What follows belongs to an exercise in optimizing a design on an open flow for small area and a short achievable clock period; a production flow would make more cautious choices.
Where RTL was checked, it was by simulation tests only, not by an equivalence proof against the original.
Not every run is shown, and edits may drop behaviour that the tests do not exercise.
For runs 3 to 9, only the layout was checked, not whether the RTL still works.
Power is estimated from default activity; no workload was simulated.

### Sequential cells grouped by signal name, run 1

The bar under the picture is 100 um long.
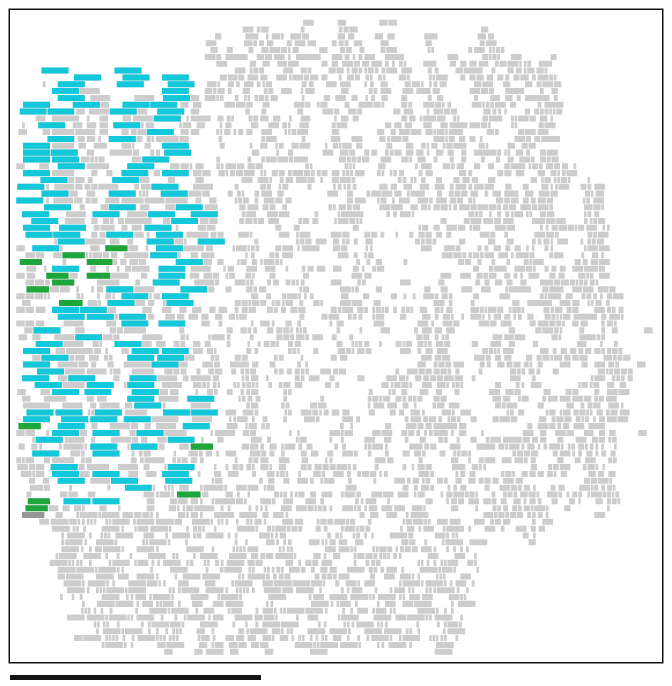
### Final layout, run 1

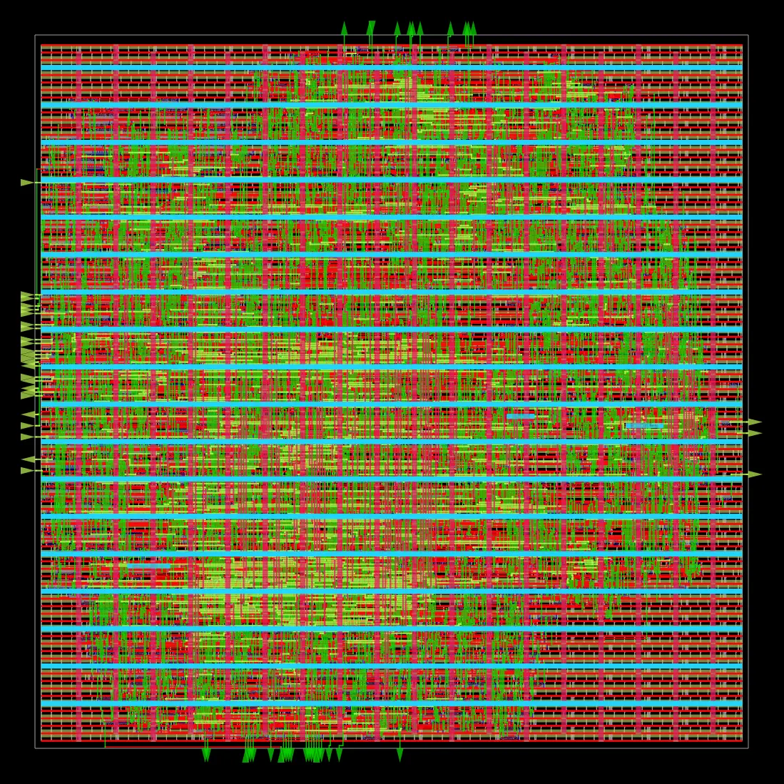
### Signal wires on met2, run 1

The bar under the picture is 100 um long.
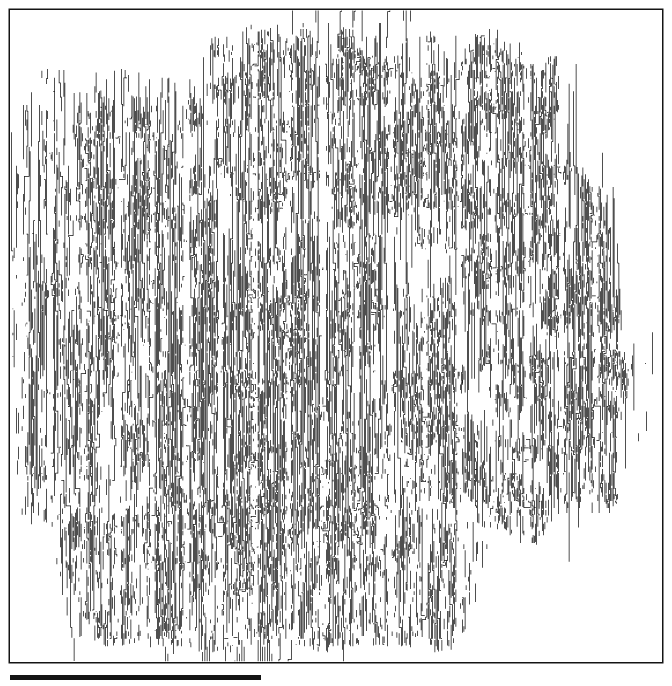
### Sequential cells colored by instance or generate block, run 1

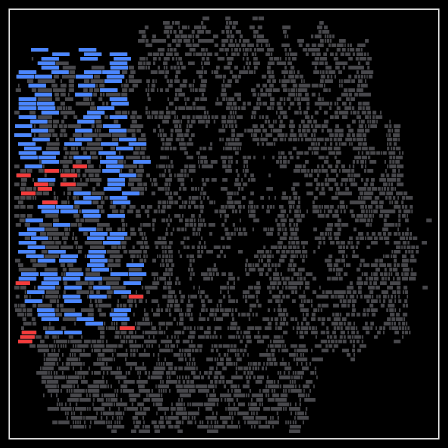
--- flow/run.sh ---
#!/bin/bash
# synth_recipe.tcl (not shown) runs the flow's synth.tcl, then flattens the netlist and writes it again
# the make line also repeats each setting of config.mk as NAME=value (left out here)
make -C /OpenROAD-flow-scripts/flow DESIGN_CONFIG=/design/flow/config.mk WORK_HOME=/design/flow/orfs CLKGATE_MAP_FILE= SYNTH_SCRIPT=/design/flow/synth_recipe.tcl finish
--- flow/config.mk ---
export PLATFORM = sky130hd
export DESIGN_NAME = cpu_core
export DESIGN_NICKNAME = cpu_core
export VERILOG_FILES = /design/flow/design.v
export SDC_FILE = /design/flow/constraint.sdc
export NUM_CORES = 4
export LEC_CHECK = 0
export CAP_MARGIN = 20
export CORE_MARGIN = 2
export CORE_UTILIZATION = 40
export SLEW_MARGIN = 20
--- flow/constraint.sdc ---
create_clock -name core_clock -period 45.0 [get_ports {clk}]
set_input_delay 9.0000 -clock core_clock [delete_from_list [all_inputs] [get_ports {clk}]]
set_output_delay 9.0000 -clock core_clock [all_outputs]
set_load 0.01 [all_outputs]
--- flow/design.v ---
module if_stage (
    input  wire        clk,
    input  wire        rst_n,
    input  wire        stall,
    input  wire        branch_taken,
    input  wire [18:0] branch_target,
    output reg         ibus_valid,
    output reg  [18:0] ibus_addr,
    input  wire [18:0] ibus_rdata,
    output reg  [18:0] pc,
    output reg  [18:0] instruction
);
    always @(posedge clk or negedge rst_n) begin
        if (!rst_n) begin
            pc          <= 19'd0;
            ibus_valid  <= 1'b0;
        end
        else if (!stall) begin
            pc <= branch_taken ? branch_target : pc + 19'd1;
            ibus_valid <= 1'b1;
            ibus_addr  <= pc;
        end
    end
    always @(posedge clk or negedge rst_n) begin
        if (!rst_n)
            instruction <= 19'd0;
        else if (ibus_valid)
            instruction <= ibus_rdata;
    end
endmodule
module id_stage(
    input [18:0] instruction,
    output [4:0] opcode,
    output [2:0] rd,
    output [2:0] rs1,
    output [2:0] rs2,
    output [14:0] immediate,
    output reg [1:0] prediction
);
    assign opcode = instruction[18:14];
    assign rd = instruction[13:11];
    assign rs1 = instruction[10:8];
    assign rs2 = instruction[7:5];
    assign immediate = instruction[14:0];
    always @(*) begin
        case(opcode)
            5'b01010, 5'b01011, 5'b01100: prediction = 2'b10;  
            default: prediction = 2'b00;  
        endcase
    end
endmodule
module regfile(
    input clk,
    input [2:0] rd_addr,
    input [2:0] rs1_addr,
    input [2:0] rs2_addr,
    input [18:0] wb_data,
    input reg_write,
    output [18:0] rs1_data,
    output [18:0] rs2_data
);
    reg [18:0] registers [0:7];
    always @(posedge clk) begin
        if (reg_write && rd_addr != 0)
            registers[rd_addr] <= wb_data;
    end
    assign rs1_data = (rs1_addr == 3'd0) ? 19'd0 : registers[rs1_addr];
    assign rs2_data = (rs2_addr == 3'd0) ? 19'd0 : registers[rs2_addr];
endmodule
module alu(
    input [4:0] opcode,
    input [18:0] operand_a,
    input [18:0] operand_b,
    output reg [18:0] result,
    output reg zero_flag,
    output reg div_by_zero
);
    always @(*) begin
        result = 19'd0;
        div_by_zero = 1'b0;
        case(opcode)
            5'b00000: result = operand_a + operand_b;
            5'b00001: result = operand_a - operand_b;
            5'b00010: result = operand_a * operand_b;
            5'b00011: begin
                div_by_zero = (operand_b == 0);
                result = (operand_b == 0) ? 19'h7FFFF : operand_a / operand_b;
            end
            5'b00100: result = operand_a & operand_b;
            5'b00101: result = operand_a | operand_b;
            5'b00110: result = operand_a ^ operand_b;
            5'b00111: result = ~operand_a;
            5'b01000: result = operand_a + 1;
            5'b01001: result = operand_a - 1;
        endcase
        zero_flag = (result == 0);
    end
endmodule
module cpu_core (
    input  wire        clk,
    input  wire        rst_n,
    output reg         bus_valid,
    output reg         bus_write,
    output reg  [18:0] bus_addr,
    output reg  [18:0] bus_wdata,
    input  wire [18:0] bus_rdata
);
    wire [18:0] if_pc;
    wire [18:0] if_instr;
    wire [4:0]  opcode;
    wire [2:0]  rd, rs1, rs2;
    wire [14:0] imm;
    wire [18:0] rs1_data, rs2_data;
    wire [18:0] alu_result;
    wire        zero_flag;
    wire        div_by_zero;
    wire [18:0] wb_data;
    wire        reg_write;
    wire is_load  = (opcode == 5'b01000);
    wire is_store = (opcode == 5'b01001);
    wire mem_access = is_load | is_store;
    if_stage ifs (
        .clk(clk),
        .rst_n(rst_n),
        .stall(mem_access),           
        .branch_taken(1'b0),
        .branch_target(19'd0),
        .ibus_valid(),                
        .ibus_addr(),                 
        .ibus_rdata(bus_rdata),
        .pc(if_pc),
        .instruction(if_instr)
    );
    id_stage id (
        .instruction(if_instr),
        .opcode(opcode),
        .rd(rd),
        .rs1(rs1),
        .rs2(rs2),
        .immediate(imm),
        .prediction()
    );
    regfile rf (
        .clk(clk),
        .rd_addr(rd),
        .rs1_addr(rs1),
        .rs2_addr(rs2),
        .wb_data(wb_data),
        .reg_write(reg_write),
        .rs1_data(rs1_data),
        .rs2_data(rs2_data)
    );
    alu alu_u (
        .opcode(opcode),
        .operand_a(rs1_data),
        .operand_b(rs2_data),
        .result(alu_result),
        .zero_flag(zero_flag),
        .div_by_zero(div_by_zero)
    );
always @(*) begin
    bus_valid = mem_access;
    bus_write = is_store;
    bus_addr  = alu_result;
    bus_wdata = rs2_data;
end
    assign wb_data =
        (is_load)  ? bus_rdata :
                     alu_result;
    assign reg_write = ~is_store & ~is_load;
endmodule
==> flow_metrics.py, run 1 <==
metrics = {
    "outcome": {
        "status": "no timing/DRC/antenna violations",
    },
    "cts": {
        "cts_buffer_depth": 2,
        "cts_resized": 46,
        "h-tree-depth": 4,
        "numClockSinks": 158,
        "ctsHoldBuffers": 0,
        "cts_buffers": 17,
        "clkTransAtPathRegs_ps": 60,
        "clk_latency_ps": 420,
        "cts_setup_buffers": 6,
        "cts_tree": "yes",
    },
    "cells_and_area": {
        "final_common_cell": "ha_1",
        "final_cell_mix": "308 x ha_1, 294 x nand2_1, 254 x inv_1, 242 x nor2_1, 221 x buf_4",
        "nClkBuffers": 19,
        "num-fill-cells": 6186,
        "largest_reg_flops": 143,
        "clk_share": 0.0219,
        "fin_area_um2": 30600,
        "multi_input_area_um2": 20800,
        "multi_input_area_share": 0.679,
        "design.seq.count": 158,
        "inv_count": 261,
        "area_share_nonclk_buffers": 0.0796,
        "largest_cell_class": "multi-input gates",
        "regMostFlops": "rf.registers",
        "area_growth_pct": 17.3,
        "drive_gt1_frac": 0.181,
    },
    "global_route": {
        "busiest_layer": "met2",
        "grt_first_pass_wirelength_mm": 160,
        "grt_remaining_overflow": 0,
        "grt_util_met3": 0.0611,
        "grt_max_degree": 44,
        "grt_pass1_vias": 25300,
        "antenna_found_initial": 11,
        "grtUsageMet1": 0.418,
        "track_usage": 0.318,
    },
    "min_path": {
        "hold_depth": 1,
        "holdPathEnd": "ifs.instruction[12]",
        "hp-start": "ifs.instruction[12]",
    },
    "pwr": {
        "fin_total_pwr_mw": 2.06,
        "internal_power_mw": 1.00,
        "combPwrFrac": 0.830,
        "pwr-share-clk": 0.079,
        "seqPwrFrac": 0.091,
        "power_leakage_nw": 13.2,
        "clockNetworkPower_uw": 162,
        "p_sw_frac": 0.515,
        "p_switching_mw": 1.06,
        "comb_cell_power_mw": 1.71,
    },
    "synthesis": {
        "synth.area.mux_share": 0.0958,
        "ys.flop_type": "edfxtp_1",
        "synth_top_family_by_area": "adder cells",
        "synth_xor_area_frac": 0.0496,
        "synth_top_area_share": 0.165,
        "synthSimpleGateAreaFrac": 0.155,
        "synth_area_leaders": "edfxtp_1 16%, ha_1 15%, fa_1 9.5%",
        "mappedNetlistArea_um2": 26100,
        "synth_area_per_cell_um2": 8.63,
        "synth_compound_area_frac": 0.216,
        "synthCells": 3023,
        "synth_warnings": 5,
        "yosysMostFrequentCell": "ha_1",
        "synthDistinctLibCells": 99,
        "synth_area_leader_cell": "edfxtp_1",
        "synth_seq_cells": 158,
        "synth_edf_count": 143,
    },
    "timing": {
        "tightest_slew_ps": 1140,
        "period_share": 0.969,
        "slew_viol_final": 0,
        "skew_ps": 10.2,
        "fin_crit_ps": 43620,
        "finalSetupTns_ps": 0,
    },
    "detailed_routing": {
        "firstDrtPassIters": 8,
        "wl_per_cell_um": 26.8,
        "wl_met3_mm": 10.7,
        "met1_length_mm": 44.1,
        "wl_met2_mm": 48.2,
        "routed_via_density": 6.32,
    },
    "critical_path": {
        "rr_worst_depth": 159,
        "critical_path.top_delay_family": "compound AO/OA/AOI/OAI gates",
        "cp-end-kind": "output port",
        "critical_path_depth": 159,
        "rr_startpoint": "ifs.instruction[5]",
        "critPathLaunch": "ifs.instruction[5]",
        "r2r_setup_slack_ps": 10410,
        "required_ps": 36000,
        "endpoint": "bus_addr[0]",
        "r2r-end": "rf.registers[1][0]",
        "crit_path_frequent_cell": "ha_1",
        "crit_arrival_ps": 34620,
        "cp_max_fo": 17,
    },
    "placement": {
        "dp_cells": 4011,
        "post-place-ws_ps": -1750,
        "routabilityCongestion": 1.01,
        "numPortBuffers": 60,
    },
    "floorplan": {
        "start_util": 0.405,
        "coreArea_um2": 64500,
    },
    "job": {
        "cap_viol_max_count": 0,
    },
}
-- 'Sequential cells grouped by signal name' (at the start) --
| color | netlist name | sequential cells |
|---|---|---|
| cyan | rf.registers | 143 |
| green | ifs.instruction | 14 |
area taken by flip-flops and latches: 4680 um^2
Seq/total area: 0.153
fin util: 0.475
Seq. pwr: 188 uW

-- 'Final layout' (at the start) --
Boundary Pins: 61
Die Wd: 259 um

-- 'Signal wires on met2' (at the start) --
share of all routed wire: 44%
main direction: vertical
wire length on this layer: 48.2 mm
nets with wire on the layer: 3186
longest straight run: 106 um
M2 GR Usage: 0.501
vias post-DR: 25.8k
DRT Wirelength: 109 mm

-- 'Sequential cells colored by instance or generate block' (at the start) --
| color | scope | sequential cells |
|---|---|---|
| red | ifs | 15 |
| blue | rf | 143 |
Non-Filler Instances: 4081
die area: 67300 um^2

### Zoomed window, run 1

Window x 105 to 155, y 105 to 155 um. Cells in gray, sequential cells in the stronger gray; small squares are vias.
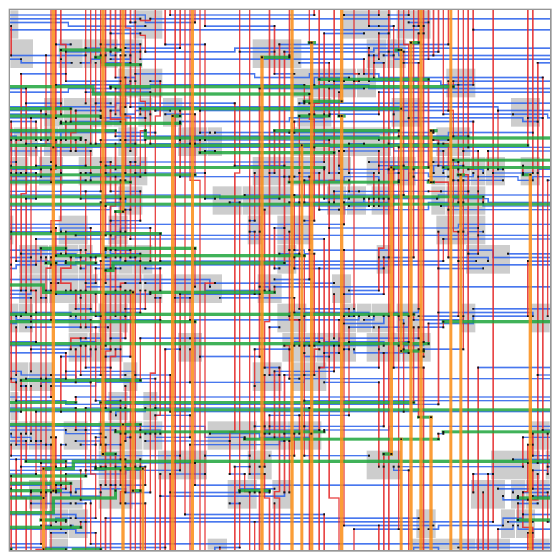

==> run 1 -> run 2 <==
==> flow/design.v (replaced) <==
module if_stage (
    input  wire        clk,
    input  wire        rst_n,
    input  wire [18:0] ibus_rdata,
    output reg  [13:0] instruction
);
    reg fetch_en;
    always @(posedge clk or negedge rst_n) begin
        if (!rst_n) begin
            fetch_en    <= 1'b0;
            instruction <= 14'd0;
        end else begin
            fetch_en    <= 1'b1;
            instruction <= ibus_rdata[18:5] & {14{fetch_en}};
        end
    end
endmodule
module id_stage (
    input  [13:0] instruction,    
    output [4:0]  opcode,
    output [2:0]  rd,
    output [2:0]  rs1,
    output [2:0]  rs2
);
    assign opcode = instruction[13:9];
    assign rd     = instruction[8:6];
    assign rs1    = instruction[5:3];
    assign rs2    = instruction[2:0];
endmodule
module regfile (
    input         clk,
    input  [2:0]  rd_addr,
    input  [2:0]  rs1_addr,
    input  [2:0]  rs2_addr,
    input  [18:0] wb_data,
    input         reg_write,
    output [18:0] rs1_data,
    output [18:0] rs2_data
);
    reg [18:0] registers [1:7];
    always @(posedge clk) begin
        if (reg_write && rd_addr != 3'd0)
            registers[rd_addr] <= wb_data;
    end
    assign rs1_data = (rs1_addr == 3'd0) ? 19'd0 : registers[rs1_addr];
    assign rs2_data = (rs2_addr == 3'd0) ? 19'd0 : registers[rs2_addr];
endmodule
module alu (
    input  [4:0]  opcode,
    input  [18:0] operand_a,
    input  [18:0] operand_b,
    output reg [18:0] result
);
    wire [18:0] a = operand_a;
    wire [18:0] b = operand_b;
    wire [18:0] addb = opcode[3] ? {19{opcode[0]}} : (b ^ {19{opcode[0]}});
    wire [18:0] sum  = a + addb + {18'd0, opcode[0] ^ opcode[3]};
    wire [18:0] prod = a * b;
    wire [18:0] quot;
    divider div_u (.a(a), .b(b), .q(quot));
    always @(*) begin
        case (opcode)
            5'd0, 5'd1, 5'd8, 5'd9: result = sum;
            5'd2: result = prod;
            5'd3: result = quot;
            5'd4: result = a & b;
            5'd5: result = a | b;
            5'd6: result = a ^ b;
            5'd7: result = ~a;
            default: result = 19'd0;
        endcase
    end
endmodule
module divider(input [18:0] a, input [18:0] b, output [18:0] q);
    wire [20:0] b3 = {2'b0, b} + {1'b0, b, 1'b0};
    wire [18:0] rem [0:19];
    wire top_c = (b[18:1] == 0) & (a[18] >= b[0]);
    assign q[18] = top_c;
    assign rem[18] = top_c ? {a[18] ^ b[0], a[17:0]} : a;
    genvar j;
    generate
        for (j = 8; j >= 0; j = j - 1) begin : st
            localparam integer S = 2*j;
            localparam integer W = 19 - S;
            wire [W-1:0] R = rem[S+2][18:S];
            wire ok1 = (W >= 19) ? 1'b1 : ~|(b >> W);
            wire ok2 = ~|(b >> (W-1));
            wire ok3 = ~|(b3 >> W);
            wire [W:0] d1 = {1'b0, R} - {1'b0, b[W-1:0]};
            wire [W:0] d2 = {1'b0, R} - {1'b0, b[W-2:0], 1'b0};
            wire [W:0] d3 = {1'b0, R} - {1'b0, b3[W-1:0]};
            wire c1 = ok1 & ~d1[W];
            wire c2 = ok2 & ~d2[W];
            wire c3 = ok3 & ~d3[W];
            assign q[S+1] = c2;
            assign q[S]   = c3 | (c1 & ~c2);
            wire [W-1:0] nr = c3 ? d3[W-1:0] : c2 ? d2[W-1:0] : c1 ? d1[W-1:0] : R;
            if (S == 0) begin : l
                assign rem[S] = nr;
            end else begin : m
                assign rem[S] = {nr, rem[S+2][S-1:0]};
            end
        end
    endgenerate
endmodule
module cpu_core (
    input  wire        clk,
    input  wire        rst_n,
    output wire        bus_valid,
    output wire        bus_write,
    output wire [18:0] bus_addr,
    output wire [18:0] bus_wdata,
    input  wire [18:0] bus_rdata
);
    wire [13:0] instr;
    wire [4:0]  opcode;
    wire [2:0]  rd, rs1, rs2;
    wire [18:0] rs1_data, rs2_data;
    wire [18:0] alu_result;
    if_stage ifs (
        .clk(clk),
        .rst_n(rst_n),
        .ibus_rdata(bus_rdata),
        .instruction(instr)
    );
    id_stage id (
        .instruction(instr),
        .opcode(opcode),
        .rd(rd),
        .rs1(rs1),
        .rs2(rs2)
    );
    wire mem_access = (opcode == 5'd8) | (opcode == 5'd9);
    regfile rf (
        .clk(clk),
        .rd_addr(rd),
        .rs1_addr(rs1),
        .rs2_addr(rs2),
        .wb_data(alu_result),
        .reg_write(~mem_access),
        .rs1_data(rs1_data),
        .rs2_data(rs2_data)
    );
    alu alu_u (
        .opcode(opcode),
        .operand_a(rs1_data),
        .operand_b(rs2_data),
        .result(alu_result)
    );
    assign bus_valid = mem_access;
    assign bus_write = (opcode == 5'd9);
    assign bus_addr  = alu_result;
    assign bus_wdata = rs2_data;
endmodule
--- a/flow/config.mk
+++ b/flow/config.mk
@@ -5,6 +5,7 @@
 export SDC_FILE = /design/flow/constraint.sdc
 export NUM_CORES = 4
 export LEC_CHECK = 0
+export ABC_AREA = 1
 export CAP_MARGIN = 20
 export CORE_MARGIN = 2
 export CORE_UTILIZATION = 40
### Zoomed window, run 2

Window x 111 to 161, y 111 to 161 um. Cells in gray, sequential cells in the stronger gray; small squares are vias.
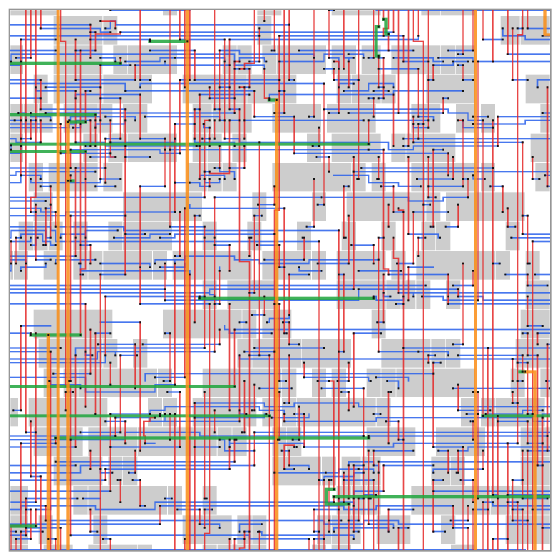
| color | layer |
|---|---|
| orange | M4 |
| red | M2 |
| green | M3 |
| blue | M1 |
sequential cells in the window: 0
most frequent: inv_1 (65), ha_1 (42), nand2_1 (30)
cells with their middle in the window: 193

### Sequential cells grouped by signal name, run 2

The bar under the picture is 100 um long.
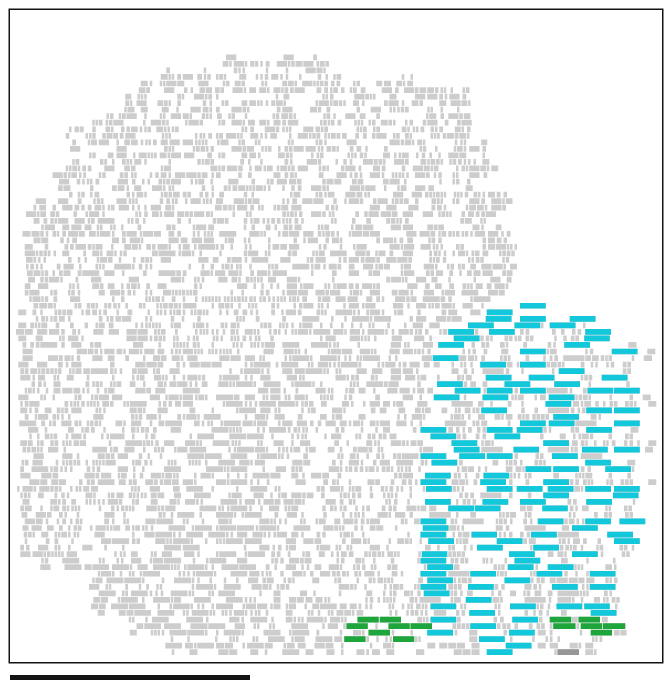
| color | netlist name | sequential cells |
|---|---|---|
| cyan | rf.registers | 133 |
| green | ifs.instruction | 14 |
not colored: 1
Seq. pwr: 170 uW
fin util: 0.436

==> run 2 against run 1 <==
Against the previous run:
- critical path depth is 9 lower
- final area increased by 1.4%
- clock skew increased by 3.8 ps
- maximum frequency increased by 16%
- cell count rose by 22%
- still clean on timing, DRC and antenna
- non-clock buffer count is 177 lower
- critical path type unchanged
==> flow_metrics.py, run 2 <==
metrics = {
    "cts": {
        "numClockSinks": 148,
        "cts_buffers": 17,
        "clkTransAtPathRegs_ps": 60,
        "cts_resized": 0,
        "clk_latency_ps": 430,
        "cts_setup_buffers": 0,
    },
    "floorplan": {
        "io_pins": 61,
        "die_w_um": 271,
        "coreArea_um2": 71100,
        "start_util": 0.402,
    },
    "critical_path": {
        "rr_startpoint": "ifs.instruction[2]",
        "rr_worst_depth": 149,
        "crit_path_frequent_cell": "nand2_1",
        "cp-end-kind": "output port",
        "cp_max_fo": 49,
        "crit_arrival_ps": 28450,
        "critical_path.top_delay_family": "compound AO/OA/AOI/OAI gates",
        "required_ps": 36000,
        "r2r_setup_slack_ps": 17210,
    },
    "timing": {
        "finalSetupTns_ps": 0,
        "skew_ps": 14.0,
        "period_share": 0.832,
    },
    "cells_and_area": {
        "final_common_cell": "nand2_1",
        "final_cells": 4994,
        "largest_reg_flops": 133,
        "num-fill-cells": 7327,
        "fin_area_um2": 31000,
        "inv_count": 625,
        "clk_share": 0.0186,
        "area_growth_pct": 8.51,
        "multi_input_area_um2": 21500,
        "final_cell_mix": "827 x nand2_1, 589 x inv_1, 457 x ha_1, 365 x a21oi_1, 310 x nor2_1",
    },
    "pwr": {
        "power_leakage_nw": 15.7,
        "combPwrFrac": 0.811,
        "p_switching_uw": 884,
        "internal_power_uw": 739,
        "clockNetworkPower_uw": 137,
        "p_sw_frac": 0.545,
    },
    "detailed_routing": {
        "met1_length_mm": 44.7,
        "wl_met2_mm": 44.4,
        "routed_via_density": 5.45,
        "firstDrtPassIters": 6,
    },
    "synthesis": {
        "synth_compound_area_frac": 0.174,
        "synthDistinctLibCells": 62,
        "synth.area.mux_share": 0,
        "synth_seq_cells": 148,
        "synth_edf_count": 133,
        "synth_area_leader_cell": "ha_1",
        "synth_warnings": 4,
        "synthSimpleGateAreaFrac": 0.222,
        "synth_top_family_by_area": "adder cells",
        "mappedNetlistArea_um2": 28600,
        "yosysMostFrequentCell": "nand2_1",
        "synth_xor_area_frac": 0.0509,
        "ys.flop_type": "edfxtp_1",
    },
    "min_path": {
        "hold_depth": 2,
    },
    "global_route": {
        "grt_pass1_vias": 26200,
        "busiest_layer": "met2",
        "antenna_found_initial": 0,
        "grtUsageMet2": 0.436,
    },
    "job": {
        "cap_viol_max_count": 0,
    },
    "outcome": {
        "status": "no timing/DRC/antenna violations",
    },
    "placement": {
        "routabilityCongestion": 0.929,
        "dp_cells": 4961,
    },
}
### Final layout, run 2

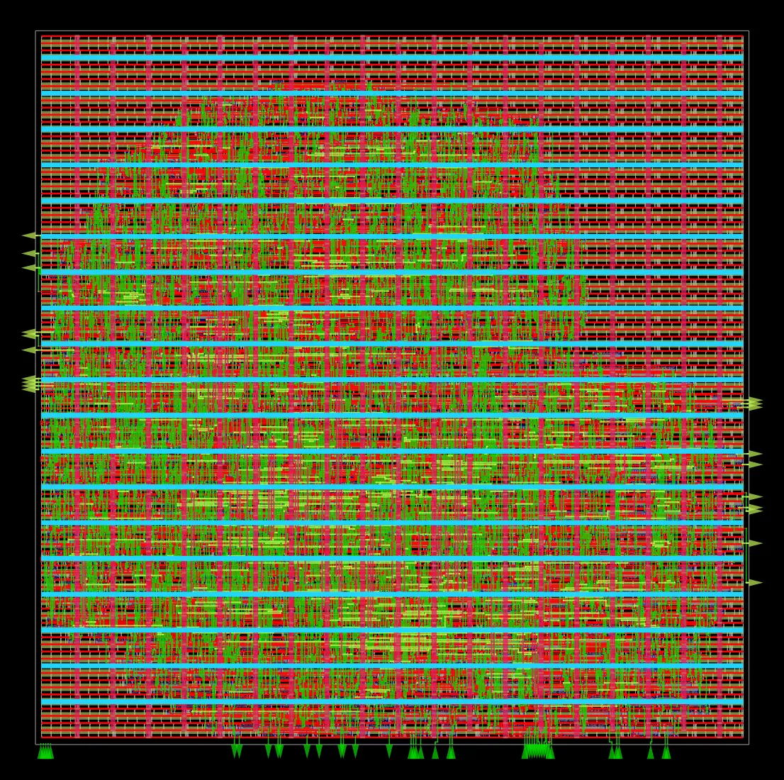
# rows: 98
die area: 73600 um^2
die height: 271 um

### Sequential cells colored by instance or generate block, run 2

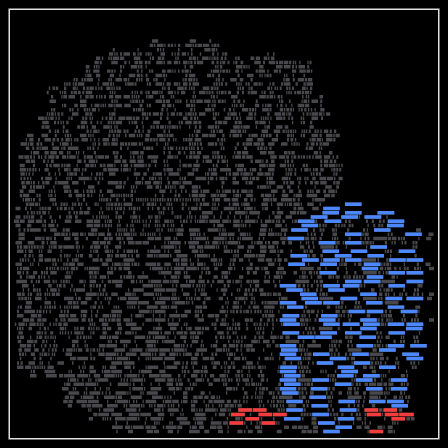

==> run 3: a larger rewrite; changed files in full <==
==> flow/design.v <==
module if_stage (
    input  wire        clk,
    input  wire        rst_n,
    input  wire [18:0] ibus_rdata,
    output reg         fetch_en,
    output wire [18:0] next_instr,
    output reg  [4:0]  opcode,
    output reg  [2:0]  rd
);
    assign next_instr = ibus_rdata & {19{fetch_en}};
    always @(posedge clk or negedge rst_n) begin
        if (!rst_n) begin
            fetch_en <= 1'b0;
            opcode   <= 5'd0;
            rd       <= 3'd0;
        end else begin
            fetch_en <= 1'b1;
            opcode   <= next_instr[18:14];
            rd       <= next_instr[13:11];
        end
    end
endmodule
module id_stage (
    input  [18:0] instruction,
    output [2:0]  rs1,
    output [2:0]  rs2
);
    assign rs1 = instruction[10:8];
    assign rs2 = instruction[7:5];
endmodule
module regfile (
    input         clk,
    input  [2:0]  rd_addr,
    input  [2:0]  rs1_addr,
    input  [2:0]  rs2_addr,
    input  [18:0] wb_data,
    input         reg_write,
    output [18:0] rs1_data,
    output [18:0] rs2_data
);
    reg [18:0] registers [1:7];
    always @(posedge clk) begin
        if (reg_write && rd_addr != 3'd0)
            registers[rd_addr] <= wb_data;
    end
    assign rs1_data = (rs1_addr == 3'd0) ? 19'd0 : registers[rs1_addr];
    assign rs2_data = (rs2_addr == 3'd0) ? 19'd0 : registers[rs2_addr];
endmodule
module alu #(parameter integer SP = 10) (
    input             clk,
    input             rst_n,
    input      [18:0] a_next,
    input      [18:0] b_next,
    input      [4:0]  op_next,
    input      [4:0]  opcode,
    output reg [18:0] operand_a,
    output reg [18:0] operand_b,
    output reg [18:0] result
);
    localparam integer NK = SP / 2;    
    wire        div_n = op_next[0];    
    wire [18:0] y_n   = div_n ? b_next : a_next;
    wire [20:0] y3_n  = {2'b0, y_n} + {1'b0, y_n, 1'b0};
    wire [18:0] z1_n  = y_n ^ {19{div_n}};
    wire [18:0] z3_n  = y3_n[18:0] ^ {19{div_n}};
    wire [9:0]  ok3_n;
    genvar k;
    generate
        for (k = 0; k < 10; k = k + 1) begin : ok3g
            assign ok3_n[k] = ~|(y3_n >> (19 - 2*k));
        end
    endgenerate
    wire [18:0] acc_n;
    wire [19:SP] q_n;
    md_steps #(.HI(18), .LO(SP)) pre (
        .acc_in(a_next & {19{div_n}}), .z1(z1_n), .z3(z3_n), .div(div_n),
        .b(b_next), .ok3(ok3_n[9:NK]), .acc_out(acc_n), .q(q_n)
    );
    reg  [18:SP]   acc_hi;
    reg  [18:SP]   q_hi;
    reg  [18:0]    z1, z3;
    reg  [NK-1:0]  ok3;
    reg            div_r;
    always @(posedge clk or negedge rst_n) begin
        if (!rst_n) begin
            operand_a <= 19'd0;
            operand_b <= 19'd0;
        end else begin
            operand_a <= a_next;
            operand_b <= b_next;
        end
    end
    always @(posedge clk) begin
        acc_hi <= acc_n[18:SP];
        q_hi   <= q_n[18:SP];
        z1     <= z1_n;
        z3     <= z3_n;
        ok3    <= ok3_n[NK-1:0];
        div_r  <= div_n;
    end
    wire [18:0] a = operand_a;
    wire [18:0] b = operand_b;
    wire [18:0] prod;
    wire [SP-1:0] q_lo;
    md_steps #(.HI(SP-2), .LO(0)) post (
        .acc_in({acc_hi, a[SP-1:0] & {SP{div_r}}}), .z1(z1), .z3(z3), .div(div_r),
        .b(b), .ok3(ok3), .acc_out(prod), .q(q_lo)
    );
    wire [18:0] quot = {q_hi, q_lo};
    wire [18:0] addb = opcode[3] ? {19{opcode[0]}} : (b ^ {19{opcode[0]}});
    wire [18:0] sum  = a + addb + {18'd0, opcode[0] ^ opcode[3]};
    always @(*) begin
        case (opcode)
            5'd0, 5'd1, 5'd8, 5'd9: result = sum;
            5'd2: result = prod;
            5'd3: result = quot;
            5'd4: result = a & b;
            5'd5: result = a | b;
            5'd6: result = a ^ b;
            5'd7: result = ~a;
            default: result = 19'd0;
        endcase
    end
endmodule
module md_steps #(parameter integer HI = 18, parameter integer LO = 0) (
    input  [18:0]      acc_in,
    input  [18:0]      z1,
    input  [18:0]      z3,
    input              div,
    input  [18:0]      b,
    input  [HI/2:LO/2] ok3,
    output [18:0]      acc_out,
    output [HI+1:LO]   q
);
    wire [18:0] acc [LO:HI+2];
    assign acc[HI+2] = acc_in;
    assign acc_out = acc[LO];
    wire [18:0] z2 = {z1[17:0], div};
    genvar s;
    generate
        for (s = HI; s >= LO; s = s - 2) begin : st
            localparam integer W = 19 - s;
            wire [W-1:0] r = acc[s+2][18:s];
            wire [W-1:0] nr;
            if (W == 1) begin : top
                wire x = r[0] ^ z1[0] ^ div;
                wire c1 = ~|b[18:1] & (r[0] | z1[0]);
                wire e1 = div ? c1 : b[18];
                assign q[s] = c1;
                assign q[s+1] = 1'b0;
                assign nr = e1 ? x : r;
            end else begin : full
                wire [W:0] x1, x2, x3;
                addc #(W) u1 (.x(r), .y(z1[W-1:0]), .ci(div), .s(x1[W-1:0]), .co(x1[W]));
                addc #(W) u2 (.x(r), .y(z2[W-1:0]), .ci(div), .s(x2[W-1:0]), .co(x2[W]));
                addc #(W) u3 (.x(r), .y(z3[W-1:0]), .ci(div), .s(x3[W-1:0]), .co(x3[W]));
                wire ok1 = (W >= 19) ? 1'b1 : ~|(b >> W);
                wire ok2 = ~|(b >> (W-1));
                wire c1 = ok1 & x1[W];
                wire c2 = ok2 & x2[W];
                wire c3 = ok3[s/2] & x3[W];
                assign q[s+1] = c2;
                assign q[s]   = c3 | (c1 & ~c2);
                wire e3 = div ? c3 : (b[s+1] & b[s]);
                wire e2 = div ? c2 : b[s+1];
                wire e1 = div ? c1 : b[s];
                assign nr = e3 ? x3[W-1:0] : e2 ? x2[W-1:0] : e1 ? x1[W-1:0] : r;
            end
            if (s == 0) begin : l
                assign acc[s] = nr;
            end else begin : m
                assign acc[s] = {nr, acc[s+2][s-1:0]};
            end
        end
    endgenerate
endmodule
module addc #(parameter integer W = 8) (
    input  [W-1:0] x, input [W-1:0] y, input ci,
    output [W-1:0] s, output co
);
    localparam integer L = (W <= 1) ? 1 : $clog2(W);
    wire [W-1:0] g [0:L];
    wire [W-1:0] p [0:L];
    assign g[0] = {x[W-1:1] & y[W-1:1], (x[0] & y[0]) | ((x[0] | y[0]) & ci)};
    assign p[0] = {x[W-1:1] | y[W-1:1], 1'b0};
    genvar l, i;
    generate
        for (l = 0; l < L; l = l + 1) begin : lv
            for (i = 0; i < W; i = i + 1) begin : bt
                if ((i >> l) & 1) begin : c
                    localparam integer J = ((i >> l) << l) - 1;
                    assign g[l+1][i] = g[l][i] | (p[l][i] & g[l][J]);
                    assign p[l+1][i] = p[l][i] & p[l][J];
                end else begin : n
                    assign g[l+1][i] = g[l][i];
                    assign p[l+1][i] = p[l][i];
                end
            end
        end
    endgenerate
    wire [W-1:0] c = {g[L][W-2:0], ci};
    assign s  = x ^ (y ^ c);
    assign co = g[L][W-1];
endmodule
module cpu_core (
    input  wire        clk,
    input  wire        rst_n,
    output wire        bus_valid,
    output wire        bus_write,
    output wire [18:0] bus_addr,
    output wire [18:0] bus_wdata,
    input  wire [18:0] bus_rdata
);
    wire        fetch_en;
    wire [4:0]  opcode;
    wire [2:0]  rd;
    wire [18:0] next_instr;         
    if_stage ifs (
        .clk(clk),
        .rst_n(rst_n),
        .ibus_rdata(bus_rdata),
        .fetch_en(fetch_en),
        .next_instr(next_instr),
        .opcode(opcode),
        .rd(rd)
    );
    wire [2:0] rs1_n, rs2_n;
    id_stage id (
        .instruction(next_instr),
        .rs1(rs1_n),
        .rs2(rs2_n)
    );
    wire [18:0] alu_result;
    wire        mem_access = (opcode == 5'd8) | (opcode == 5'd9);
    wire        reg_write  = ~mem_access & (rd != 3'd0);
    wire [18:0] rf_a, rf_b;
    regfile rf (
        .clk(clk),
        .rd_addr(rd),
        .rs1_addr(rs1_n),
        .rs2_addr(rs2_n),
        .wb_data(alu_result),
        .reg_write(reg_write),
        .rs1_data(rf_a),
        .rs2_data(rf_b)
    );
    wire [18:0] a_n = (reg_write && rd == rs1_n) ? alu_result : rf_a;
    wire [18:0] b_n = (reg_write && rd == rs2_n) ? alu_result : rf_b;
    wire [18:0] op_a, op_b;
    wire [18:0] quot;
    alu alu_u (
        .clk(clk),
        .rst_n(rst_n),
        .a_next(a_n),
        .b_next(b_n),
        .op_next(next_instr[18:14]),
        .opcode(opcode),
        .operand_a(op_a),
        .operand_b(op_b),
        .result(alu_result)
    );
    assign bus_valid = mem_access;
    assign bus_write = (opcode == 5'd9);
    assign bus_addr  = alu_result;
    assign bus_wdata = op_b;
endmodule
### Sequential cells colored by instance or generate block, run 3

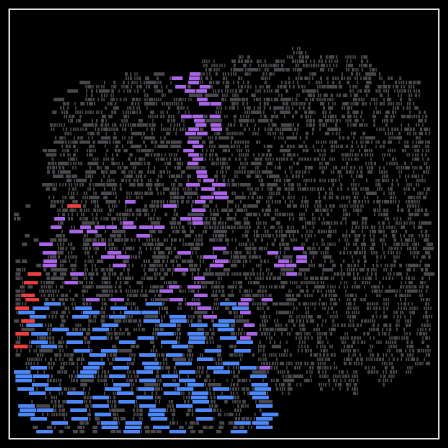
| color | scope | sequential cells |
|---|---|---|
| blue | rf | 133 |
| red | ifs | 9 |
| purple | alu_u | 99 |
Non-Filler Instances: 5613
die area: 74800 um^2

### Signal wires on met2, run 3

The bar under the picture is 100 um long.
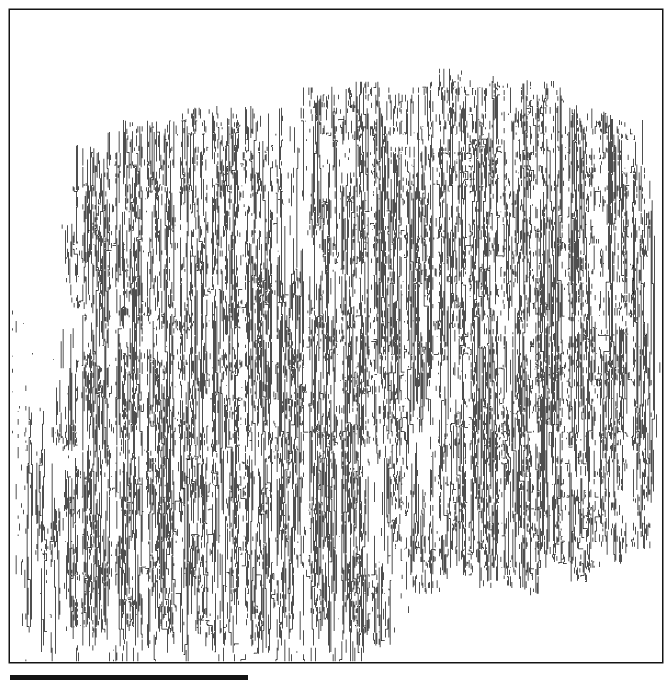
longest straight run: 117 um
main direction: vertical
wire length on this layer: 47.6 mm
vias post-DR: 30.1k
M2 GR Usage: 0.447
DRT Wirelength: 106 mm

### Final layout, run 3

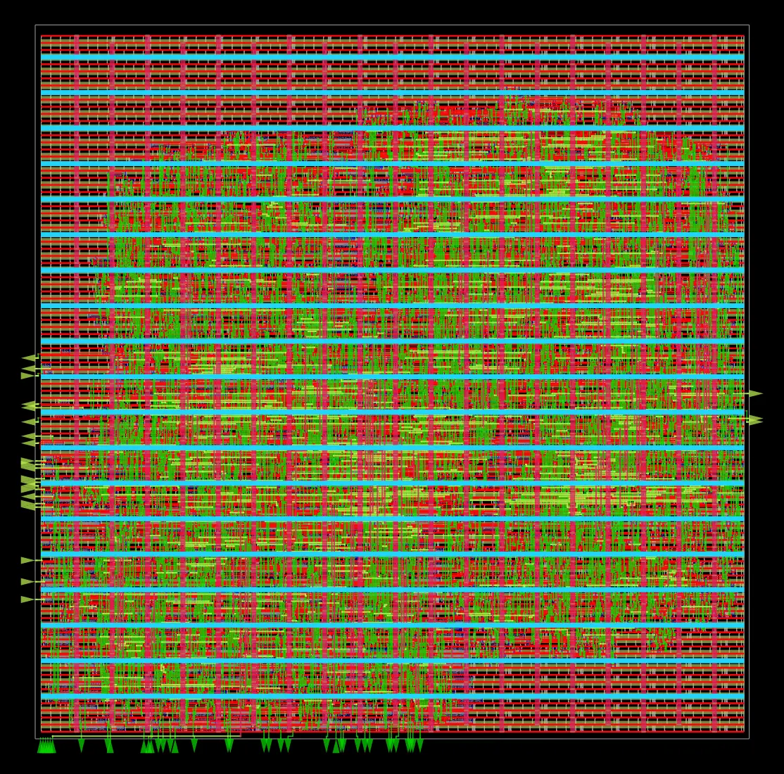
die height: 273 um
final instance area: 31400 um^2
fin util: 0.438

==> run 3 against run 2 <==
Against the previous run:
- still clean on timing, DRC and antenna
- cell count grew 12%
- clock power grew 73%
- worst setup slack gained 12000 ps
- first-iteration DRC count grew 42%
- via count grew 11%
- worst hold slack lost 46 ps
- critical endpoint is now alu_u.acc_hi[10]
- largest cell class unchanged
- largest power group unchanged
==> flow_metrics.py, run 3 <==
metrics = {
    "synthesis": {
        "synth.area.mux_share": 0,
        "synth_top_family_by_area": "simple AND/OR/NAND/NOR gates",
        "yosysMostFrequentCell": "nand2_1",
        "mappedNetlistArea_um2": 29000,
        "synthSimpleGateAreaFrac": 0.414,
        "synth_area_per_cell_um2": 6.27,
        "synthDistinctLibCells": 73,
        "synth_edf_count": 133,
        "ys.flop_type": "edfxtp_1",
        "synthCells": 4635,
        "synth_seq_cells": 241,
        "synth_top_area_share": 0.209,
        "synth_area_leaders": "nand2_1 21%, edfxtp_1 14%, nand3_1 7.5%",
        "synth_compound_area_frac": 0.120,
        "synth_warnings": 14,
    },
    "detailed_routing": {
        "routed_via_density": 5.37,
        "firstDrtPassIters": 6,
        "wl_met2_mm": 47.6,
        "wl_met3_mm": 8.19,
    },
    "pwr": {
        "power_leakage_nw": 16.0,
        "p_sw_frac": 0.579,
        "fin_total_pwr_mw": 2.55,
        "internal_power_mw": 1.07,
        "comb_cell_power_mw": 1.98,
        "pg_seq_uw": 335,
        "clockNetworkPower_uw": 237,
        "seqPwrFrac": 0.132,
        "pwr-share-clk": 0.093,
    },
    "cells_and_area": {
        "area_share_nonclk_buffers": 0.0291,
        "clk_share": 0.0302,
        "largest_reg_flops": 133,
        "largest_cell_class": "multi-input gates",
        "inv_count": 656,
        "multi_input_area_share": 0.621,
        "multi_input_area_um2": 19500,
        "regMostFlops": "rf.registers",
        "drive_gt1_frac": 0.0974,
        "final_cell_mix": "1615 x nand2_1, 545 x inv_1, 436 x nand3_1, 310 x nor2_1, 196 x o21ai_0",
        "design.seq.count": 241,
        "final_common_cell": "nand2_1",
    },
    "timing": {
        "tightest_slew_ps": 1110,
        "slew_viol_final": 0,
        "skew_ps": 71.3,
    },
    "global_route": {
        "busiest_layer": "met2",
        "grt_max_degree": 66,
        "grt_pass1_vias": 27100,
        "grt_first_pass_wirelength_mm": 161,
        "grt_util_met3": 0.0339,
        "grt_remaining_overflow": 0,
        "grtUsageMet1": 0.388,
        "antenna_found_initial": 1,
    },
    "critical_path": {
        "endpoint": "alu_u.acc_hi[10]",
        "cp-end-kind": "register",
        "crit_path_frequent_cell": "nand2_1",
        "critPathLaunch": "alu_u.div_r",
        "r2r_setup_slack_ps": 19850,
        "critical_path_depth": 162,
        "required_ps": 45430,
        "crit_arrival_ps": 25580,
        "cp_max_fo": 37,
        "critical_path.top_delay_family": "simple AND/OR/NAND/NOR gates",
        "rr_worst_depth": 162,
    },
    "placement": {
        "routabilityCongestion": 0.960,
        "dp_cells": 5561,
        "post-place-ws_ps": 20160,
        "numPortBuffers": 55,
    },
    "cts": {
        "clkTransAtPathRegs_ps": 60,
        "clk_latency_ps": 610,
        "cts_buffer_depth": 3,
        "cts_tree": "yes",
        "cts_setup_buffers": 0,
        "h-tree-depth": 1,
        "ctsHoldBuffers": 0,
    },
    "floorplan": {
        "start_util": 0.405,
        "coreArea_um2": 71700,
        "io_pins": 61,
        "die_w_um": 273,
    },
    "outcome": {
        "status": "no timing/DRC/antenna violations",
    },
    "job": {
        "cap_viol_max_count": 0,
    },
    "min_path": {
        "holdPathEnd": "alu_u.operand_a[1]",
        "hold_depth": 2,
    },
}
### Sequential cells grouped by signal name, run 3

The bar under the picture is 100 um long.
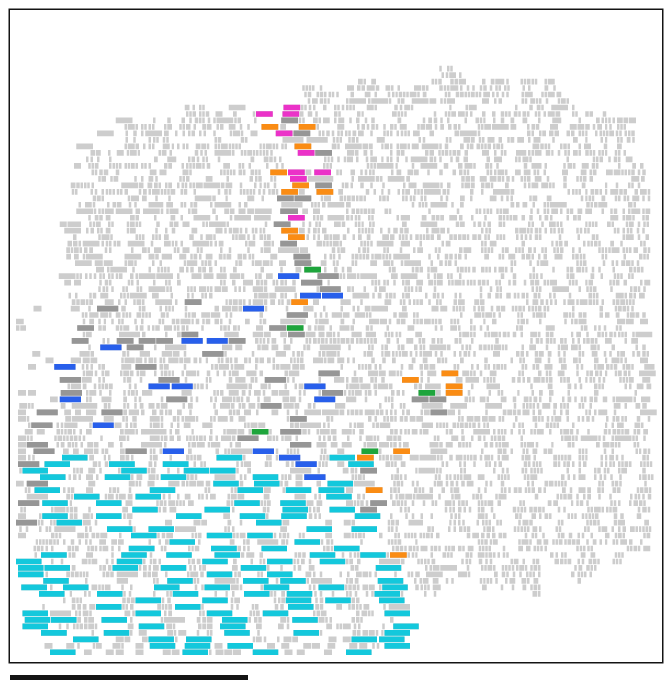

==> run 3 -> run 4 <==
--- a/flow/design.v
+++ b/flow/design.v
@@ -61,8 +61,9 @@
     wire        div_n = op_next[0];    
     wire [18:0] y_n   = div_n ? b_next : a_next;
     wire [20:0] y3_n  = {2'b0, y_n} + {1'b0, y_n, 1'b0};
-    wire [18:0] z1_n  = y_n ^ {19{div_n}};
-    wire [18:0] z3_n  = y3_n[18:0] ^ {19{div_n}};
+    wire [18:0] z1_n  = div_n ? (~b_next + 19'd1) : a_next;
+    wire [18:0] z3_n  = div_n ? (~y3_n[18:0] + 19'd1) : y3_n[18:0];
+    wire        bz_n  = ~|b_next;
     wire [9:0]  ok3_n;
     genvar k;
     generate
@@ -81,6 +82,7 @@
     reg  [18:0]    z1, z3;
     reg  [NK-1:0]  ok3;
     reg            div_r;
+    reg            bz;
     always @(posedge clk or negedge rst_n) begin
         if (!rst_n) begin
             operand_a <= 19'd0;
@@ -97,6 +99,7 @@
         z3     <= z3_n;
         ok3    <= ok3_n[NK-1:0];
         div_r  <= div_n;
+        bz     <= bz_n;
     end
     wire [18:0] a = operand_a;
     wire [18:0] b = operand_b;
@@ -106,7 +109,7 @@
         .acc_in({acc_hi, a[SP-1:0] & {SP{div_r}}}), .z1(z1), .z3(z3), .div(div_r),
         .b(b), .ok3(ok3), .acc_out(prod), .q(q_lo)
     );
-    wire [18:0] quot = {q_hi, q_lo};
+    wire [18:0] quot = {q_hi, q_lo} | {19{bz}};
     wire [18:0] addb = opcode[3] ? {19{opcode[0]}} : (b ^ {19{opcode[0]}});
     wire [18:0] sum  = a + addb + {18'd0, opcode[0] ^ opcode[3]};
     always @(*) begin
@@ -135,7 +138,7 @@
     wire [18:0] acc [LO:HI+2];
     assign acc[HI+2] = acc_in;
     assign acc_out = acc[LO];
-    wire [18:0] z2 = {z1[17:0], div};
+    wire [18:0] z2 = {z1[17:0], 1'b0};
     genvar s;
     generate
         for (s = HI; s >= LO; s = s - 2) begin : st
@@ -143,17 +146,17 @@
             wire [W-1:0] r = acc[s+2][18:s];
             wire [W-1:0] nr;
             if (W == 1) begin : top
-                wire x = r[0] ^ z1[0] ^ div;
-                wire c1 = ~|b[18:1] & (r[0] | z1[0]);
+                wire x = r[0] ^ z1[0];
+                wire c1 = ~|b[18:1] & (r[0] & z1[0]);
                 wire e1 = div ? c1 : b[18];
                 assign q[s] = c1;
                 assign q[s+1] = 1'b0;
                 assign nr = e1 ? x : r;
             end else begin : full
                 wire [W:0] x1, x2, x3;
-                addc #(W) u1 (.x(r), .y(z1[W-1:0]), .ci(div), .s(x1[W-1:0]), .co(x1[W]));
-                addc #(W) u2 (.x(r), .y(z2[W-1:0]), .ci(div), .s(x2[W-1:0]), .co(x2[W]));
-                addc #(W) u3 (.x(r), .y(z3[W-1:0]), .ci(div), .s(x3[W-1:0]), .co(x3[W]));
+                addc #(W) u1 (.x(r), .y(z1[W-1:0]), .ci(1'b0), .s(x1[W-1:0]), .co(x1[W]));
+                addc #(W) u2 (.x(r), .y(z2[W-1:0]), .ci(1'b0), .s(x2[W-1:0]), .co(x2[W]));
+                addc #(W) u3 (.x(r), .y(z3[W-1:0]), .ci(1'b0), .s(x3[W-1:0]), .co(x3[W]));
                 wire ok1 = (W >= 19) ? 1'b1 : ~|(b >> W);
                 wire ok2 = ~|(b >> (W-1));
                 wire c1 = ok1 & x1[W];
==> flow/flow/run.sh (new file) <==
#!/bin/bash
# The standard layout, with timing repair asked to leave more setup
# slack than the clock period needs (SETUP_SLACK_MARGIN, in ns, from
# flow/margin.txt), so that the layout's critical path comes out shorter.
set -euo pipefail
export SETUP_SLACK_MARGIN="$(cat flow/margin.txt)"
bash standard.sh > standard.log 2>&1
==> flow/flow/margin.txt (new file) <==
20
==> flow/standard.sh (new file) <==
#!/bin/bash
# synth_recipe.tcl (not shown) runs the flow's synth.tcl, then flattens the netlist and writes it again
# the make line also repeats each setting of config.mk as NAME=value (left out here)
make -C /OpenROAD-flow-scripts/flow DESIGN_CONFIG=/design/flow/config.mk WORK_HOME=/design/flow/orfs CLKGATE_MAP_FILE= SYNTH_SCRIPT=/design/flow/synth_recipe.tcl "${@:-finish}"
--- a/flow/config.mk
+++ b/flow/config.mk
@@ -10,3 +10,4 @@
 export CORE_MARGIN = 2
 export CORE_UTILIZATION = 40
 export SLEW_MARGIN = 20
+export TNS_END_PERCENT = 5
removed: flow/run.sh
### Sequential cells grouped by signal name, run 4

The bar under the picture is 100 um long.
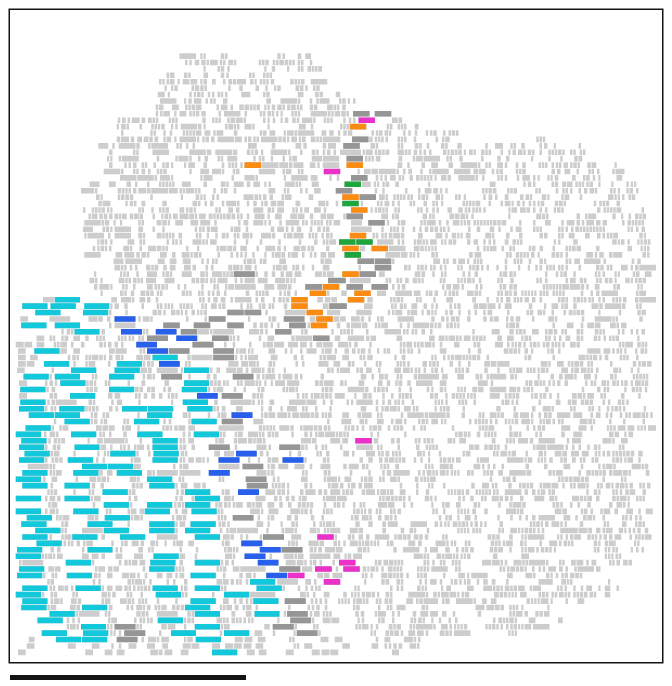
| color | netlist name | sequential cells |
|---|---|---|
| green | alu_u.ok3 | 5 |
| blue | alu_u.operand_b | 19 |
| magenta | alu_u.acc_hi | 9 |
| orange | alu_u.z1 | 18 |
| cyan | rf.registers | 133 |
area taken by flip-flops and latches: 6410 um^2
fin util: 0.441

### Final layout, run 4

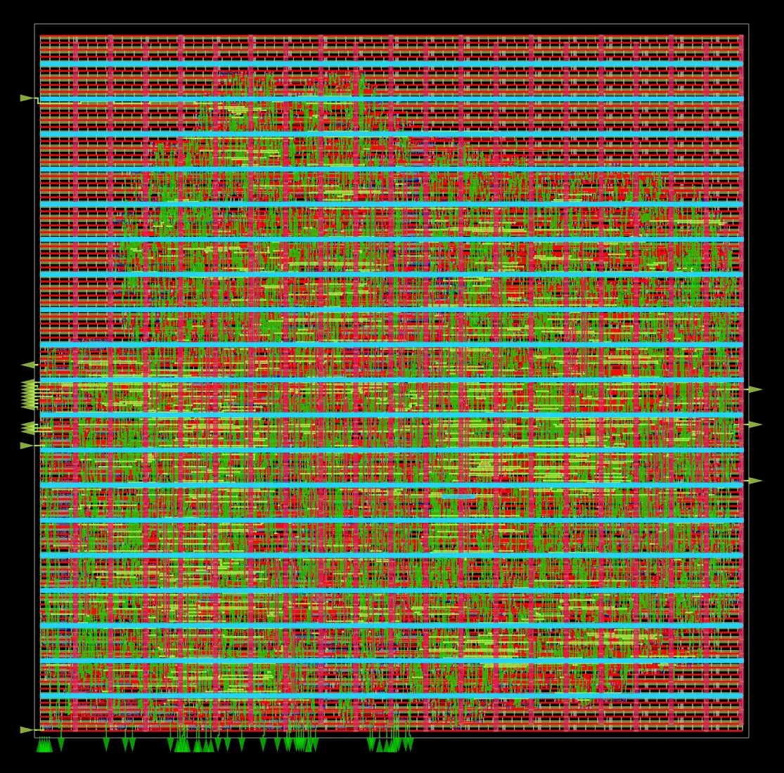
Die Wd: 277 um
# rows: 99
final instance area: 32300 um^2
Non-Filler Instances: 5710

### Signal wires on met2, run 4

The bar under the picture is 100 um long.
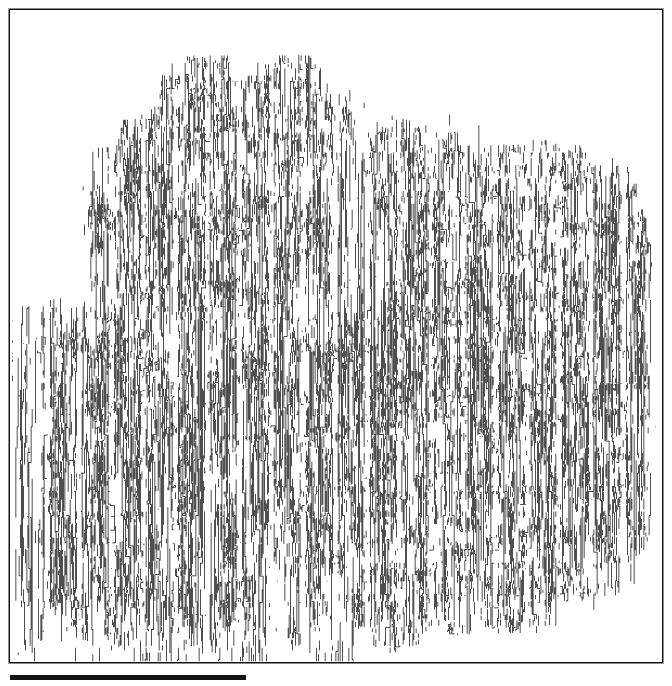
main direction: vertical
longest straight run: 90.4 um
wire length on this layer: 49.6 mm
DRT Wirelength: 111 mm
M2 GR Usage: 0.454

==> run 4 against run 3 <==
Against the previous run:
- routed wire length grew 4.7%
- core utilization up 0.30 points
- register-to-register slack improved by 2000 ps
- worst hold slack worse by 110 ps
- power down 4.2%
- die area increased by 2.3%
- via count rose by 2.9%
- combinational power decreased by 5%
- worst setup slack better by 2000 ps
- critical endpoint is now alu_u.acc_hi[13]
- highest routed layer is now met5
==> flow_metrics.py, run 4 <==
metrics = {
    "outcome": {
        "status": "no timing/DRC/antenna violations",
    },
    "critical_path": {
        "rr_startpoint": "alu_u.z1[2]",
        "critical_path.top_delay_family": "simple AND/OR/NAND/NOR gates",
        "crit_arrival_ps": 23520,
        "endpoint": "alu_u.acc_hi[13]",
        "rr_worst_depth": 156,
        "cp_max_fo": 21,
        "critical_path_depth": 156,
        "cp-end-kind": "register",
        "critPathLaunch": "alu_u.z1[2]",
    },
    "min_path": {
        "holdPathEnd": "alu_u.operand_a[5]",
        "hold_depth": 2,
    },
    "pwr": {
        "comb_cell_power_mw": 1.89,
        "p_sw_frac": 0.580,
        "pg_seq_uw": 338,
        "pwr-share-clk": 0.088,
        "clockNetworkPower_uw": 216,
        "p_switching_mw": 1.42,
        "power_leakage_nw": 16.2,
    },
    "cells_and_area": {
        "area_growth_pct": 8.63,
        "regMostFlops": "rf.registers",
        "multi_input_area_um2": 20200,
        "final_cell_mix": "1559 x nand2_1, 561 x inv_1, 424 x nand3_1, 333 x nor2_1, 220 x o21ai_0",
        "clk_share": 0.0261,
        "num-fill-cells": 7725,
        "sh_seq_area": 0.199,
        "drive_gt1_frac": 0.107,
        "largest_reg_flops": 133,
        "largest_cell_class": "multi-input gates",
        "nClkBuffers": 36,
        "inv_count": 670,
    },
    "synthesis": {
        "synth_seq_cells": 242,
        "ys.flop_type": "edfxtp_1",
        "synth_area_leaders": "nand2_1 20%, edfxtp_1 13%, nand3_1 7.1%",
        "synth_area_per_cell_um2": 6.31,
        "synth_warnings": 14,
        "synthCells": 4709,
        "synth_xor_area_frac": 0.0445,
        "yosysMostFrequentCell": "nand2_1",
        "mappedNetlistArea_um2": 29700,
        "synth_top_area_share": 0.198,
        "synth.area.mux_share": 0,
    },
    "global_route": {
        "grt_remaining_overflow": 0,
        "track_usage": 0.283,
        "grt_max_degree": 66,
        "grt_first_pass_wirelength_mm": 168,
        "antenna_found_initial": 1,
        "grt_util_met3": 0.0332,
        "grt_pass1_vias": 28500,
        "busiest_layer": "met2",
    },
    "floorplan": {
        "coreArea_um2": 73200,
        "dieArea_um2": 76500,
        "start_util": 0.406,
    },
    "detailed_routing": {
        "met1_length_mm": 46.8,
        "wl_per_cell_um": 19.5,
        "wl_met3_mm": 8.72,
        "firstDrtPassIters": 6,
        "num_vias": 31000,
    },
    "cts": {
        "cts_resized": 8,
        "numClockSinks": 242,
        "cts_buffer_depth": 3,
        "cts_tree": "yes",
        "cts_setup_buffers": 0,
        "ctsHoldBuffers": 0,
        "clkTransAtPathRegs_ps": 70,
    },
    "timing": {
        "fin_crit_ps": 23110,
        "skew_ps": 24.8,
        "period_share": 0.514,
        "slew_viol_final": 0,
    },
    "placement": {
        "numPortBuffers": 55,
        "post-place-ws_ps": 19220,
        "routabilityCongestion": 0.962,
    },
    "job": {
        "cap_viol_max_count": 0,
    },
}
### Sequential cells colored by instance or generate block, run 4

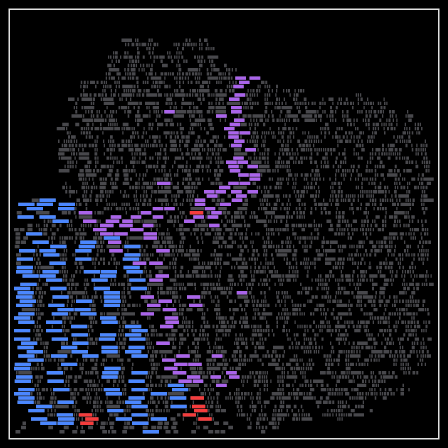

==> run 4 -> run 5 <==
==> flow/flow/margin.txt (replaced) <==
26
### Sequential cells colored by instance or generate block, run 5

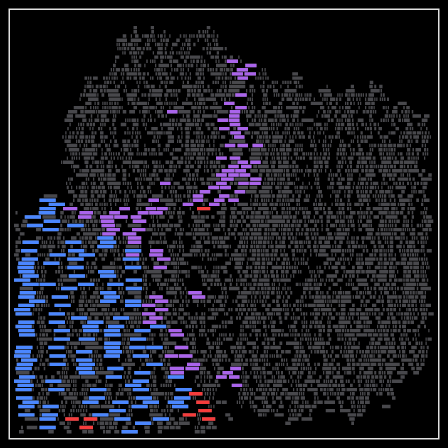
| color | scope | sequential cells |
|---|---|---|
| blue | rf | 133 |
| purple | alu_u | 100 |
| red | ifs | 9 |
fin util: 0.536
die area: 76500 um^2
Non-Filler Instances: 6114

### Final layout, run 5

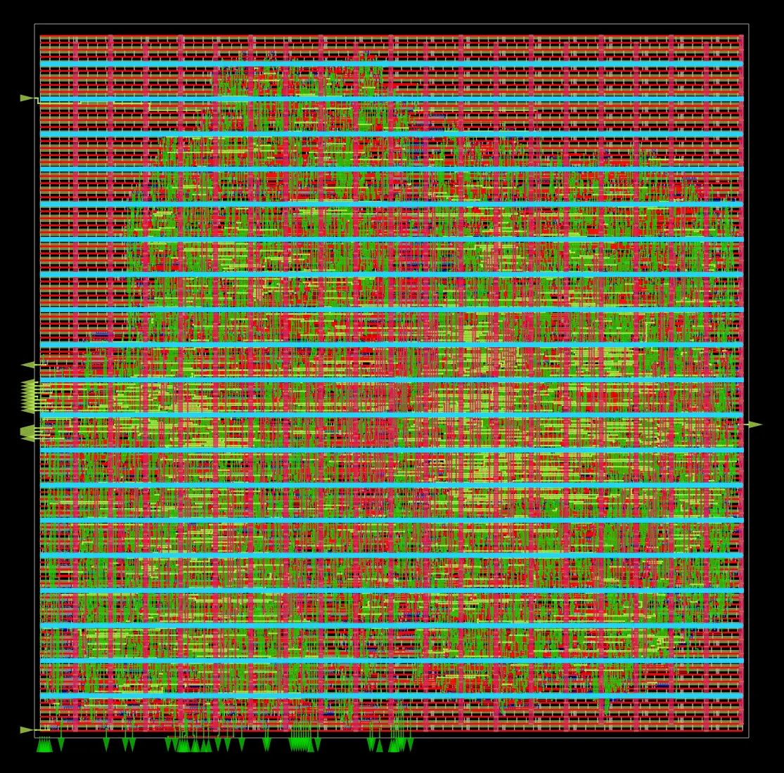
final instance area: 39200 um^2
die height: 277 um
DRT Wirelength: 125 mm

### Signal wires on met2, run 5

The bar under the picture is 100 um long.
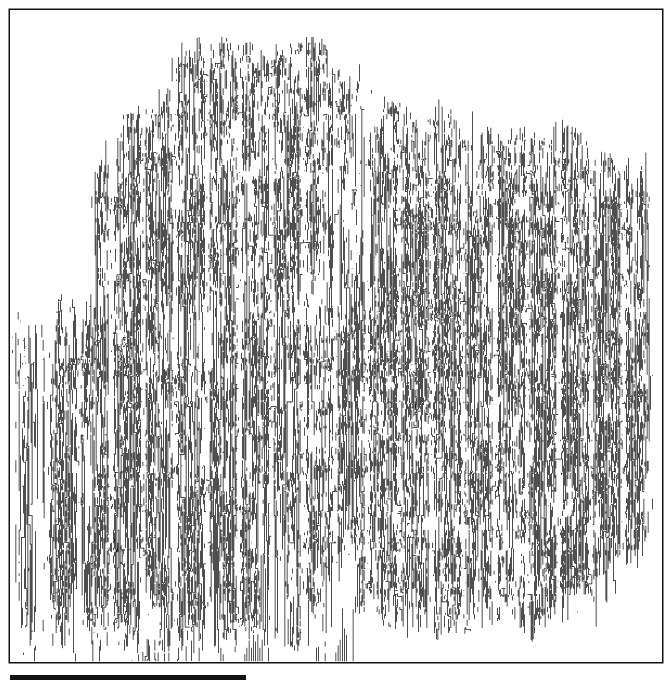
nets with wire on the layer: 4298
main direction: vertical
share of all routed wire: 44%
wire length on this layer: 55.5 mm
vias post-DR: 34.1k
M2 GR Usage: 0.499

==> run 5 against run 4 <==
Against the previous run:
- area after synthesis unchanged
- highest routed layer is now met4
- largest power group unchanged
- clock power up 9.7%
- die area unchanged
==> flow_metrics.py, run 5 <==
metrics = {
    "pwr": {
        "comb_cell_power_mw": 2.50,
        "p_switching_mw": 1.73,
        "pwr-share-clk": 0.077,
        "internal_power_mw": 1.36,
        "power_leakage_nw": 19.3,
        "clockNetworkPower_uw": 237,
        "seqPwrFrac": 0.112,
    },
    "critical_path": {
        "required_ps": 36000,
        "crit_path_frequent_cell": "nand2_4",
        "critical_path.top_delay_family": "simple AND/OR/NAND/NOR gates",
        "critical_path_depth": 85,
        "cp_max_fo": 12,
        "endpoint": "bus_addr[8]",
        "rr_startpoint": "alu_u.z1[1]",
        "r2r_setup_slack_ps": 25420,
    },
    "outcome": {
        "status": "no timing/DRC/antenna violations",
    },
    "synthesis": {
        "synthSimpleGateAreaFrac": 0.406,
        "yosysMostFrequentCell": "nand2_1",
        "synth.area.mux_share": 0,
        "ys.flop_type": "edfxtp_1",
        "synth_area_leader_cell": "nand2_1",
        "synthCells": 4709,
        "mappedNetlistArea_um2": 29700,
        "synth_xor_area_frac": 0.0445,
        "synthDistinctLibCells": 79,
        "synth_edf_count": 133,
    },
    "global_route": {
        "busiest_layer": "met2",
        "grtUsageMet1": 0.386,
        "grt_remaining_overflow": 0,
        "grt_first_pass_wirelength_mm": 184,
        "track_usage": 0.310,
        "antenna_found_initial": 2,
    },
    "timing": {
        "slew_viol_final": 0,
        "finalSetupTns_ps": 0,
        "skew_ps": 22.0,
        "tightest_slew_ps": 1130,
    },
    "placement": {
        "post-place-ws_ps": 19480,
    },
    "cts": {
        "cts_buffer_depth": 3,
        "ctsHoldBuffers": 0,
        "cts_tree": "yes",
        "numClockSinks": 242,
        "cts_resized": 703,
        "h-tree-depth": 1,
        "clk_latency_ps": 570,
        "clkTransAtPathRegs_ps": 70,
        "cts_setup_buffers": 256,
    },
    "floorplan": {
        "coreArea_um2": 73200,
        "rows": 99,
        "start_util": 0.406,
        "die_w_um": 277,
    },
    "cells_and_area": {
        "design.seq.count": 242,
        "multi_input_area_um2": 23400,
        "area_share_nonclk_buffers": 0.115,
        "sh_seq_area": 0.164,
        "regMostFlops": "rf.registers",
        "nClkBuffers": 36,
        "final_common_cell": "nand2_1",
        "largest_cell_class": "multi-input gates",
        "area_growth_pct": 32.0,
    },
    "detailed_routing": {
        "firstDrtPassIters": 8,
        "met1_length_mm": 48.1,
        "wl_met2_mm": 55.5,
    },
    "min_path": {
        "hp-start": "rf.registers[1][5]",
        "hold_depth": 2,
    },
}
### Sequential cells grouped by signal name, run 5

The bar under the picture is 100 um long.
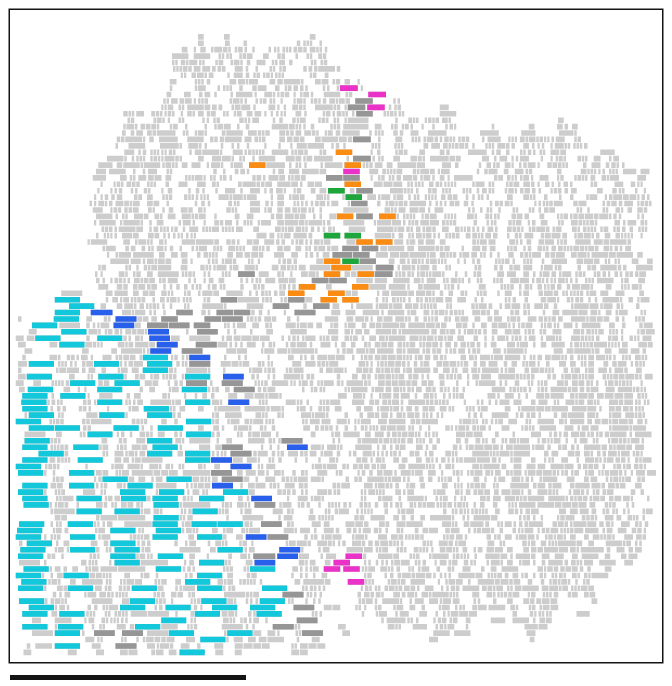

==> run 5 -> run 6 <==
--- a/flow/design.v
+++ b/flow/design.v
@@ -152,6 +152,21 @@
                 assign q[s] = c1;
                 assign q[s+1] = 1'b0;
                 assign nr = e1 ? x : r;
+            end else if (s == 0) begin : last
+                wire [W:0] x1, x2, x3;
+                addc #(W) u1 (.x(r), .y(z1[W-1:0]), .ci(1'b0), .s(x1[W-1:0]), .co(x1[W]));
+                addc #(W) u2 (.x(r), .y(z2[W-1:0]), .ci(1'b0), .s(x2[W-1:0]), .co(x2[W]));
+                addc #(W) u3 (.x(r), .y(z3[W-1:0]), .ci(1'b0), .s(x3[W-1:0]), .co(x3[W]));
+                wire ok2 = ~|(b >> (W-1));
+                wire c1 = x1[W];
+                wire c2 = ok2 & x2[W];
+                wire c3 = ok3[s/2] & x3[W];
+                assign q[s+1] = c2;
+                assign q[s]   = c3 | (c1 & ~c2);
+                wire [W-1:0] mz = b[s+1] ? (b[s] ? z3[W-1:0] : z2[W-1:0]) :
+                                           (b[s] ? z1[W-1:0] : {W{1'b0}});
+                wire pco;
+                addc #(W) um (.x(r), .y(mz), .ci(1'b0), .s(nr), .co(pco));
             end else begin : full
                 wire [W:0] x1, x2, x3;
                 addc #(W) u1 (.x(r), .y(z1[W-1:0]), .ci(1'b0), .s(x1[W-1:0]), .co(x1[W]));
==> flow/flow/margin.txt (replaced) <==
24
### Sequential cells grouped by signal name, run 6

The bar under the picture is 100 um long.
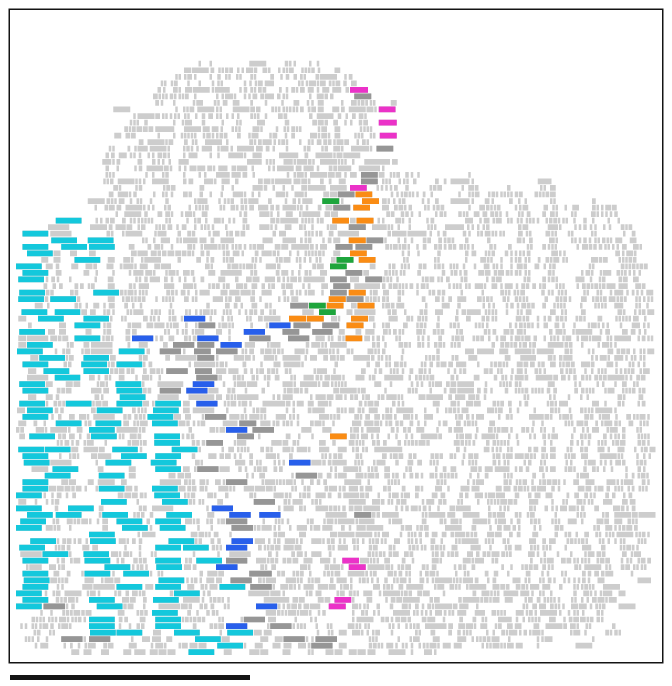
| color | netlist name | sequential cells |
|---|---|---|
| green | alu_u.ok3 | 5 |
| blue | alu_u.operand_b | 19 |
| cyan | rf.registers | 133 |
| orange | alu_u.z1 | 18 |
| magenta | alu_u.acc_hi | 9 |
not colored: 58
fin util: 0.470
area taken by flip-flops and latches: 6420 um^2
Seq/total area: 0.194

### Sequential cells colored by instance or generate block, run 6

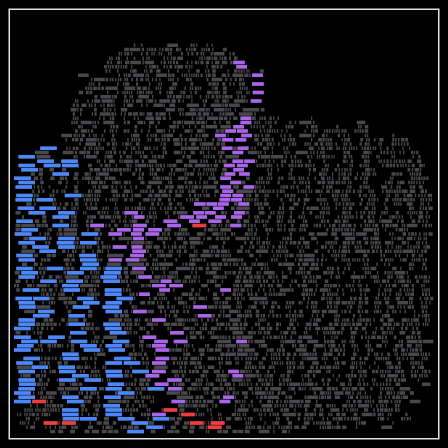
| color | scope | sequential cells |
|---|---|---|
| red | ifs | 9 |
| purple | alu_u | 100 |
| blue | rf | 133 |
Non-Filler Instances: 5529
die area: 73600 um^2

==> run 6 against run 5 <==
Against the previous run:
- critical path depth decreased by 9
- via count decreased by 11%
- final area decreased by 16%
- area after synthesis decreased by 3.9%
- clock skew decreased by 3.4 ps
- critical endpoint is now bus_addr[11]
==> flow_metrics.py, run 6 <==
metrics = {
    "synthesis": {
        "synth_compound_area_frac": 0.159,
        "synthSimpleGateAreaFrac": 0.376,
        "synth.area.mux_share": 0,
        "synth_seq_cells": 242,
        "synth_warnings": 14,
        "synth_xor_area_frac": 0.0429,
        "ys.flop_type": "edfxtp_1",
        "mappedNetlistArea_um2": 28600,
        "synth_top_area_share": 0.172,
        "synth_edf_count": 133,
    },
    "critical_path": {
        "r2r-end": "alu_u.acc_hi[12]",
        "required_ps": 36000,
        "critical_path_depth": 76,
        "endpoint": "bus_addr[11]",
        "rr_startpoint": "alu_u.z3[1]",
        "cp-end-kind": "output port",
        "critPathLaunch": "alu_u.z3[1]",
        "rr_worst_depth": 138,
        "crit_path_frequent_cell": "nand2_1",
    },
    "cells_and_area": {
        "multi_input_area_share": 0.606,
        "area_share_nonclk_buffers": 0.0641,
        "final_common_cell": "nand2_1",
        "final_cell_mix": "1269 x nand2_1, 514 x inv_1, 375 x nand3_1, 317 x nor2_1, 240 x o21ai_0",
        "largest_reg_flops": 133,
        "regMostFlops": "rf.registers",
        "design.seq.count": 242,
        "multi_input_area_um2": 20000,
        "num-fill-cells": 7308,
    },
    "outcome": {
        "status": "no timing/DRC/antenna violations",
    },
    "pwr": {
        "p_sw_frac": 0.566,
        "power_leakage_nw": 16.0,
        "pwr-share-clk": 0.100,
        "p_switching_mw": 1.29,
    },
    "global_route": {
        "grt_util_met3": 0.0275,
        "grtUsageMet2": 0.475,
        "grtUsageMet1": 0.369,
        "busiest_layer": "met2",
        "grt_max_degree": 64,
        "grt_first_pass_wirelength_mm": 165,
        "grt_pass1_vias": 27800,
    },
    "placement": {
        "dp_cells": 5366,
    },
    "cts": {
        "ctsHoldBuffers": 0,
        "cts_setup_buffers": 41,
        "numClockSinks": 242,
        "clk_latency_ps": 560,
        "cts_tree": "yes",
    },
    "timing": {
        "tightest_slew_ps": 1130,
        "slew_viol_final": 0,
    },
    "floorplan": {
        "start_util": 0.406,
        "die_w_um": 271,
    },
    "detailed_routing": {
        "num_vias": 30400,
        "met1_length_mm": 45.3,
        "wl_per_cell_um": 19.9,
        "wirelength_mm": 110,
        "firstDrtPassIters": 6,
    },
    "min_path": {
        "holdPathEnd": "alu_u.operand_a[0]",
    },
}
### Zoomed window, run 6

Window x 111 to 161, y 111 to 161 um. Cells in gray, sequential cells in the stronger gray; small squares are vias.
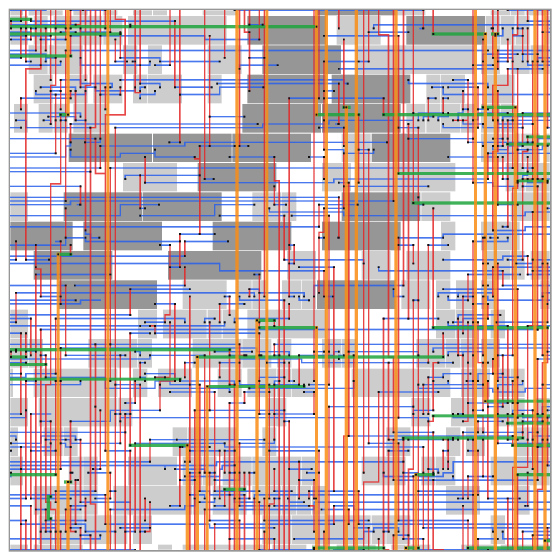
| color | layer |
|---|---|
| red | M2 |
| green | M3 |
| orange | M4 |
| blue | M1 |
cells with their middle in the window: 184
netlist names of flops here include: alu_u.z1 (9), alu_u.z3 (7), alu_u.ok3 (2)
sequential cells in the window: 23
most frequent: nand2_1 (43), inv_1 (19), dfxtp_1 (19)

### Final layout, run 6

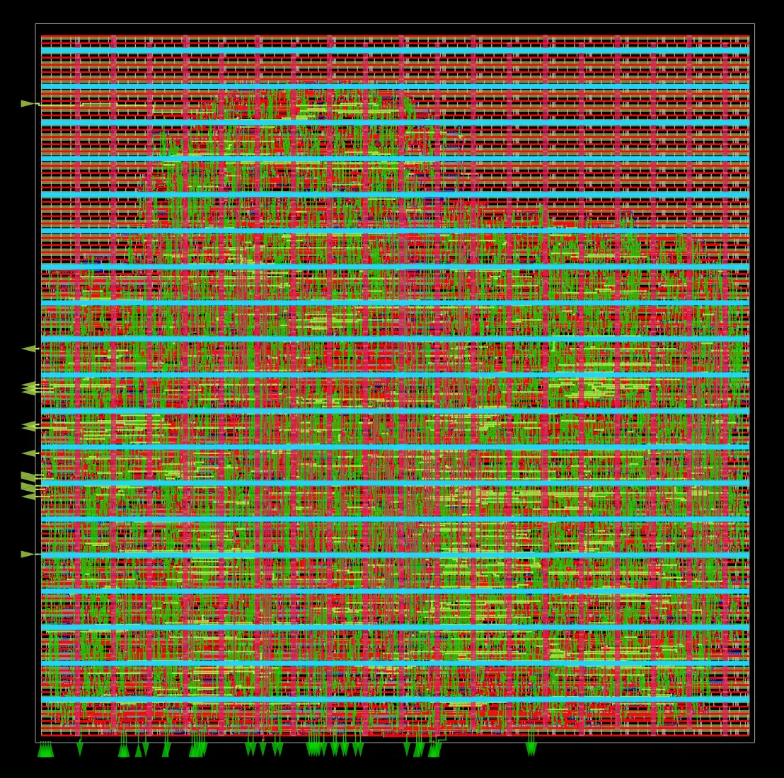

==> run 6 -> run 7 <==
--- a/flow/config.mk
+++ b/flow/config.mk
@@ -8,6 +8,7 @@
 export ABC_AREA = 1
 export CAP_MARGIN = 20
 export CORE_MARGIN = 2
-export CORE_UTILIZATION = 40
+export CORE_UTILIZATION = 60
+export PLACE_DENSITY = 0.85
 export SLEW_MARGIN = 20
 export TNS_END_PERCENT = 5
### Final layout, run 7

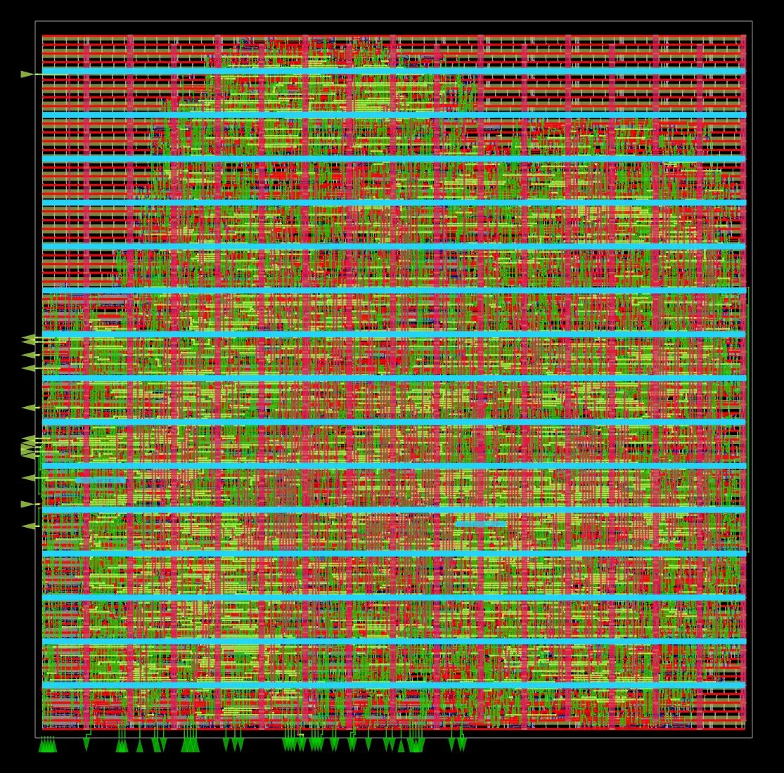
# rows: 79
Die Wd: 222 um
die area: 49400 um^2

### Zoomed window, run 7

Window x 86 to 136, y 86 to 136 um. Cells in gray, sequential cells in the stronger gray; small squares are vias.
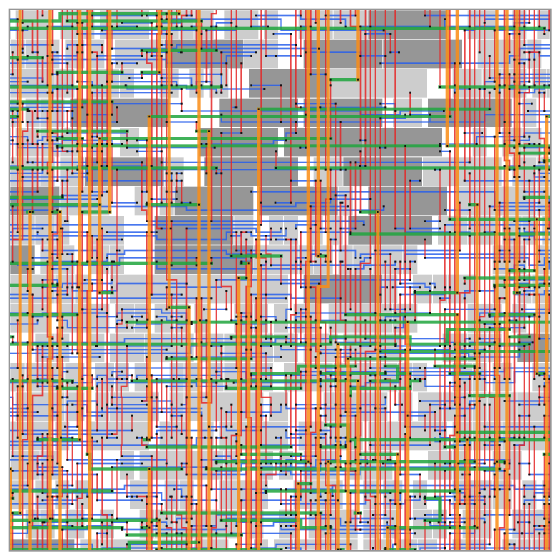
| color | layer |
|---|---|
| orange | M4 |
| blue | M1 |
| green | M3 |
| red | M2 |
sequential cells in the window: 23
cells with their middle in the window: 256
most frequent: nand2_1 (49), inv_1 (31), o21ai_0 (20)
netlist names of flops here include: alu_u.z1 (9), alu_u.z3 (4), alu_u.ok3 (3)

==> run 7 against run 6 <==
Against the previous run:
- clock power decreased by 15%
- non-clock buffer count decreased by 41
- maximum frequency decreased by 2.7%
- area after synthesis unchanged
- die area decreased by 33%
- core utilization increased by 21 points
- synthesized cell count unchanged
- critical path type unchanged
==> flow_metrics.py, run 7 <==
metrics = {
    "synthesis": {
        "mappedNetlistArea_um2": 28600,
        "synth_top_area_share": 0.172,
        "synth_edf_count": 133,
        "yosysMostFrequentCell": "nand2_1",
        "synthSimpleGateAreaFrac": 0.376,
        "synth_xor_area_frac": 0.0429,
    },
    "pwr": {
        "clockNetworkPower_uw": 193,
        "pg_seq_uw": 333,
        "comb_cell_power_mw": 1.69,
        "power_leakage_nw": 15.7,
        "p_sw_frac": 0.579,
        "fin_total_pwr_mw": 2.22,
    },
    "job": {
        "cap_viol_max_count": 0,
    },
    "critical_path": {
        "r2r_setup_slack_ps": 24630,
        "required_ps": 36000,
        "rr_worst_depth": 141,
        "crit_path_frequent_cell": "nand2_1",
        "r2r-end": "alu_u.acc_hi[10]",
    },
    "cts": {
        "numClockSinks": 242,
        "cts_tree": "yes",
        "cts_buffer_depth": 3,
        "ctsHoldBuffers": 0,
        "cts_resized": 96,
    },
    "floorplan": {
        "start_util": 0.611,
    },
    "cells_and_area": {
        "final_common_cell": "nand2_1",
        "multi_input_area_share": 0.623,
        "nClkBuffers": 25,
        "area_growth_pct": 11.5,
        "fin_area_um2": 31800,
        "final_cell_mix": "1273 x nand2_1, 519 x inv_1, 377 x nand3_1, 319 x nor2_1, 241 x o21ai_0",
        "regMostFlops": "rf.registers",
    },
    "placement": {
        "dp_cells": 5018,
        "post-place-ws_ps": 19810,
        "numPortBuffers": 55,
    },
    "global_route": {
        "grt_pass1_vias": 28600,
        "grt_first_pass_wirelength_mm": 157,
    },
    "min_path": {
        "hold_depth": 4,
    },
    "detailed_routing": {
        "met1_length_mm": 36.1,
        "wl_met3_mm": 12.8,
        "wl_met2_mm": 44.3,
    },
    "timing": {
        "fin_crit_ps": 21090,
        "finalSetupTns_ps": 0,
    },
    "outcome": {
        "status": "no timing/DRC/antenna violations",
    },
}
### Signal wires on met2, run 7

The bar under the picture is 50 um long.
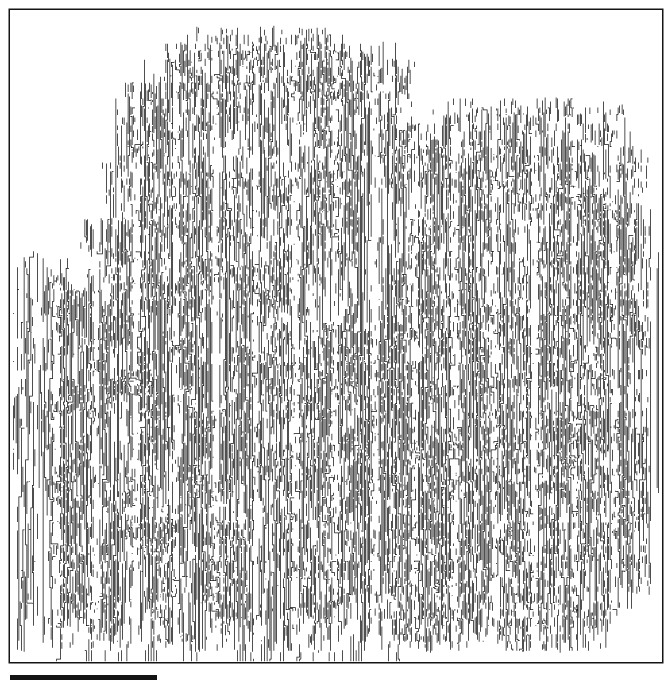
share of all routed wire: 43%
main direction: vertical
DRT Wirelength: 104 mm
vias post-DR: 31.8k
M2 GR Usage: 0.620

### Sequential cells colored by instance or generate block, run 7

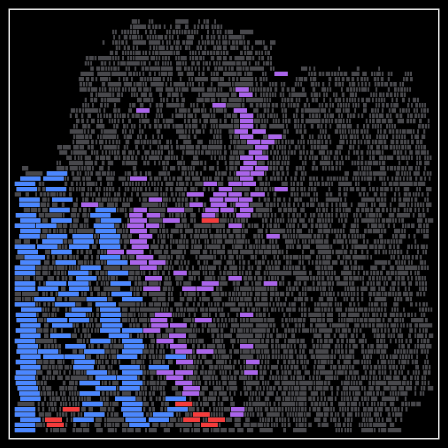

==> run 7 -> run 8 <==
==> flow/flow/run.sh (replaced) <==
#!/bin/bash
# The standard layout with two changes:
#  1. after the standard synthesis, the combinational logic is mapped again
#     by ABC with the full/half adder cells dissolved (flow/resyn.tcl); every
#     register and tie cell is kept as the standard synthesis made it;
#  2. timing repair is asked to leave more setup slack than the clock period
#     needs (SETUP_SLACK_MARGIN, in ns, from flow/margin.txt).
set -euo pipefail
R=orfs/results/sky130hd/cpu_core/base
bash standard.sh synth > synth.log 2>&1
cp "$R/1_2_yosys.v" std_1_2_yosys.v
RESYN_IN=std_1_2_yosys.v RESYN_OUT="$R/1_2_yosys.v" RESYN_TMP=resyn_flat.v \
RESYN_SCRIPT=flow/abc.script RESYN_CONSTR=flow/abc.constr RESYN_STAT=resyn_stat.txt \
    yosys -c flow/resyn.tcl > resyn.log 2>&1
rm -f "$R/1_synth.odb" "$R/1_synth.sdc"
export SETUP_SLACK_MARGIN="$(cat flow/margin.txt)"
bash standard.sh > standard.log 2>&1
==> flow/flow/abc.constr (new file) <==
set_driving_cell sky130_fd_sc_hd__buf_1
set_load 5
==> flow/flow/abc.script (new file) <==
strash
dch
map -B 0.9
topo
stime -c
buffer -c
upsize -c
dnsize -c
==> flow/flow/resyn.tcl (new file) <==
# Re-map the combinational logic of the standard synthesis netlist with ABC,
# keeping every register (and tie cell) exactly as the standard synthesis
# left it: same instances, names and cell types.
yosys -import
set lib $::env(FLOW_HOME)/platforms/sky130hd/lib/sky130_fd_sc_hd__tt_025C_1v80.lib
set in  $::env(RESYN_IN)
set out $::env(RESYN_OUT)
set script $::env(RESYN_SCRIPT)
read_liberty -ignore_miss_func $lib
read_verilog $in
hierarchy -top $::env(FLOW_TOP)
setattr -mod -set blackbox 1 sky130_fd_sc_hd__df* sky130_fd_sc_hd__edf* sky130_fd_sc_hd__conb*
flatten
opt_clean -purge
write_verilog -noattr $::env(RESYN_TMP)
design -reset
read_liberty -lib $lib
read_verilog $::env(RESYN_TMP)
hierarchy -top $::env(FLOW_TOP)
techmap
opt -fast -purge
set du {}
foreach c {probe_p_8 probec_p_8 lpflow_bleeder_1 lpflow_clkbufkapwr_1 lpflow_clkbufkapwr_16 lpflow_clkbufkapwr_2 lpflow_clkbufkapwr_4 lpflow_clkbufkapwr_8 lpflow_clkinvkapwr_1 lpflow_clkinvkapwr_16 lpflow_clkinvkapwr_2 lpflow_clkinvkapwr_4 lpflow_clkinvkapwr_8 lpflow_decapkapwr_12 lpflow_decapkapwr_3 lpflow_decapkapwr_4 lpflow_decapkapwr_6 lpflow_decapkapwr_8 lpflow_inputiso0n_1 lpflow_inputiso0p_1 lpflow_inputiso1n_1 lpflow_inputiso1p_1 lpflow_inputisolatch_1 lpflow_isobufsrc_1 lpflow_isobufsrc_16 lpflow_isobufsrc_2 lpflow_isobufsrc_4 lpflow_isobufsrc_8 lpflow_isobufsrckapwr_16 lpflow_lsbuf_lh_hl_isowell_tap_1 lpflow_lsbuf_lh_hl_isowell_tap_2 lpflow_lsbuf_lh_hl_isowell_tap_4 lpflow_lsbuf_lh_isowell_4 lpflow_lsbuf_lh_isowell_tap_1 lpflow_lsbuf_lh_isowell_tap_2 lpflow_lsbuf_lh_isowell_tap_4} {
    lappend du -dont_use sky130_fd_sc_hd__$c
}
abc -liberty $lib -script $script -constr $::env(RESYN_CONSTR) -D 45000 {*}$du
# internal nets get plain generated names; ports keep theirs
yosys rename -hide w:*.*
opt_clean -purge
splitnets
opt_clean -purge
insbuf -buf sky130_fd_sc_hd__buf_4 A X
opt_clean -purge
check -assert
tee -o $::env(RESYN_STAT) stat -liberty $lib
write_verilog -noattr -nohex -nodec $out
--- a/flow/config.mk
+++ b/flow/config.mk
@@ -8,7 +8,6 @@
 export ABC_AREA = 1
 export CAP_MARGIN = 20
 export CORE_MARGIN = 2
-export CORE_UTILIZATION = 60
-export PLACE_DENSITY = 0.85
+export CORE_UTILIZATION = 40
 export SLEW_MARGIN = 20
 export TNS_END_PERCENT = 5
### Sequential cells colored by instance or generate block, run 8

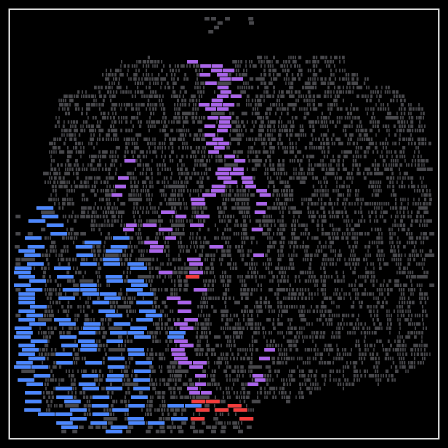
| color | scope | sequential cells |
|---|---|---|
| purple | alu_u | 100 |
| blue | rf | 133 |
| red | ifs | 9 |
Non-Filler Instances: 5590
fin util: 0.433

### Signal wires on met2, run 8

The bar under the picture is 100 um long.
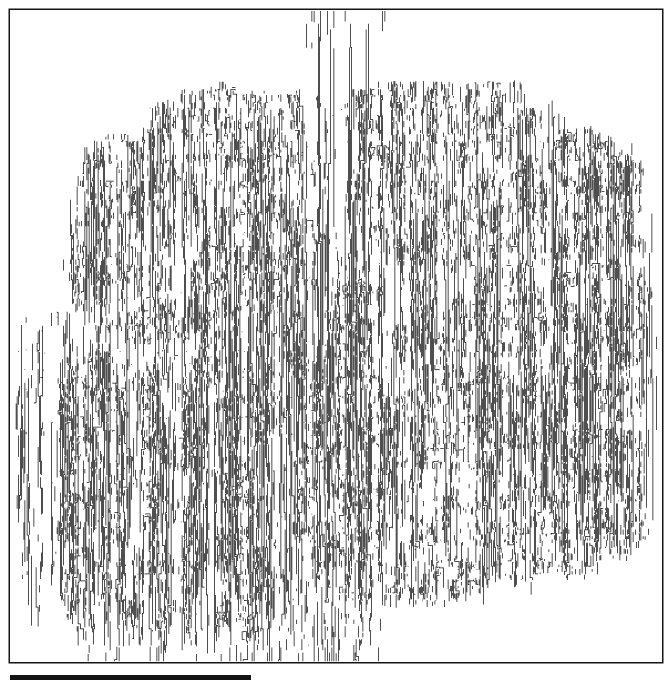
main direction: vertical
longest straight run: 91.5 um
M2 GR Usage: 0.460
vias post-DR: 30.8k
DRT Wirelength: 108 mm

==> run 8 against run 7 <==
Against the previous run:
- core utilization shrank 25 points
- register-to-register slack gained 3300 ps
- final area shrank 4.4%
- power shrank 9.2%
- clock skew grew 21 ps
- count of clock-buffer cells in the layout grew 6
- cell count grew 8.5%
- sequential share of layout area grew 0.94 points
- first-iteration DRC count shrank 34%
- critical path type unchanged
- critical endpoint is now bus_addr[14]
==> flow_metrics.py, run 8 <==
metrics = {
    "synthesis": {
        "synthCells": 4634,
        "mappedNetlistArea_um2": 28500,
        "synth_warnings": 14,
    },
    "detailed_routing": {
        "firstDrtPassIters": 6,
        "wl_met2_mm": 48.0,
        "wl_per_cell_um": 19.3,
        "met1_length_mm": 45.8,
    },
    "outcome": {
        "status": "no timing/DRC/antenna violations",
    },
    "critical_path": {
        "r2r_setup_slack_ps": 27960,
        "rr_worst_depth": 119,
        "r2r-end": "alu_u.acc_hi[11]",
        "crit_path_frequent_cell": "nand2_2",
        "endpoint": "bus_addr[14]",
        "crit_arrival_ps": 11390,
        "required_ps": 36000,
        "critical_path.top_delay_family": "simple AND/OR/NAND/NOR gates",
        "rr_startpoint": "alu_u.operand_b[17]",
        "cp-end-kind": "output port",
    },
    "cts": {
        "clk_latency_ps": 580,
        "clkTransAtPathRegs_ps": 70,
        "cts_resized": 2,
        "ctsHoldBuffers": 0,
        "cts_buffers": 24,
        "cts_tree": "yes",
        "cts_setup_buffers": 0,
        "h-tree-depth": 1,
        "numClockSinks": 242,
    },
    "cells_and_area": {
        "final_common_cell": "nand2_1",
        "seqCellArea_um2": 6420,
        "drive_gt1_frac": 0.133,
        "area_growth_pct": 6.97,
        "largest_cell_class": "multi-input gates",
        "num-fill-cells": 7514,
        "multi_input_area_share": 0.621,
        "area_share_nonclk_buffers": 0.0331,
        "fin_area_um2": 30500,
        "final_cell_mix": "1497 x nand2_1, 435 x inv_1, 429 x nand3_1, 381 x nor2_1, 208 x a21oi_1",
        "nClkBuffers": 31,
        "regMostFlops": "rf.registers",
        "multi_input_area_um2": 18900,
        "design.seq.count": 242,
    },
    "pwr": {
        "p_sw_frac": 0.578,
        "power_leakage_nw": 15.0,
        "comb_cell_power_mw": 1.47,
        "clockNetworkPower_uw": 203,
        "ir_drop_mv": 0.0363,
        "p_switching_mw": 1.16,
        "seqPwrFrac": 0.169,
        "pwr-share-clk": 0.101,
    },
    "timing": {
        "slew_viol_final": 0,
        "tightest_slew_ps": 1110,
        "skew_ps": 50.7,
    },
    "min_path": {
        "hp-start": "ifs.fetch_en",
        "holdPathEnd": "ifs.opcode[2]",
        "hold_depth": 2,
    },
    "floorplan": {
        "coreArea_um2": 70300,
        "die_w_um": 271,
        "nWellTaps": 940,
        "io_pins": 61,
    },
    "global_route": {
        "grt_util_met3": 0.0295,
        "grt_remaining_overflow": 0,
        "busiest_layer": "met2",
        "grt_first_pass_wirelength_mm": 162,
        "track_usage": 0.281,
        "grt_max_degree": 48,
    },
    "placement": {
        "routabilityCongestion": 0.968,
        "dp_cells": 5540,
        "post-place-ws_ps": 24410,
    },
    "job": {
        "cap_viol_max_count": 0,
    },
}
### Final layout, run 8

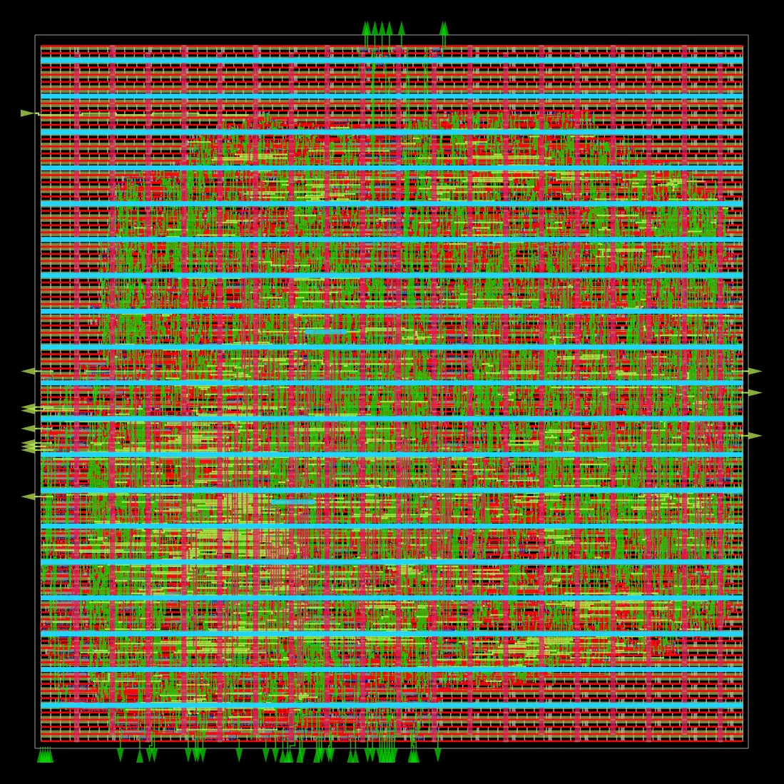
die area: 73300 um^2
# rows: 97
die height: 271 um

### Zoomed window, run 8

Window x 110 to 160, y 110 to 160 um. Cells in gray, sequential cells in the stronger gray; small squares are vias.
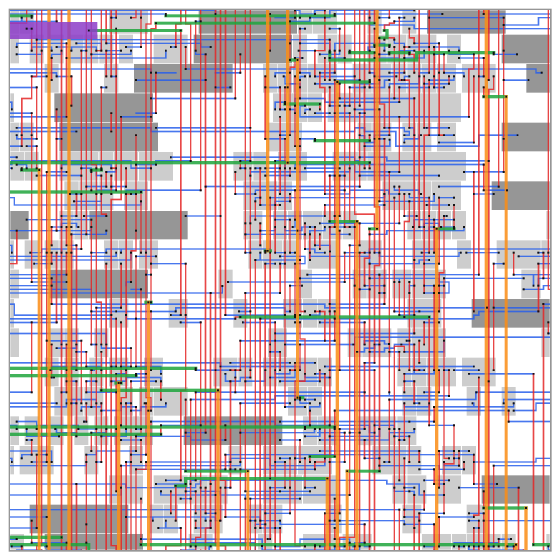

==> run 8 -> run 9 <==
==> flow/flow/margin.txt (replaced) <==
26
### Zoomed window, run 9

Window x 110 to 160, y 110 to 160 um. Cells in gray, sequential cells in the stronger gray; small squares are vias.
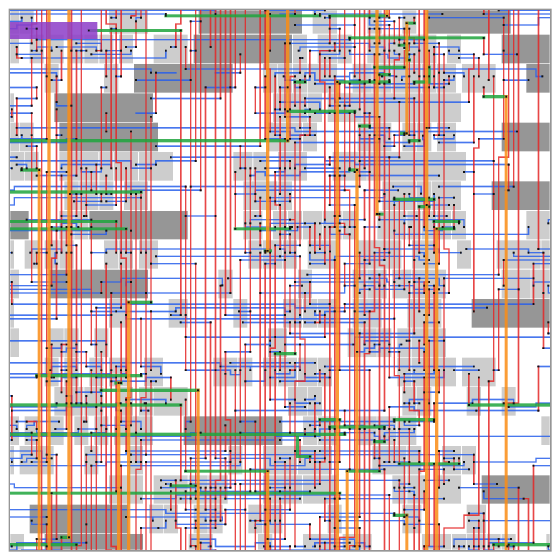
| color | layer |
|---|---|
| orange | M4 |
| blue | M1 |
| purple | M5 |
| red | M2 |
| green | M3 |
cells with their middle in the window: 212
netlist names of flops here include: alu_u.operand_b (6), alu_u.operand_a (4), alu_u.z1 (3)
most frequent: nand2_1 (45), nor2_1 (35), inv_1 (25)
sequential cells in the window: 16

### Sequential cells grouped by signal name, run 9

The bar under the picture is 100 um long.
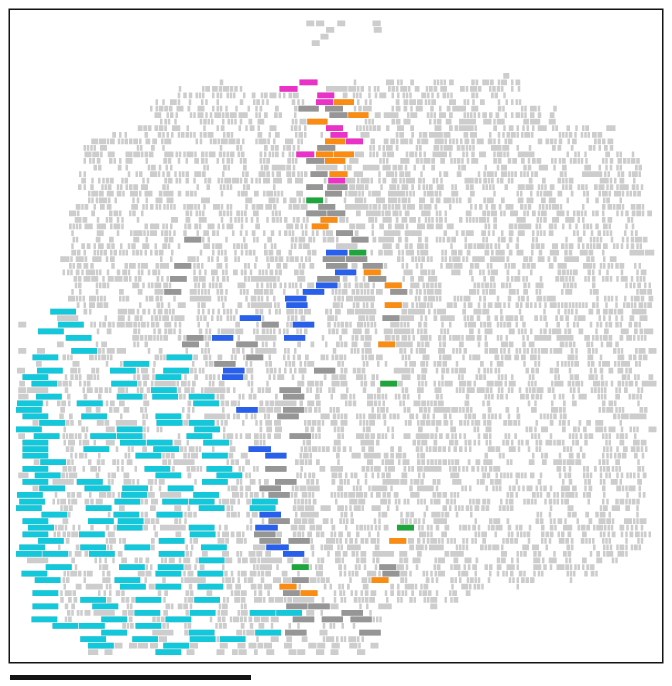
| color | netlist name | sequential cells |
|---|---|---|
| blue | alu_u.operand_b | 19 |
| cyan | rf.registers | 133 |
| orange | alu_u.z1 | 18 |
| green | alu_u.ok3 | 5 |
| magenta | alu_u.acc_hi | 9 |
fin util: 0.451
area taken by flip-flops and latches: 6470 um^2
Seq/total area: 0.204
Seq. pwr: 342 uW

### Sequential cells colored by instance or generate block, run 9

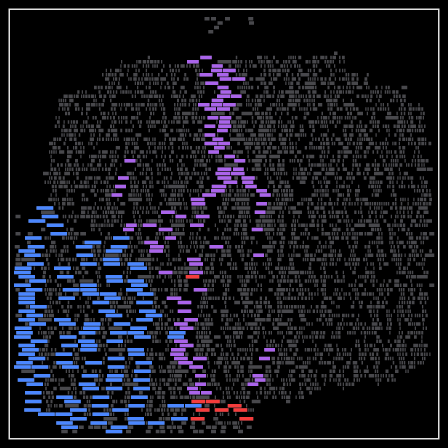
| color | scope | sequential cells |
|---|---|---|
| blue | rf | 133 |
| purple | alu_u | 100 |
| red | ifs | 9 |
Non-Filler Instances: 5660

==> run 9 against run 8 <==
Against the previous run:
- still clean on timing, DRC and antenna
- non-clock buffer count is 63 higher
- register-to-register slack improved by 1400 ps
- critical path depth fell by 7
- power grew 3.8%
- clock skew is 10 ps lower
- routed wire length up 2.5%
- synthesized cell count unchanged
- first-iteration DRC count increased by 4.2%
- largest power group unchanged
- highest routed layer unchanged
==> flow_metrics.py, run 9 <==
metrics = {
    "cts": {
        "cts_setup_buffers": 22,
        "cts_buffers": 24,
        "clk_latency_ps": 580,
        "h-tree-depth": 1,
        "numClockSinks": 242,
        "clkTransAtPathRegs_ps": 70,
    },
    "floorplan": {
        "coreArea_um2": 70300,
        "dieHeight_um": 271,
        "dieArea_um2": 73300,
        "die_w_um": 271,
        "rows": 97,
        "start_util": 0.405,
        "io_pins": 61,
    },
    "synthesis": {
        "synth_warnings": 14,
        "mappedNetlistArea_um2": 28500,
        "synthCells": 4634,
        "synth_area_per_cell_um2": 6.14,
    },
    "cells_and_area": {
        "inv_count": 560,
        "drive_gt1_frac": 0.164,
        "area_share_nonclk_buffers": 0.0494,
        "multi_input_area_share": 0.616,
        "area_growth_pct": 11.4,
        "multi_input_area_um2": 19500,
        "largest_reg_flops": 133,
        "fin_area_um2": 31700,
        "nClkBuffers": 31,
        "largest_cell_class": "multi-input gates",
        "design.seq.count": 242,
        "final_cell_mix": "1472 x nand2_1, 432 x inv_1, 410 x nand3_1, 373 x nor2_1, 204 x a21oi_1",
        "final_common_cell": "nand2_1",
    },
    "detailed_routing": {
        "wl_met3_mm": 9.21,
        "routed_via_density": 5.55,
        "wl_per_cell_um": 19.5,
        "num_vias": 31400,
        "firstDrtPassIters": 6,
    },
    "critical_path": {
        "rr_worst_depth": 118,
        "critical_path.top_delay_family": "simple AND/OR/NAND/NOR gates",
        "cp-end-kind": "output port",
        "crit_path_frequent_cell": "nand2_2",
        "r2r_setup_slack_ps": 29320,
        "r2r-end": "alu_u.acc_hi[16]",
        "critPathLaunch": "alu_u.z3[1]",
        "rr_startpoint": "alu_u.z3[1]",
        "crit_arrival_ps": 9830,
        "required_ps": 36000,
        "critical_path_depth": 65,
        "endpoint": "bus_addr[10]",
    },
    "pwr": {
        "combPwrFrac": 0.740,
        "fin_total_pwr_mw": 2.09,
        "seqPwrFrac": 0.163,
        "comb_cell_power_mw": 1.55,
        "ir_drop_mv": 0.0359,
        "p_switching_mw": 1.20,
        "p_sw_frac": 0.575,
    },
    "placement": {
        "numPortBuffers": 55,
        "routabilityCongestion": 0.968,
        "post-place-ws_ps": 24410,
        "dp_cells": 5540,
    },
    "timing": {
        "period_share": 0.419,
        "skew_ps": 40.7,
        "fin_crit_ps": 18830,
        "finalSetupTns_ps": 0,
    },
    "global_route": {
        "antenna_found_initial": 5,
        "track_usage": 0.282,
        "grt_remaining_overflow": 0,
        "grtUsageMet2": 0.463,
        "grt_util_met3": 0.0323,
        "grtUsageMet1": 0.370,
        "busiest_layer": "met2",
    },
    "min_path": {
        "hp-start": "ifs.fetch_en",
        "holdPathEnd": "ifs.opcode[2]",
    },
    "job": {
        "cap_viol_max_count": 0,
    },
    "outcome": {
        "status": "no timing/DRC/antenna violations",
    },
}
==> run 9 -> run 10 <==
--- a/flow/design.v
+++ b/flow/design.v
@@ -196,7 +196,7 @@
     input  [W-1:0] x, input [W-1:0] y, input ci,
     output [W-1:0] s, output co
 );
-    localparam integer L = (W <= 1) ? 1 : $clog2(W);
+    localparam integer L = (W <= 2) ? 1 : (W <= 4) ? 2 : (W <= 8) ? 3 : (W <= 16) ? 4 : 5;
     wire [W-1:0] g [0:L];
     wire [W-1:0] p [0:L];
     assign g[0] = {x[W-1:1] & y[W-1:1], (x[0] & y[0]) | ((x[0] | y[0]) & ci)};
==> flow/flow/margin.txt (replaced) <==
24
### Sequential cells grouped by signal name, run 10

The bar under the picture is 100 um long.
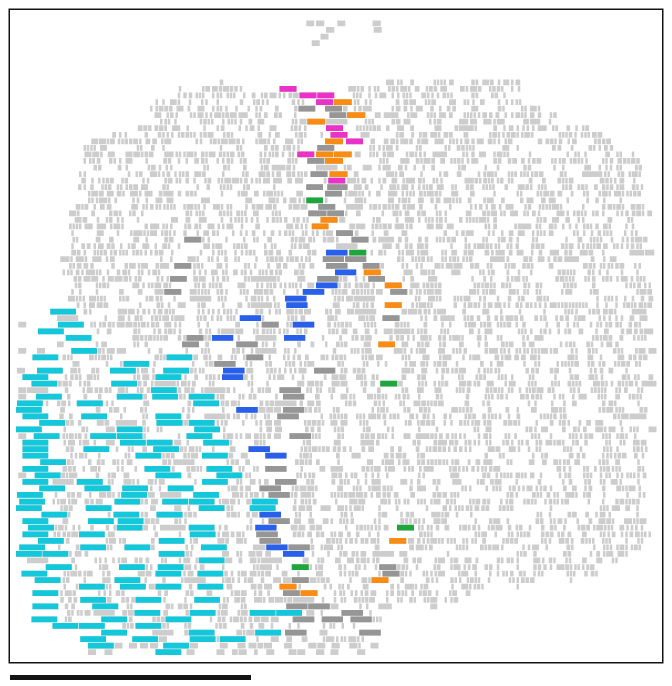
| color | netlist name | sequential cells |
|---|---|---|
| blue | alu_u.operand_b | 19 |
| orange | alu_u.z1 | 18 |
| green | alu_u.ok3 | 5 |
| magenta | alu_u.acc_hi | 9 |
| cyan | rf.registers | 133 |
Seq. pwr: 341 uW
area taken by flip-flops and latches: 6420 um^2

==> run 10 against run 9 <==
Against the previous run:
- clock power is essentially flat
- cell count is 1.2% lower
- still clean
- combinational power shrank 5%
- largest cell class unchanged
- critical path type unchanged
- worst setup slack got worse by 1600 ps
- maximum frequency down 7.6%
- sequential power about the same
==> flow_metrics.py, run 10 <==
metrics = {
    "placement": {
        "dpl.hpwl_mm": 83.0,
        "routabilityCongestion": 0.968,
        "numPortBuffers": 55,
        "dp_cells": 5540,
        "post-place-ws_ps": 24410,
    },
    "cts": {
        "cts_buffers": 24,
        "cts_tree": "yes",
        "clk_latency_ps": 580,
        "cts_setup_buffers": 0,
        "h-tree-depth": 1,
        "cts_buffer_depth": 3,
        "numClockSinks": 242,
        "cts_resized": 2,
        "ctsHoldBuffers": 0,
    },
    "critical_path": {
        "critical_path.top_delay_family": "simple AND/OR/NAND/NOR gates",
        "r2r_setup_slack_ps": 27960,
        "rr_worst_depth": 119,
        "rr_startpoint": "alu_u.operand_b[17]",
        "crit_arrival_ps": 11390,
        "cp_max_fo": 16,
        "path_class": "reg2out",
        "cp-end-kind": "output port",
        "critical_path_depth": 72,
        "critPathLaunch": "alu_u.operand_b[17]",
        "required_ps": 36000,
        "endpoint": "bus_addr[14]",
        "r2r-end": "alu_u.acc_hi[11]",
        "crit_path_frequent_cell": "nand2_2",
    },
    "cells_and_area": {
        "design.seq.count": 242,
        "multi_input_area_share": 0.621,
        "clk_share": 0.0257,
        "regMostFlops": "rf.registers",
        "drive_gt1_frac": 0.133,
        "fin_area_um2": 30500,
        "nClkBuffers": 31,
        "inv_count": 560,
        "largest_reg_flops": 133,
        "multi_input_area_um2": 18900,
        "largest_cell_class": "multi-input gates",
        "final_common_cell": "nand2_1",
        "finalCoreUtilization": 0.433,
        "num-fill-cells": 7514,
        "area_growth_pct": 6.97,
        "sh_seq_area": 0.211,
        "final_cell_mix": "1497 x nand2_1, 435 x inv_1, 429 x nand3_1, 381 x nor2_1, 208 x a21oi_1",
    },
    "min_path": {
        "holdPathEnd": "ifs.opcode[2]",
        "hp-start": "ifs.fetch_en",
        "hold_depth": 2,
    },
    "pwr": {
        "fin_total_pwr_mw": 2.02,
        "ir_drop_mv": 0.0363,
        "combPwrFrac": 0.730,
        "seqPwrFrac": 0.169,
        "p_sw_frac": 0.578,
        "p_switching_mw": 1.16,
        "clockNetworkPower_uw": 203,
        "comb_cell_power_mw": 1.47,
        "internal_power_uw": 851,
        "power_leakage_nw": 15.0,
        "pwr-share-clk": 0.101,
    },
    "global_route": {
        "grt_util_met3": 0.0295,
        "grtUsageMet1": 0.371,
        "track_usage": 0.281,
        "busiest_layer": "met2",
        "grtUsageMet2": 0.460,
        "grt_first_pass_wirelength_mm": 162,
        "antenna_found_initial": 4,
    },
    "detailed_routing": {
        "num_vias": 30800,
        "met1_length_mm": 45.8,
        "wl_met3_mm": 8.31,
        "firstDrtPassIters": 6,
        "wl_met2_mm": 48.0,
        "routed_via_density": 5.51,
        "wl_per_cell_um": 19.3,
        "wirelength_mm": 108,
    },
    "synthesis": {
        "synth_area_per_cell_um2": 6.14,
        "mappedNetlistArea_um2": 28500,
        "synth_warnings": 14,
    },
    "timing": {
        "grt_setup_unrepaired": "no",
        "fin_crit_ps": 20390,
        "slew_viol_final": 0,
        "period_share": 0.453,
        "skew_ps": 50.7,
        "finalSetupTns_ps": 0,
        "tightest_slew_ps": 1110,
    },
    "floorplan": {
        "rows": 97,
        "coreArea_um2": 70300,
        "io_pins": 61,
        "dieArea_um2": 73300,
        "dieHeight_um": 271,
        "start_util": 0.405,
        "nWellTaps": 940,
        "die_w_um": 271,
    },
    "outcome": {
        "status": "no timing/DRC/antenna violations",
    },
    "job": {
        "cap_viol_max_count": 0,
    },
}
==> run 10 -> run 11 <==
==> flow/flow/run.sh (replaced) <==
#!/bin/bash
# The standard layout with three changes:
#  1. after the standard synthesis, the combinational logic is mapped again
#     by ABC with the full/half adder cells dissolved (flow/resyn.tcl); every
#     register and tie cell is kept as the standard synthesis made it;
#  2. timing repair is asked to leave more setup slack than the clock period
#     needs (SETUP_SLACK_MARGIN, in ns, from flow/margin.txt);
#  3. every input and output port is still given a buffer, but a plain
#     buf_4 rather than the delay cell buffer_ports picks by default.
set -euo pipefail
R=orfs/results/sky130hd/cpu_core/base
bash standard.sh synth > synth.log 2>&1
cp "$R/1_2_yosys.v" std_1_2_yosys.v
RESYN_IN=std_1_2_yosys.v RESYN_OUT="$R/1_2_yosys.v" RESYN_TMP=resyn_flat.v \
RESYN_SCRIPT=flow/abc.script RESYN_CONSTR=flow/abc.constr RESYN_STAT=resyn_stat.txt \
    yosys -c flow/resyn.tcl > resyn.log 2>&1
rm -f "$R/1_synth.odb" "$R/1_synth.sdc"
export SETUP_SLACK_MARGIN="$(cat flow/margin.txt)"
export BUFFER_PORTS_ARGS="-buffer_cell sky130_fd_sc_hd__buf_4"
bash standard.sh > standard.log 2>&1
==> flow/flow/margin.txt (replaced) <==
26
--- a/flow/config.mk
+++ b/flow/config.mk
@@ -9,5 +9,7 @@
 export CAP_MARGIN = 20
 export CORE_MARGIN = 2
 export CORE_UTILIZATION = 40
+export CTS_BUF_LIST = sky130_fd_sc_hd__clkbuf_4 sky130_fd_sc_hd__clkbuf_8
+export CTS_CLUSTER_SIZE = 24
 export SLEW_MARGIN = 20
 export TNS_END_PERCENT = 5
### Signal wires on met2, run 11

The bar under the picture is 100 um long.
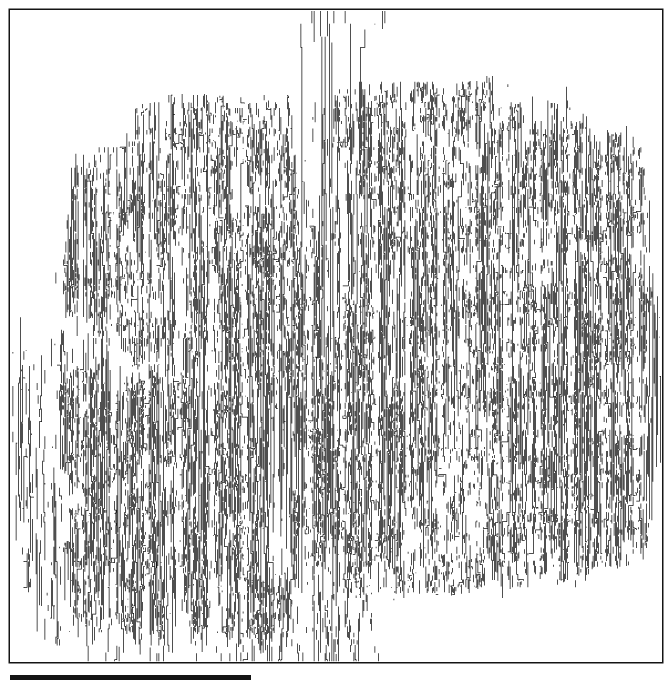
longest straight run: 103 um
share of all routed wire: 45%
DRT Wirelength: 110 mm
vias post-DR: 31.3k
M2 GR Usage: 0.473

### Zoomed window, run 11

Window x 110 to 160, y 110 to 160 um. Cells in gray, sequential cells in the stronger gray; small squares are vias.
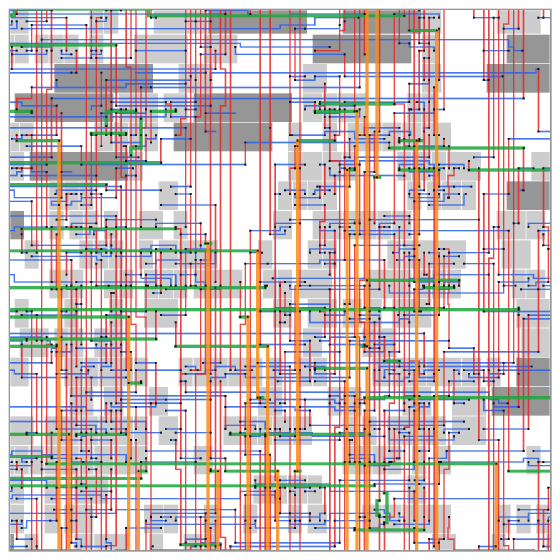
| color | layer |
|---|---|
| red | M2 |
| orange | M4 |
| blue | M1 |
| green | M3 |
cells with their middle in the window: 219
netlist names of flops here include: alu_u.operand_b (7), alu_u.z1 (3)
most frequent: nand2_1 (55), nor2_1 (29), inv_1 (27)
sequential cells in the window: 12

==> run 11 against run 10 <==
Against the previous run:
- still clean on timing, DRC and antenna
- first-iteration DRC count rose by 9.6%
- power grew 4.4%
- sequential share of layout area fell by 0.73 points
- via count rose by 1.6%
- maximum frequency is 9.6% higher
- critical path depth increased by 2
- sequential cell count unchanged
- worst setup slack improved by 1800 ps
- register-to-register slack gained 1300 ps
- non-clock buffer count grew 57
- largest cell class unchanged
==> flow_metrics.py, run 11 <==
metrics = {
    "global_route": {
        "busiest_layer": "met2",
        "grt_util_met3": 0.0295,
        "grt_pass1_vias": 27200,
        "antenna_found_initial": 3,
    },
    "critical_path": {
        "critical_path.top_delay_family": "simple AND/OR/NAND/NOR gates",
        "path_class": "reg2out",
        "cp_max_fo": 12,
        "required_ps": 36000,
        "rr_startpoint": "alu_u.operand_b[17]",
        "r2r_setup_slack_ps": 29280,
        "crit_path_frequent_cell": "nand2_2",
    },
    "cts": {
        "cts_buffer_depth": 3,
        "cts_buffers": 41,
        "clk_latency_ps": 600,
    },
    "cells_and_area": {
        "area_growth_pct": 11.4,
        "largest_cell_class": "multi-input gates",
        "regMostFlops": "rf.registers",
        "nClkBuffers": 53,
        "seqCellArea_um2": 6460,
        "design.seq.count": 242,
        "area_share_nonclk_buffers": 0.0437,
        "drive_gt1_frac": 0.184,
        "finalCoreUtilization": 0.451,
    },
    "placement": {
        "routabilityCongestion": 0.966,
        "numPortBuffers": 55,
        "dpl.hpwl_mm": 83.0,
    },
    "synthesis": {
        "synthCells": 4634,
        "synth_warnings": 14,
        "mappedNetlistArea_um2": 28500,
    },
    "outcome": {
        "status": "no timing/DRC/antenna violations",
    },
    "floorplan": {
        "dieArea_um2": 73300,
        "io_pins": 61,
    },
    "pwr": {
        "pwr-share-clk": 0.099,
        "pg_seq_uw": 344,
        "fin_total_pwr_mw": 2.11,
        "p_switching_mw": 1.22,
    },
    "detailed_routing": {
        "met1_length_mm": 46.7,
    },
    "min_path": {
        "hold_depth": 2,
        "hp-start": "ifs.fetch_en",
    },
    "timing": {
        "fin_crit_ps": 18610,
    },
}
### Final layout, run 11

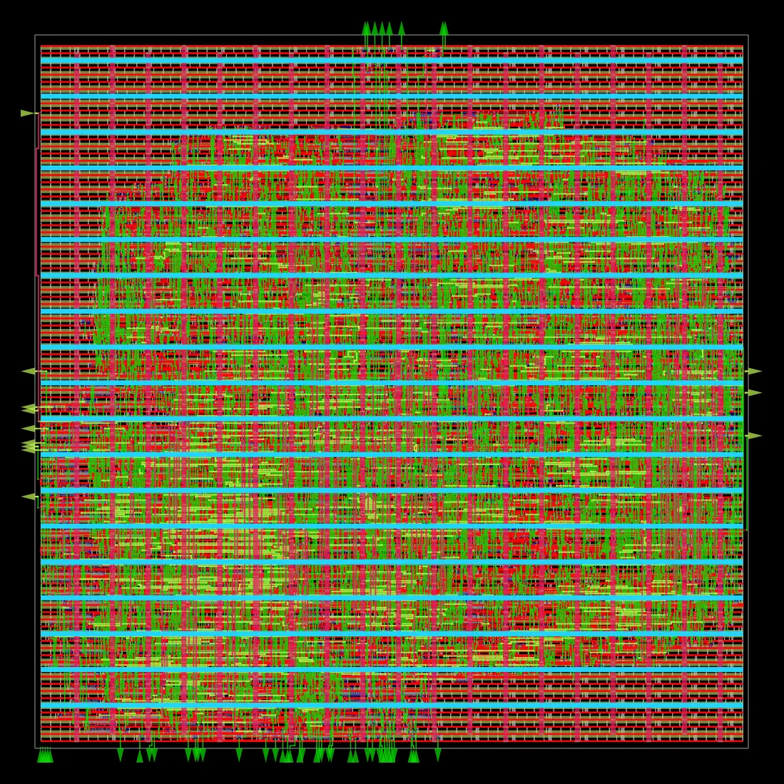
final instance area: 31700 um^2
Die Wd: 271 um
Non-Filler Instances: 5689


==> notes/layouts.md <==
Pictures saved along the way, in no particular order.

Zoomed window.
(a)
Window x 112 to 162, y 112 to 162 um. Cells in gray, sequential cells in the stronger gray; small squares are vias.
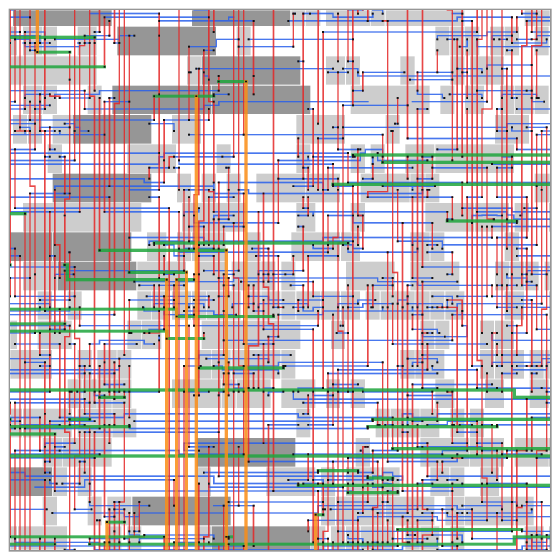
(b)
Window x 113 to 163, y 113 to 163 um. Cells in gray, sequential cells in the stronger gray; small squares are vias.
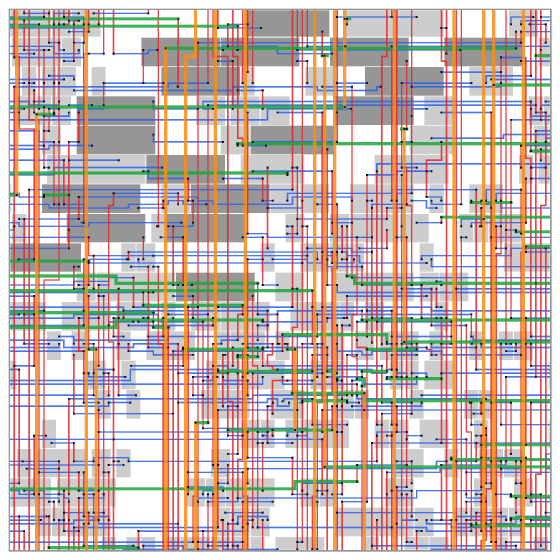
(c)
Window x 113 to 163, y 113 to 163 um. Cells in gray, sequential cells in the stronger gray; small squares are vias.
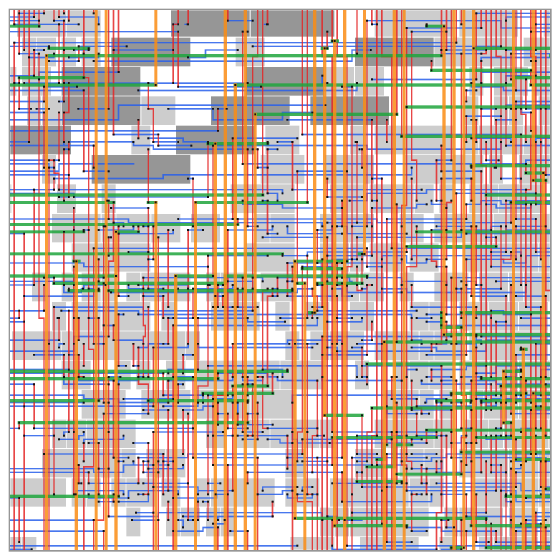
| from | picture |
|---|---|
| run 5 | (c) |
| run 3 | (a) |
| run 4 | (b) |

Key to (a):
| color | layer |
|---|---|
| blue | M1 |
| green | M3 |
| red | M2 |
| orange | M4 |
cells with their middle in the window: 203
most frequent: nand2_1 (49), inv_1 (32)
netlist names of flops here include: alu_u.operand_a (6), alu_u.operand_b (4)
sequential cells in the window: 14

-- re-timing with driven ports --
The results above use ideal ports. As a check the final layouts listed here were re-extracted and re-timed, cells and wires unchanged.
Step 1 sets driving cells, clkbuf_16 on the clock port and buf_2 on the other inputs (assumed; they add their load-dependent delay and slew).
Step 2 adds t to the input delays and takes it off the output delays; t is the mean of the earliest and latest rising clock arrival at the registers after step 1. Input paths then give back, and output paths get back, about the clock's delay inside the block.
Three values: ideal ports, drivers, drivers and shift; two values: the first two.
| run | t (ns) | slack for setup (ns) | latest minus earliest clock arrival (ns) | worst register clock-pin slew, ns | worst slew at a driven data input, ns |
|---|---|---|---|---|---|
| run 1 | 0.459 | 1.378 / 1.338 / 1.797 | 0.010 / 0.010 | 0.07 / 0.07 | 0.05 |
| run 2 | 0.458 | 7.552 / 7.518 / 7.976 | 0.014 / 0.014 | 0.07 / 0.07 | 0.04 |
| run 3 | 0.623 | 19.851 / 19.851 / 19.851 | 0.071 / 0.072 | 0.07 / 0.07 | 0.03 |
| run 4 | 0.605 | 21.886 / 21.886 / 21.832 | 0.025 / 0.025 | 0.07 / 0.07 | 0.04 |
| run 5 | 0.612 | 24.928 / 24.872 / 24.719 | 0.022 / 0.022 | 0.07 / 0.07 | 0.04 |
| run 6 | 0.607 | 24.477 / 24.425 / 24.360 | 0.019 / 0.018 | 0.07 / 0.07 | 0.04 |
| run 7 | 0.588 | 23.906 / 23.855 / 23.918 | 0.030 / 0.030 | 0.07 / 0.07 | 0.04 |
| run 8 | 0.615 | 24.611 / 24.553 / 25.168 | 0.051 / 0.051 | 0.07 / 0.07 | 0.03 |
| run 9 | 0.615 | 26.167 / 26.108 / 26.020 | 0.041 / 0.041 | 0.07 / 0.07 | 0.03 |
| run 10 | 0.615 | 24.611 / 24.553 / 25.168 | 0.051 / 0.051 | 0.07 / 0.07 | 0.03 |
| run 11 | 0.627 | 26.390 / 26.341 / 26.300 | 0.040 / 0.039 | 0.07 / 0.07 | 0.04 |
After both steps every run listed still meets setup and hold. For run 5, which loses most, drivers alone change the setup slack by -0.056 ns; drivers and shift together by -0.209 ns.
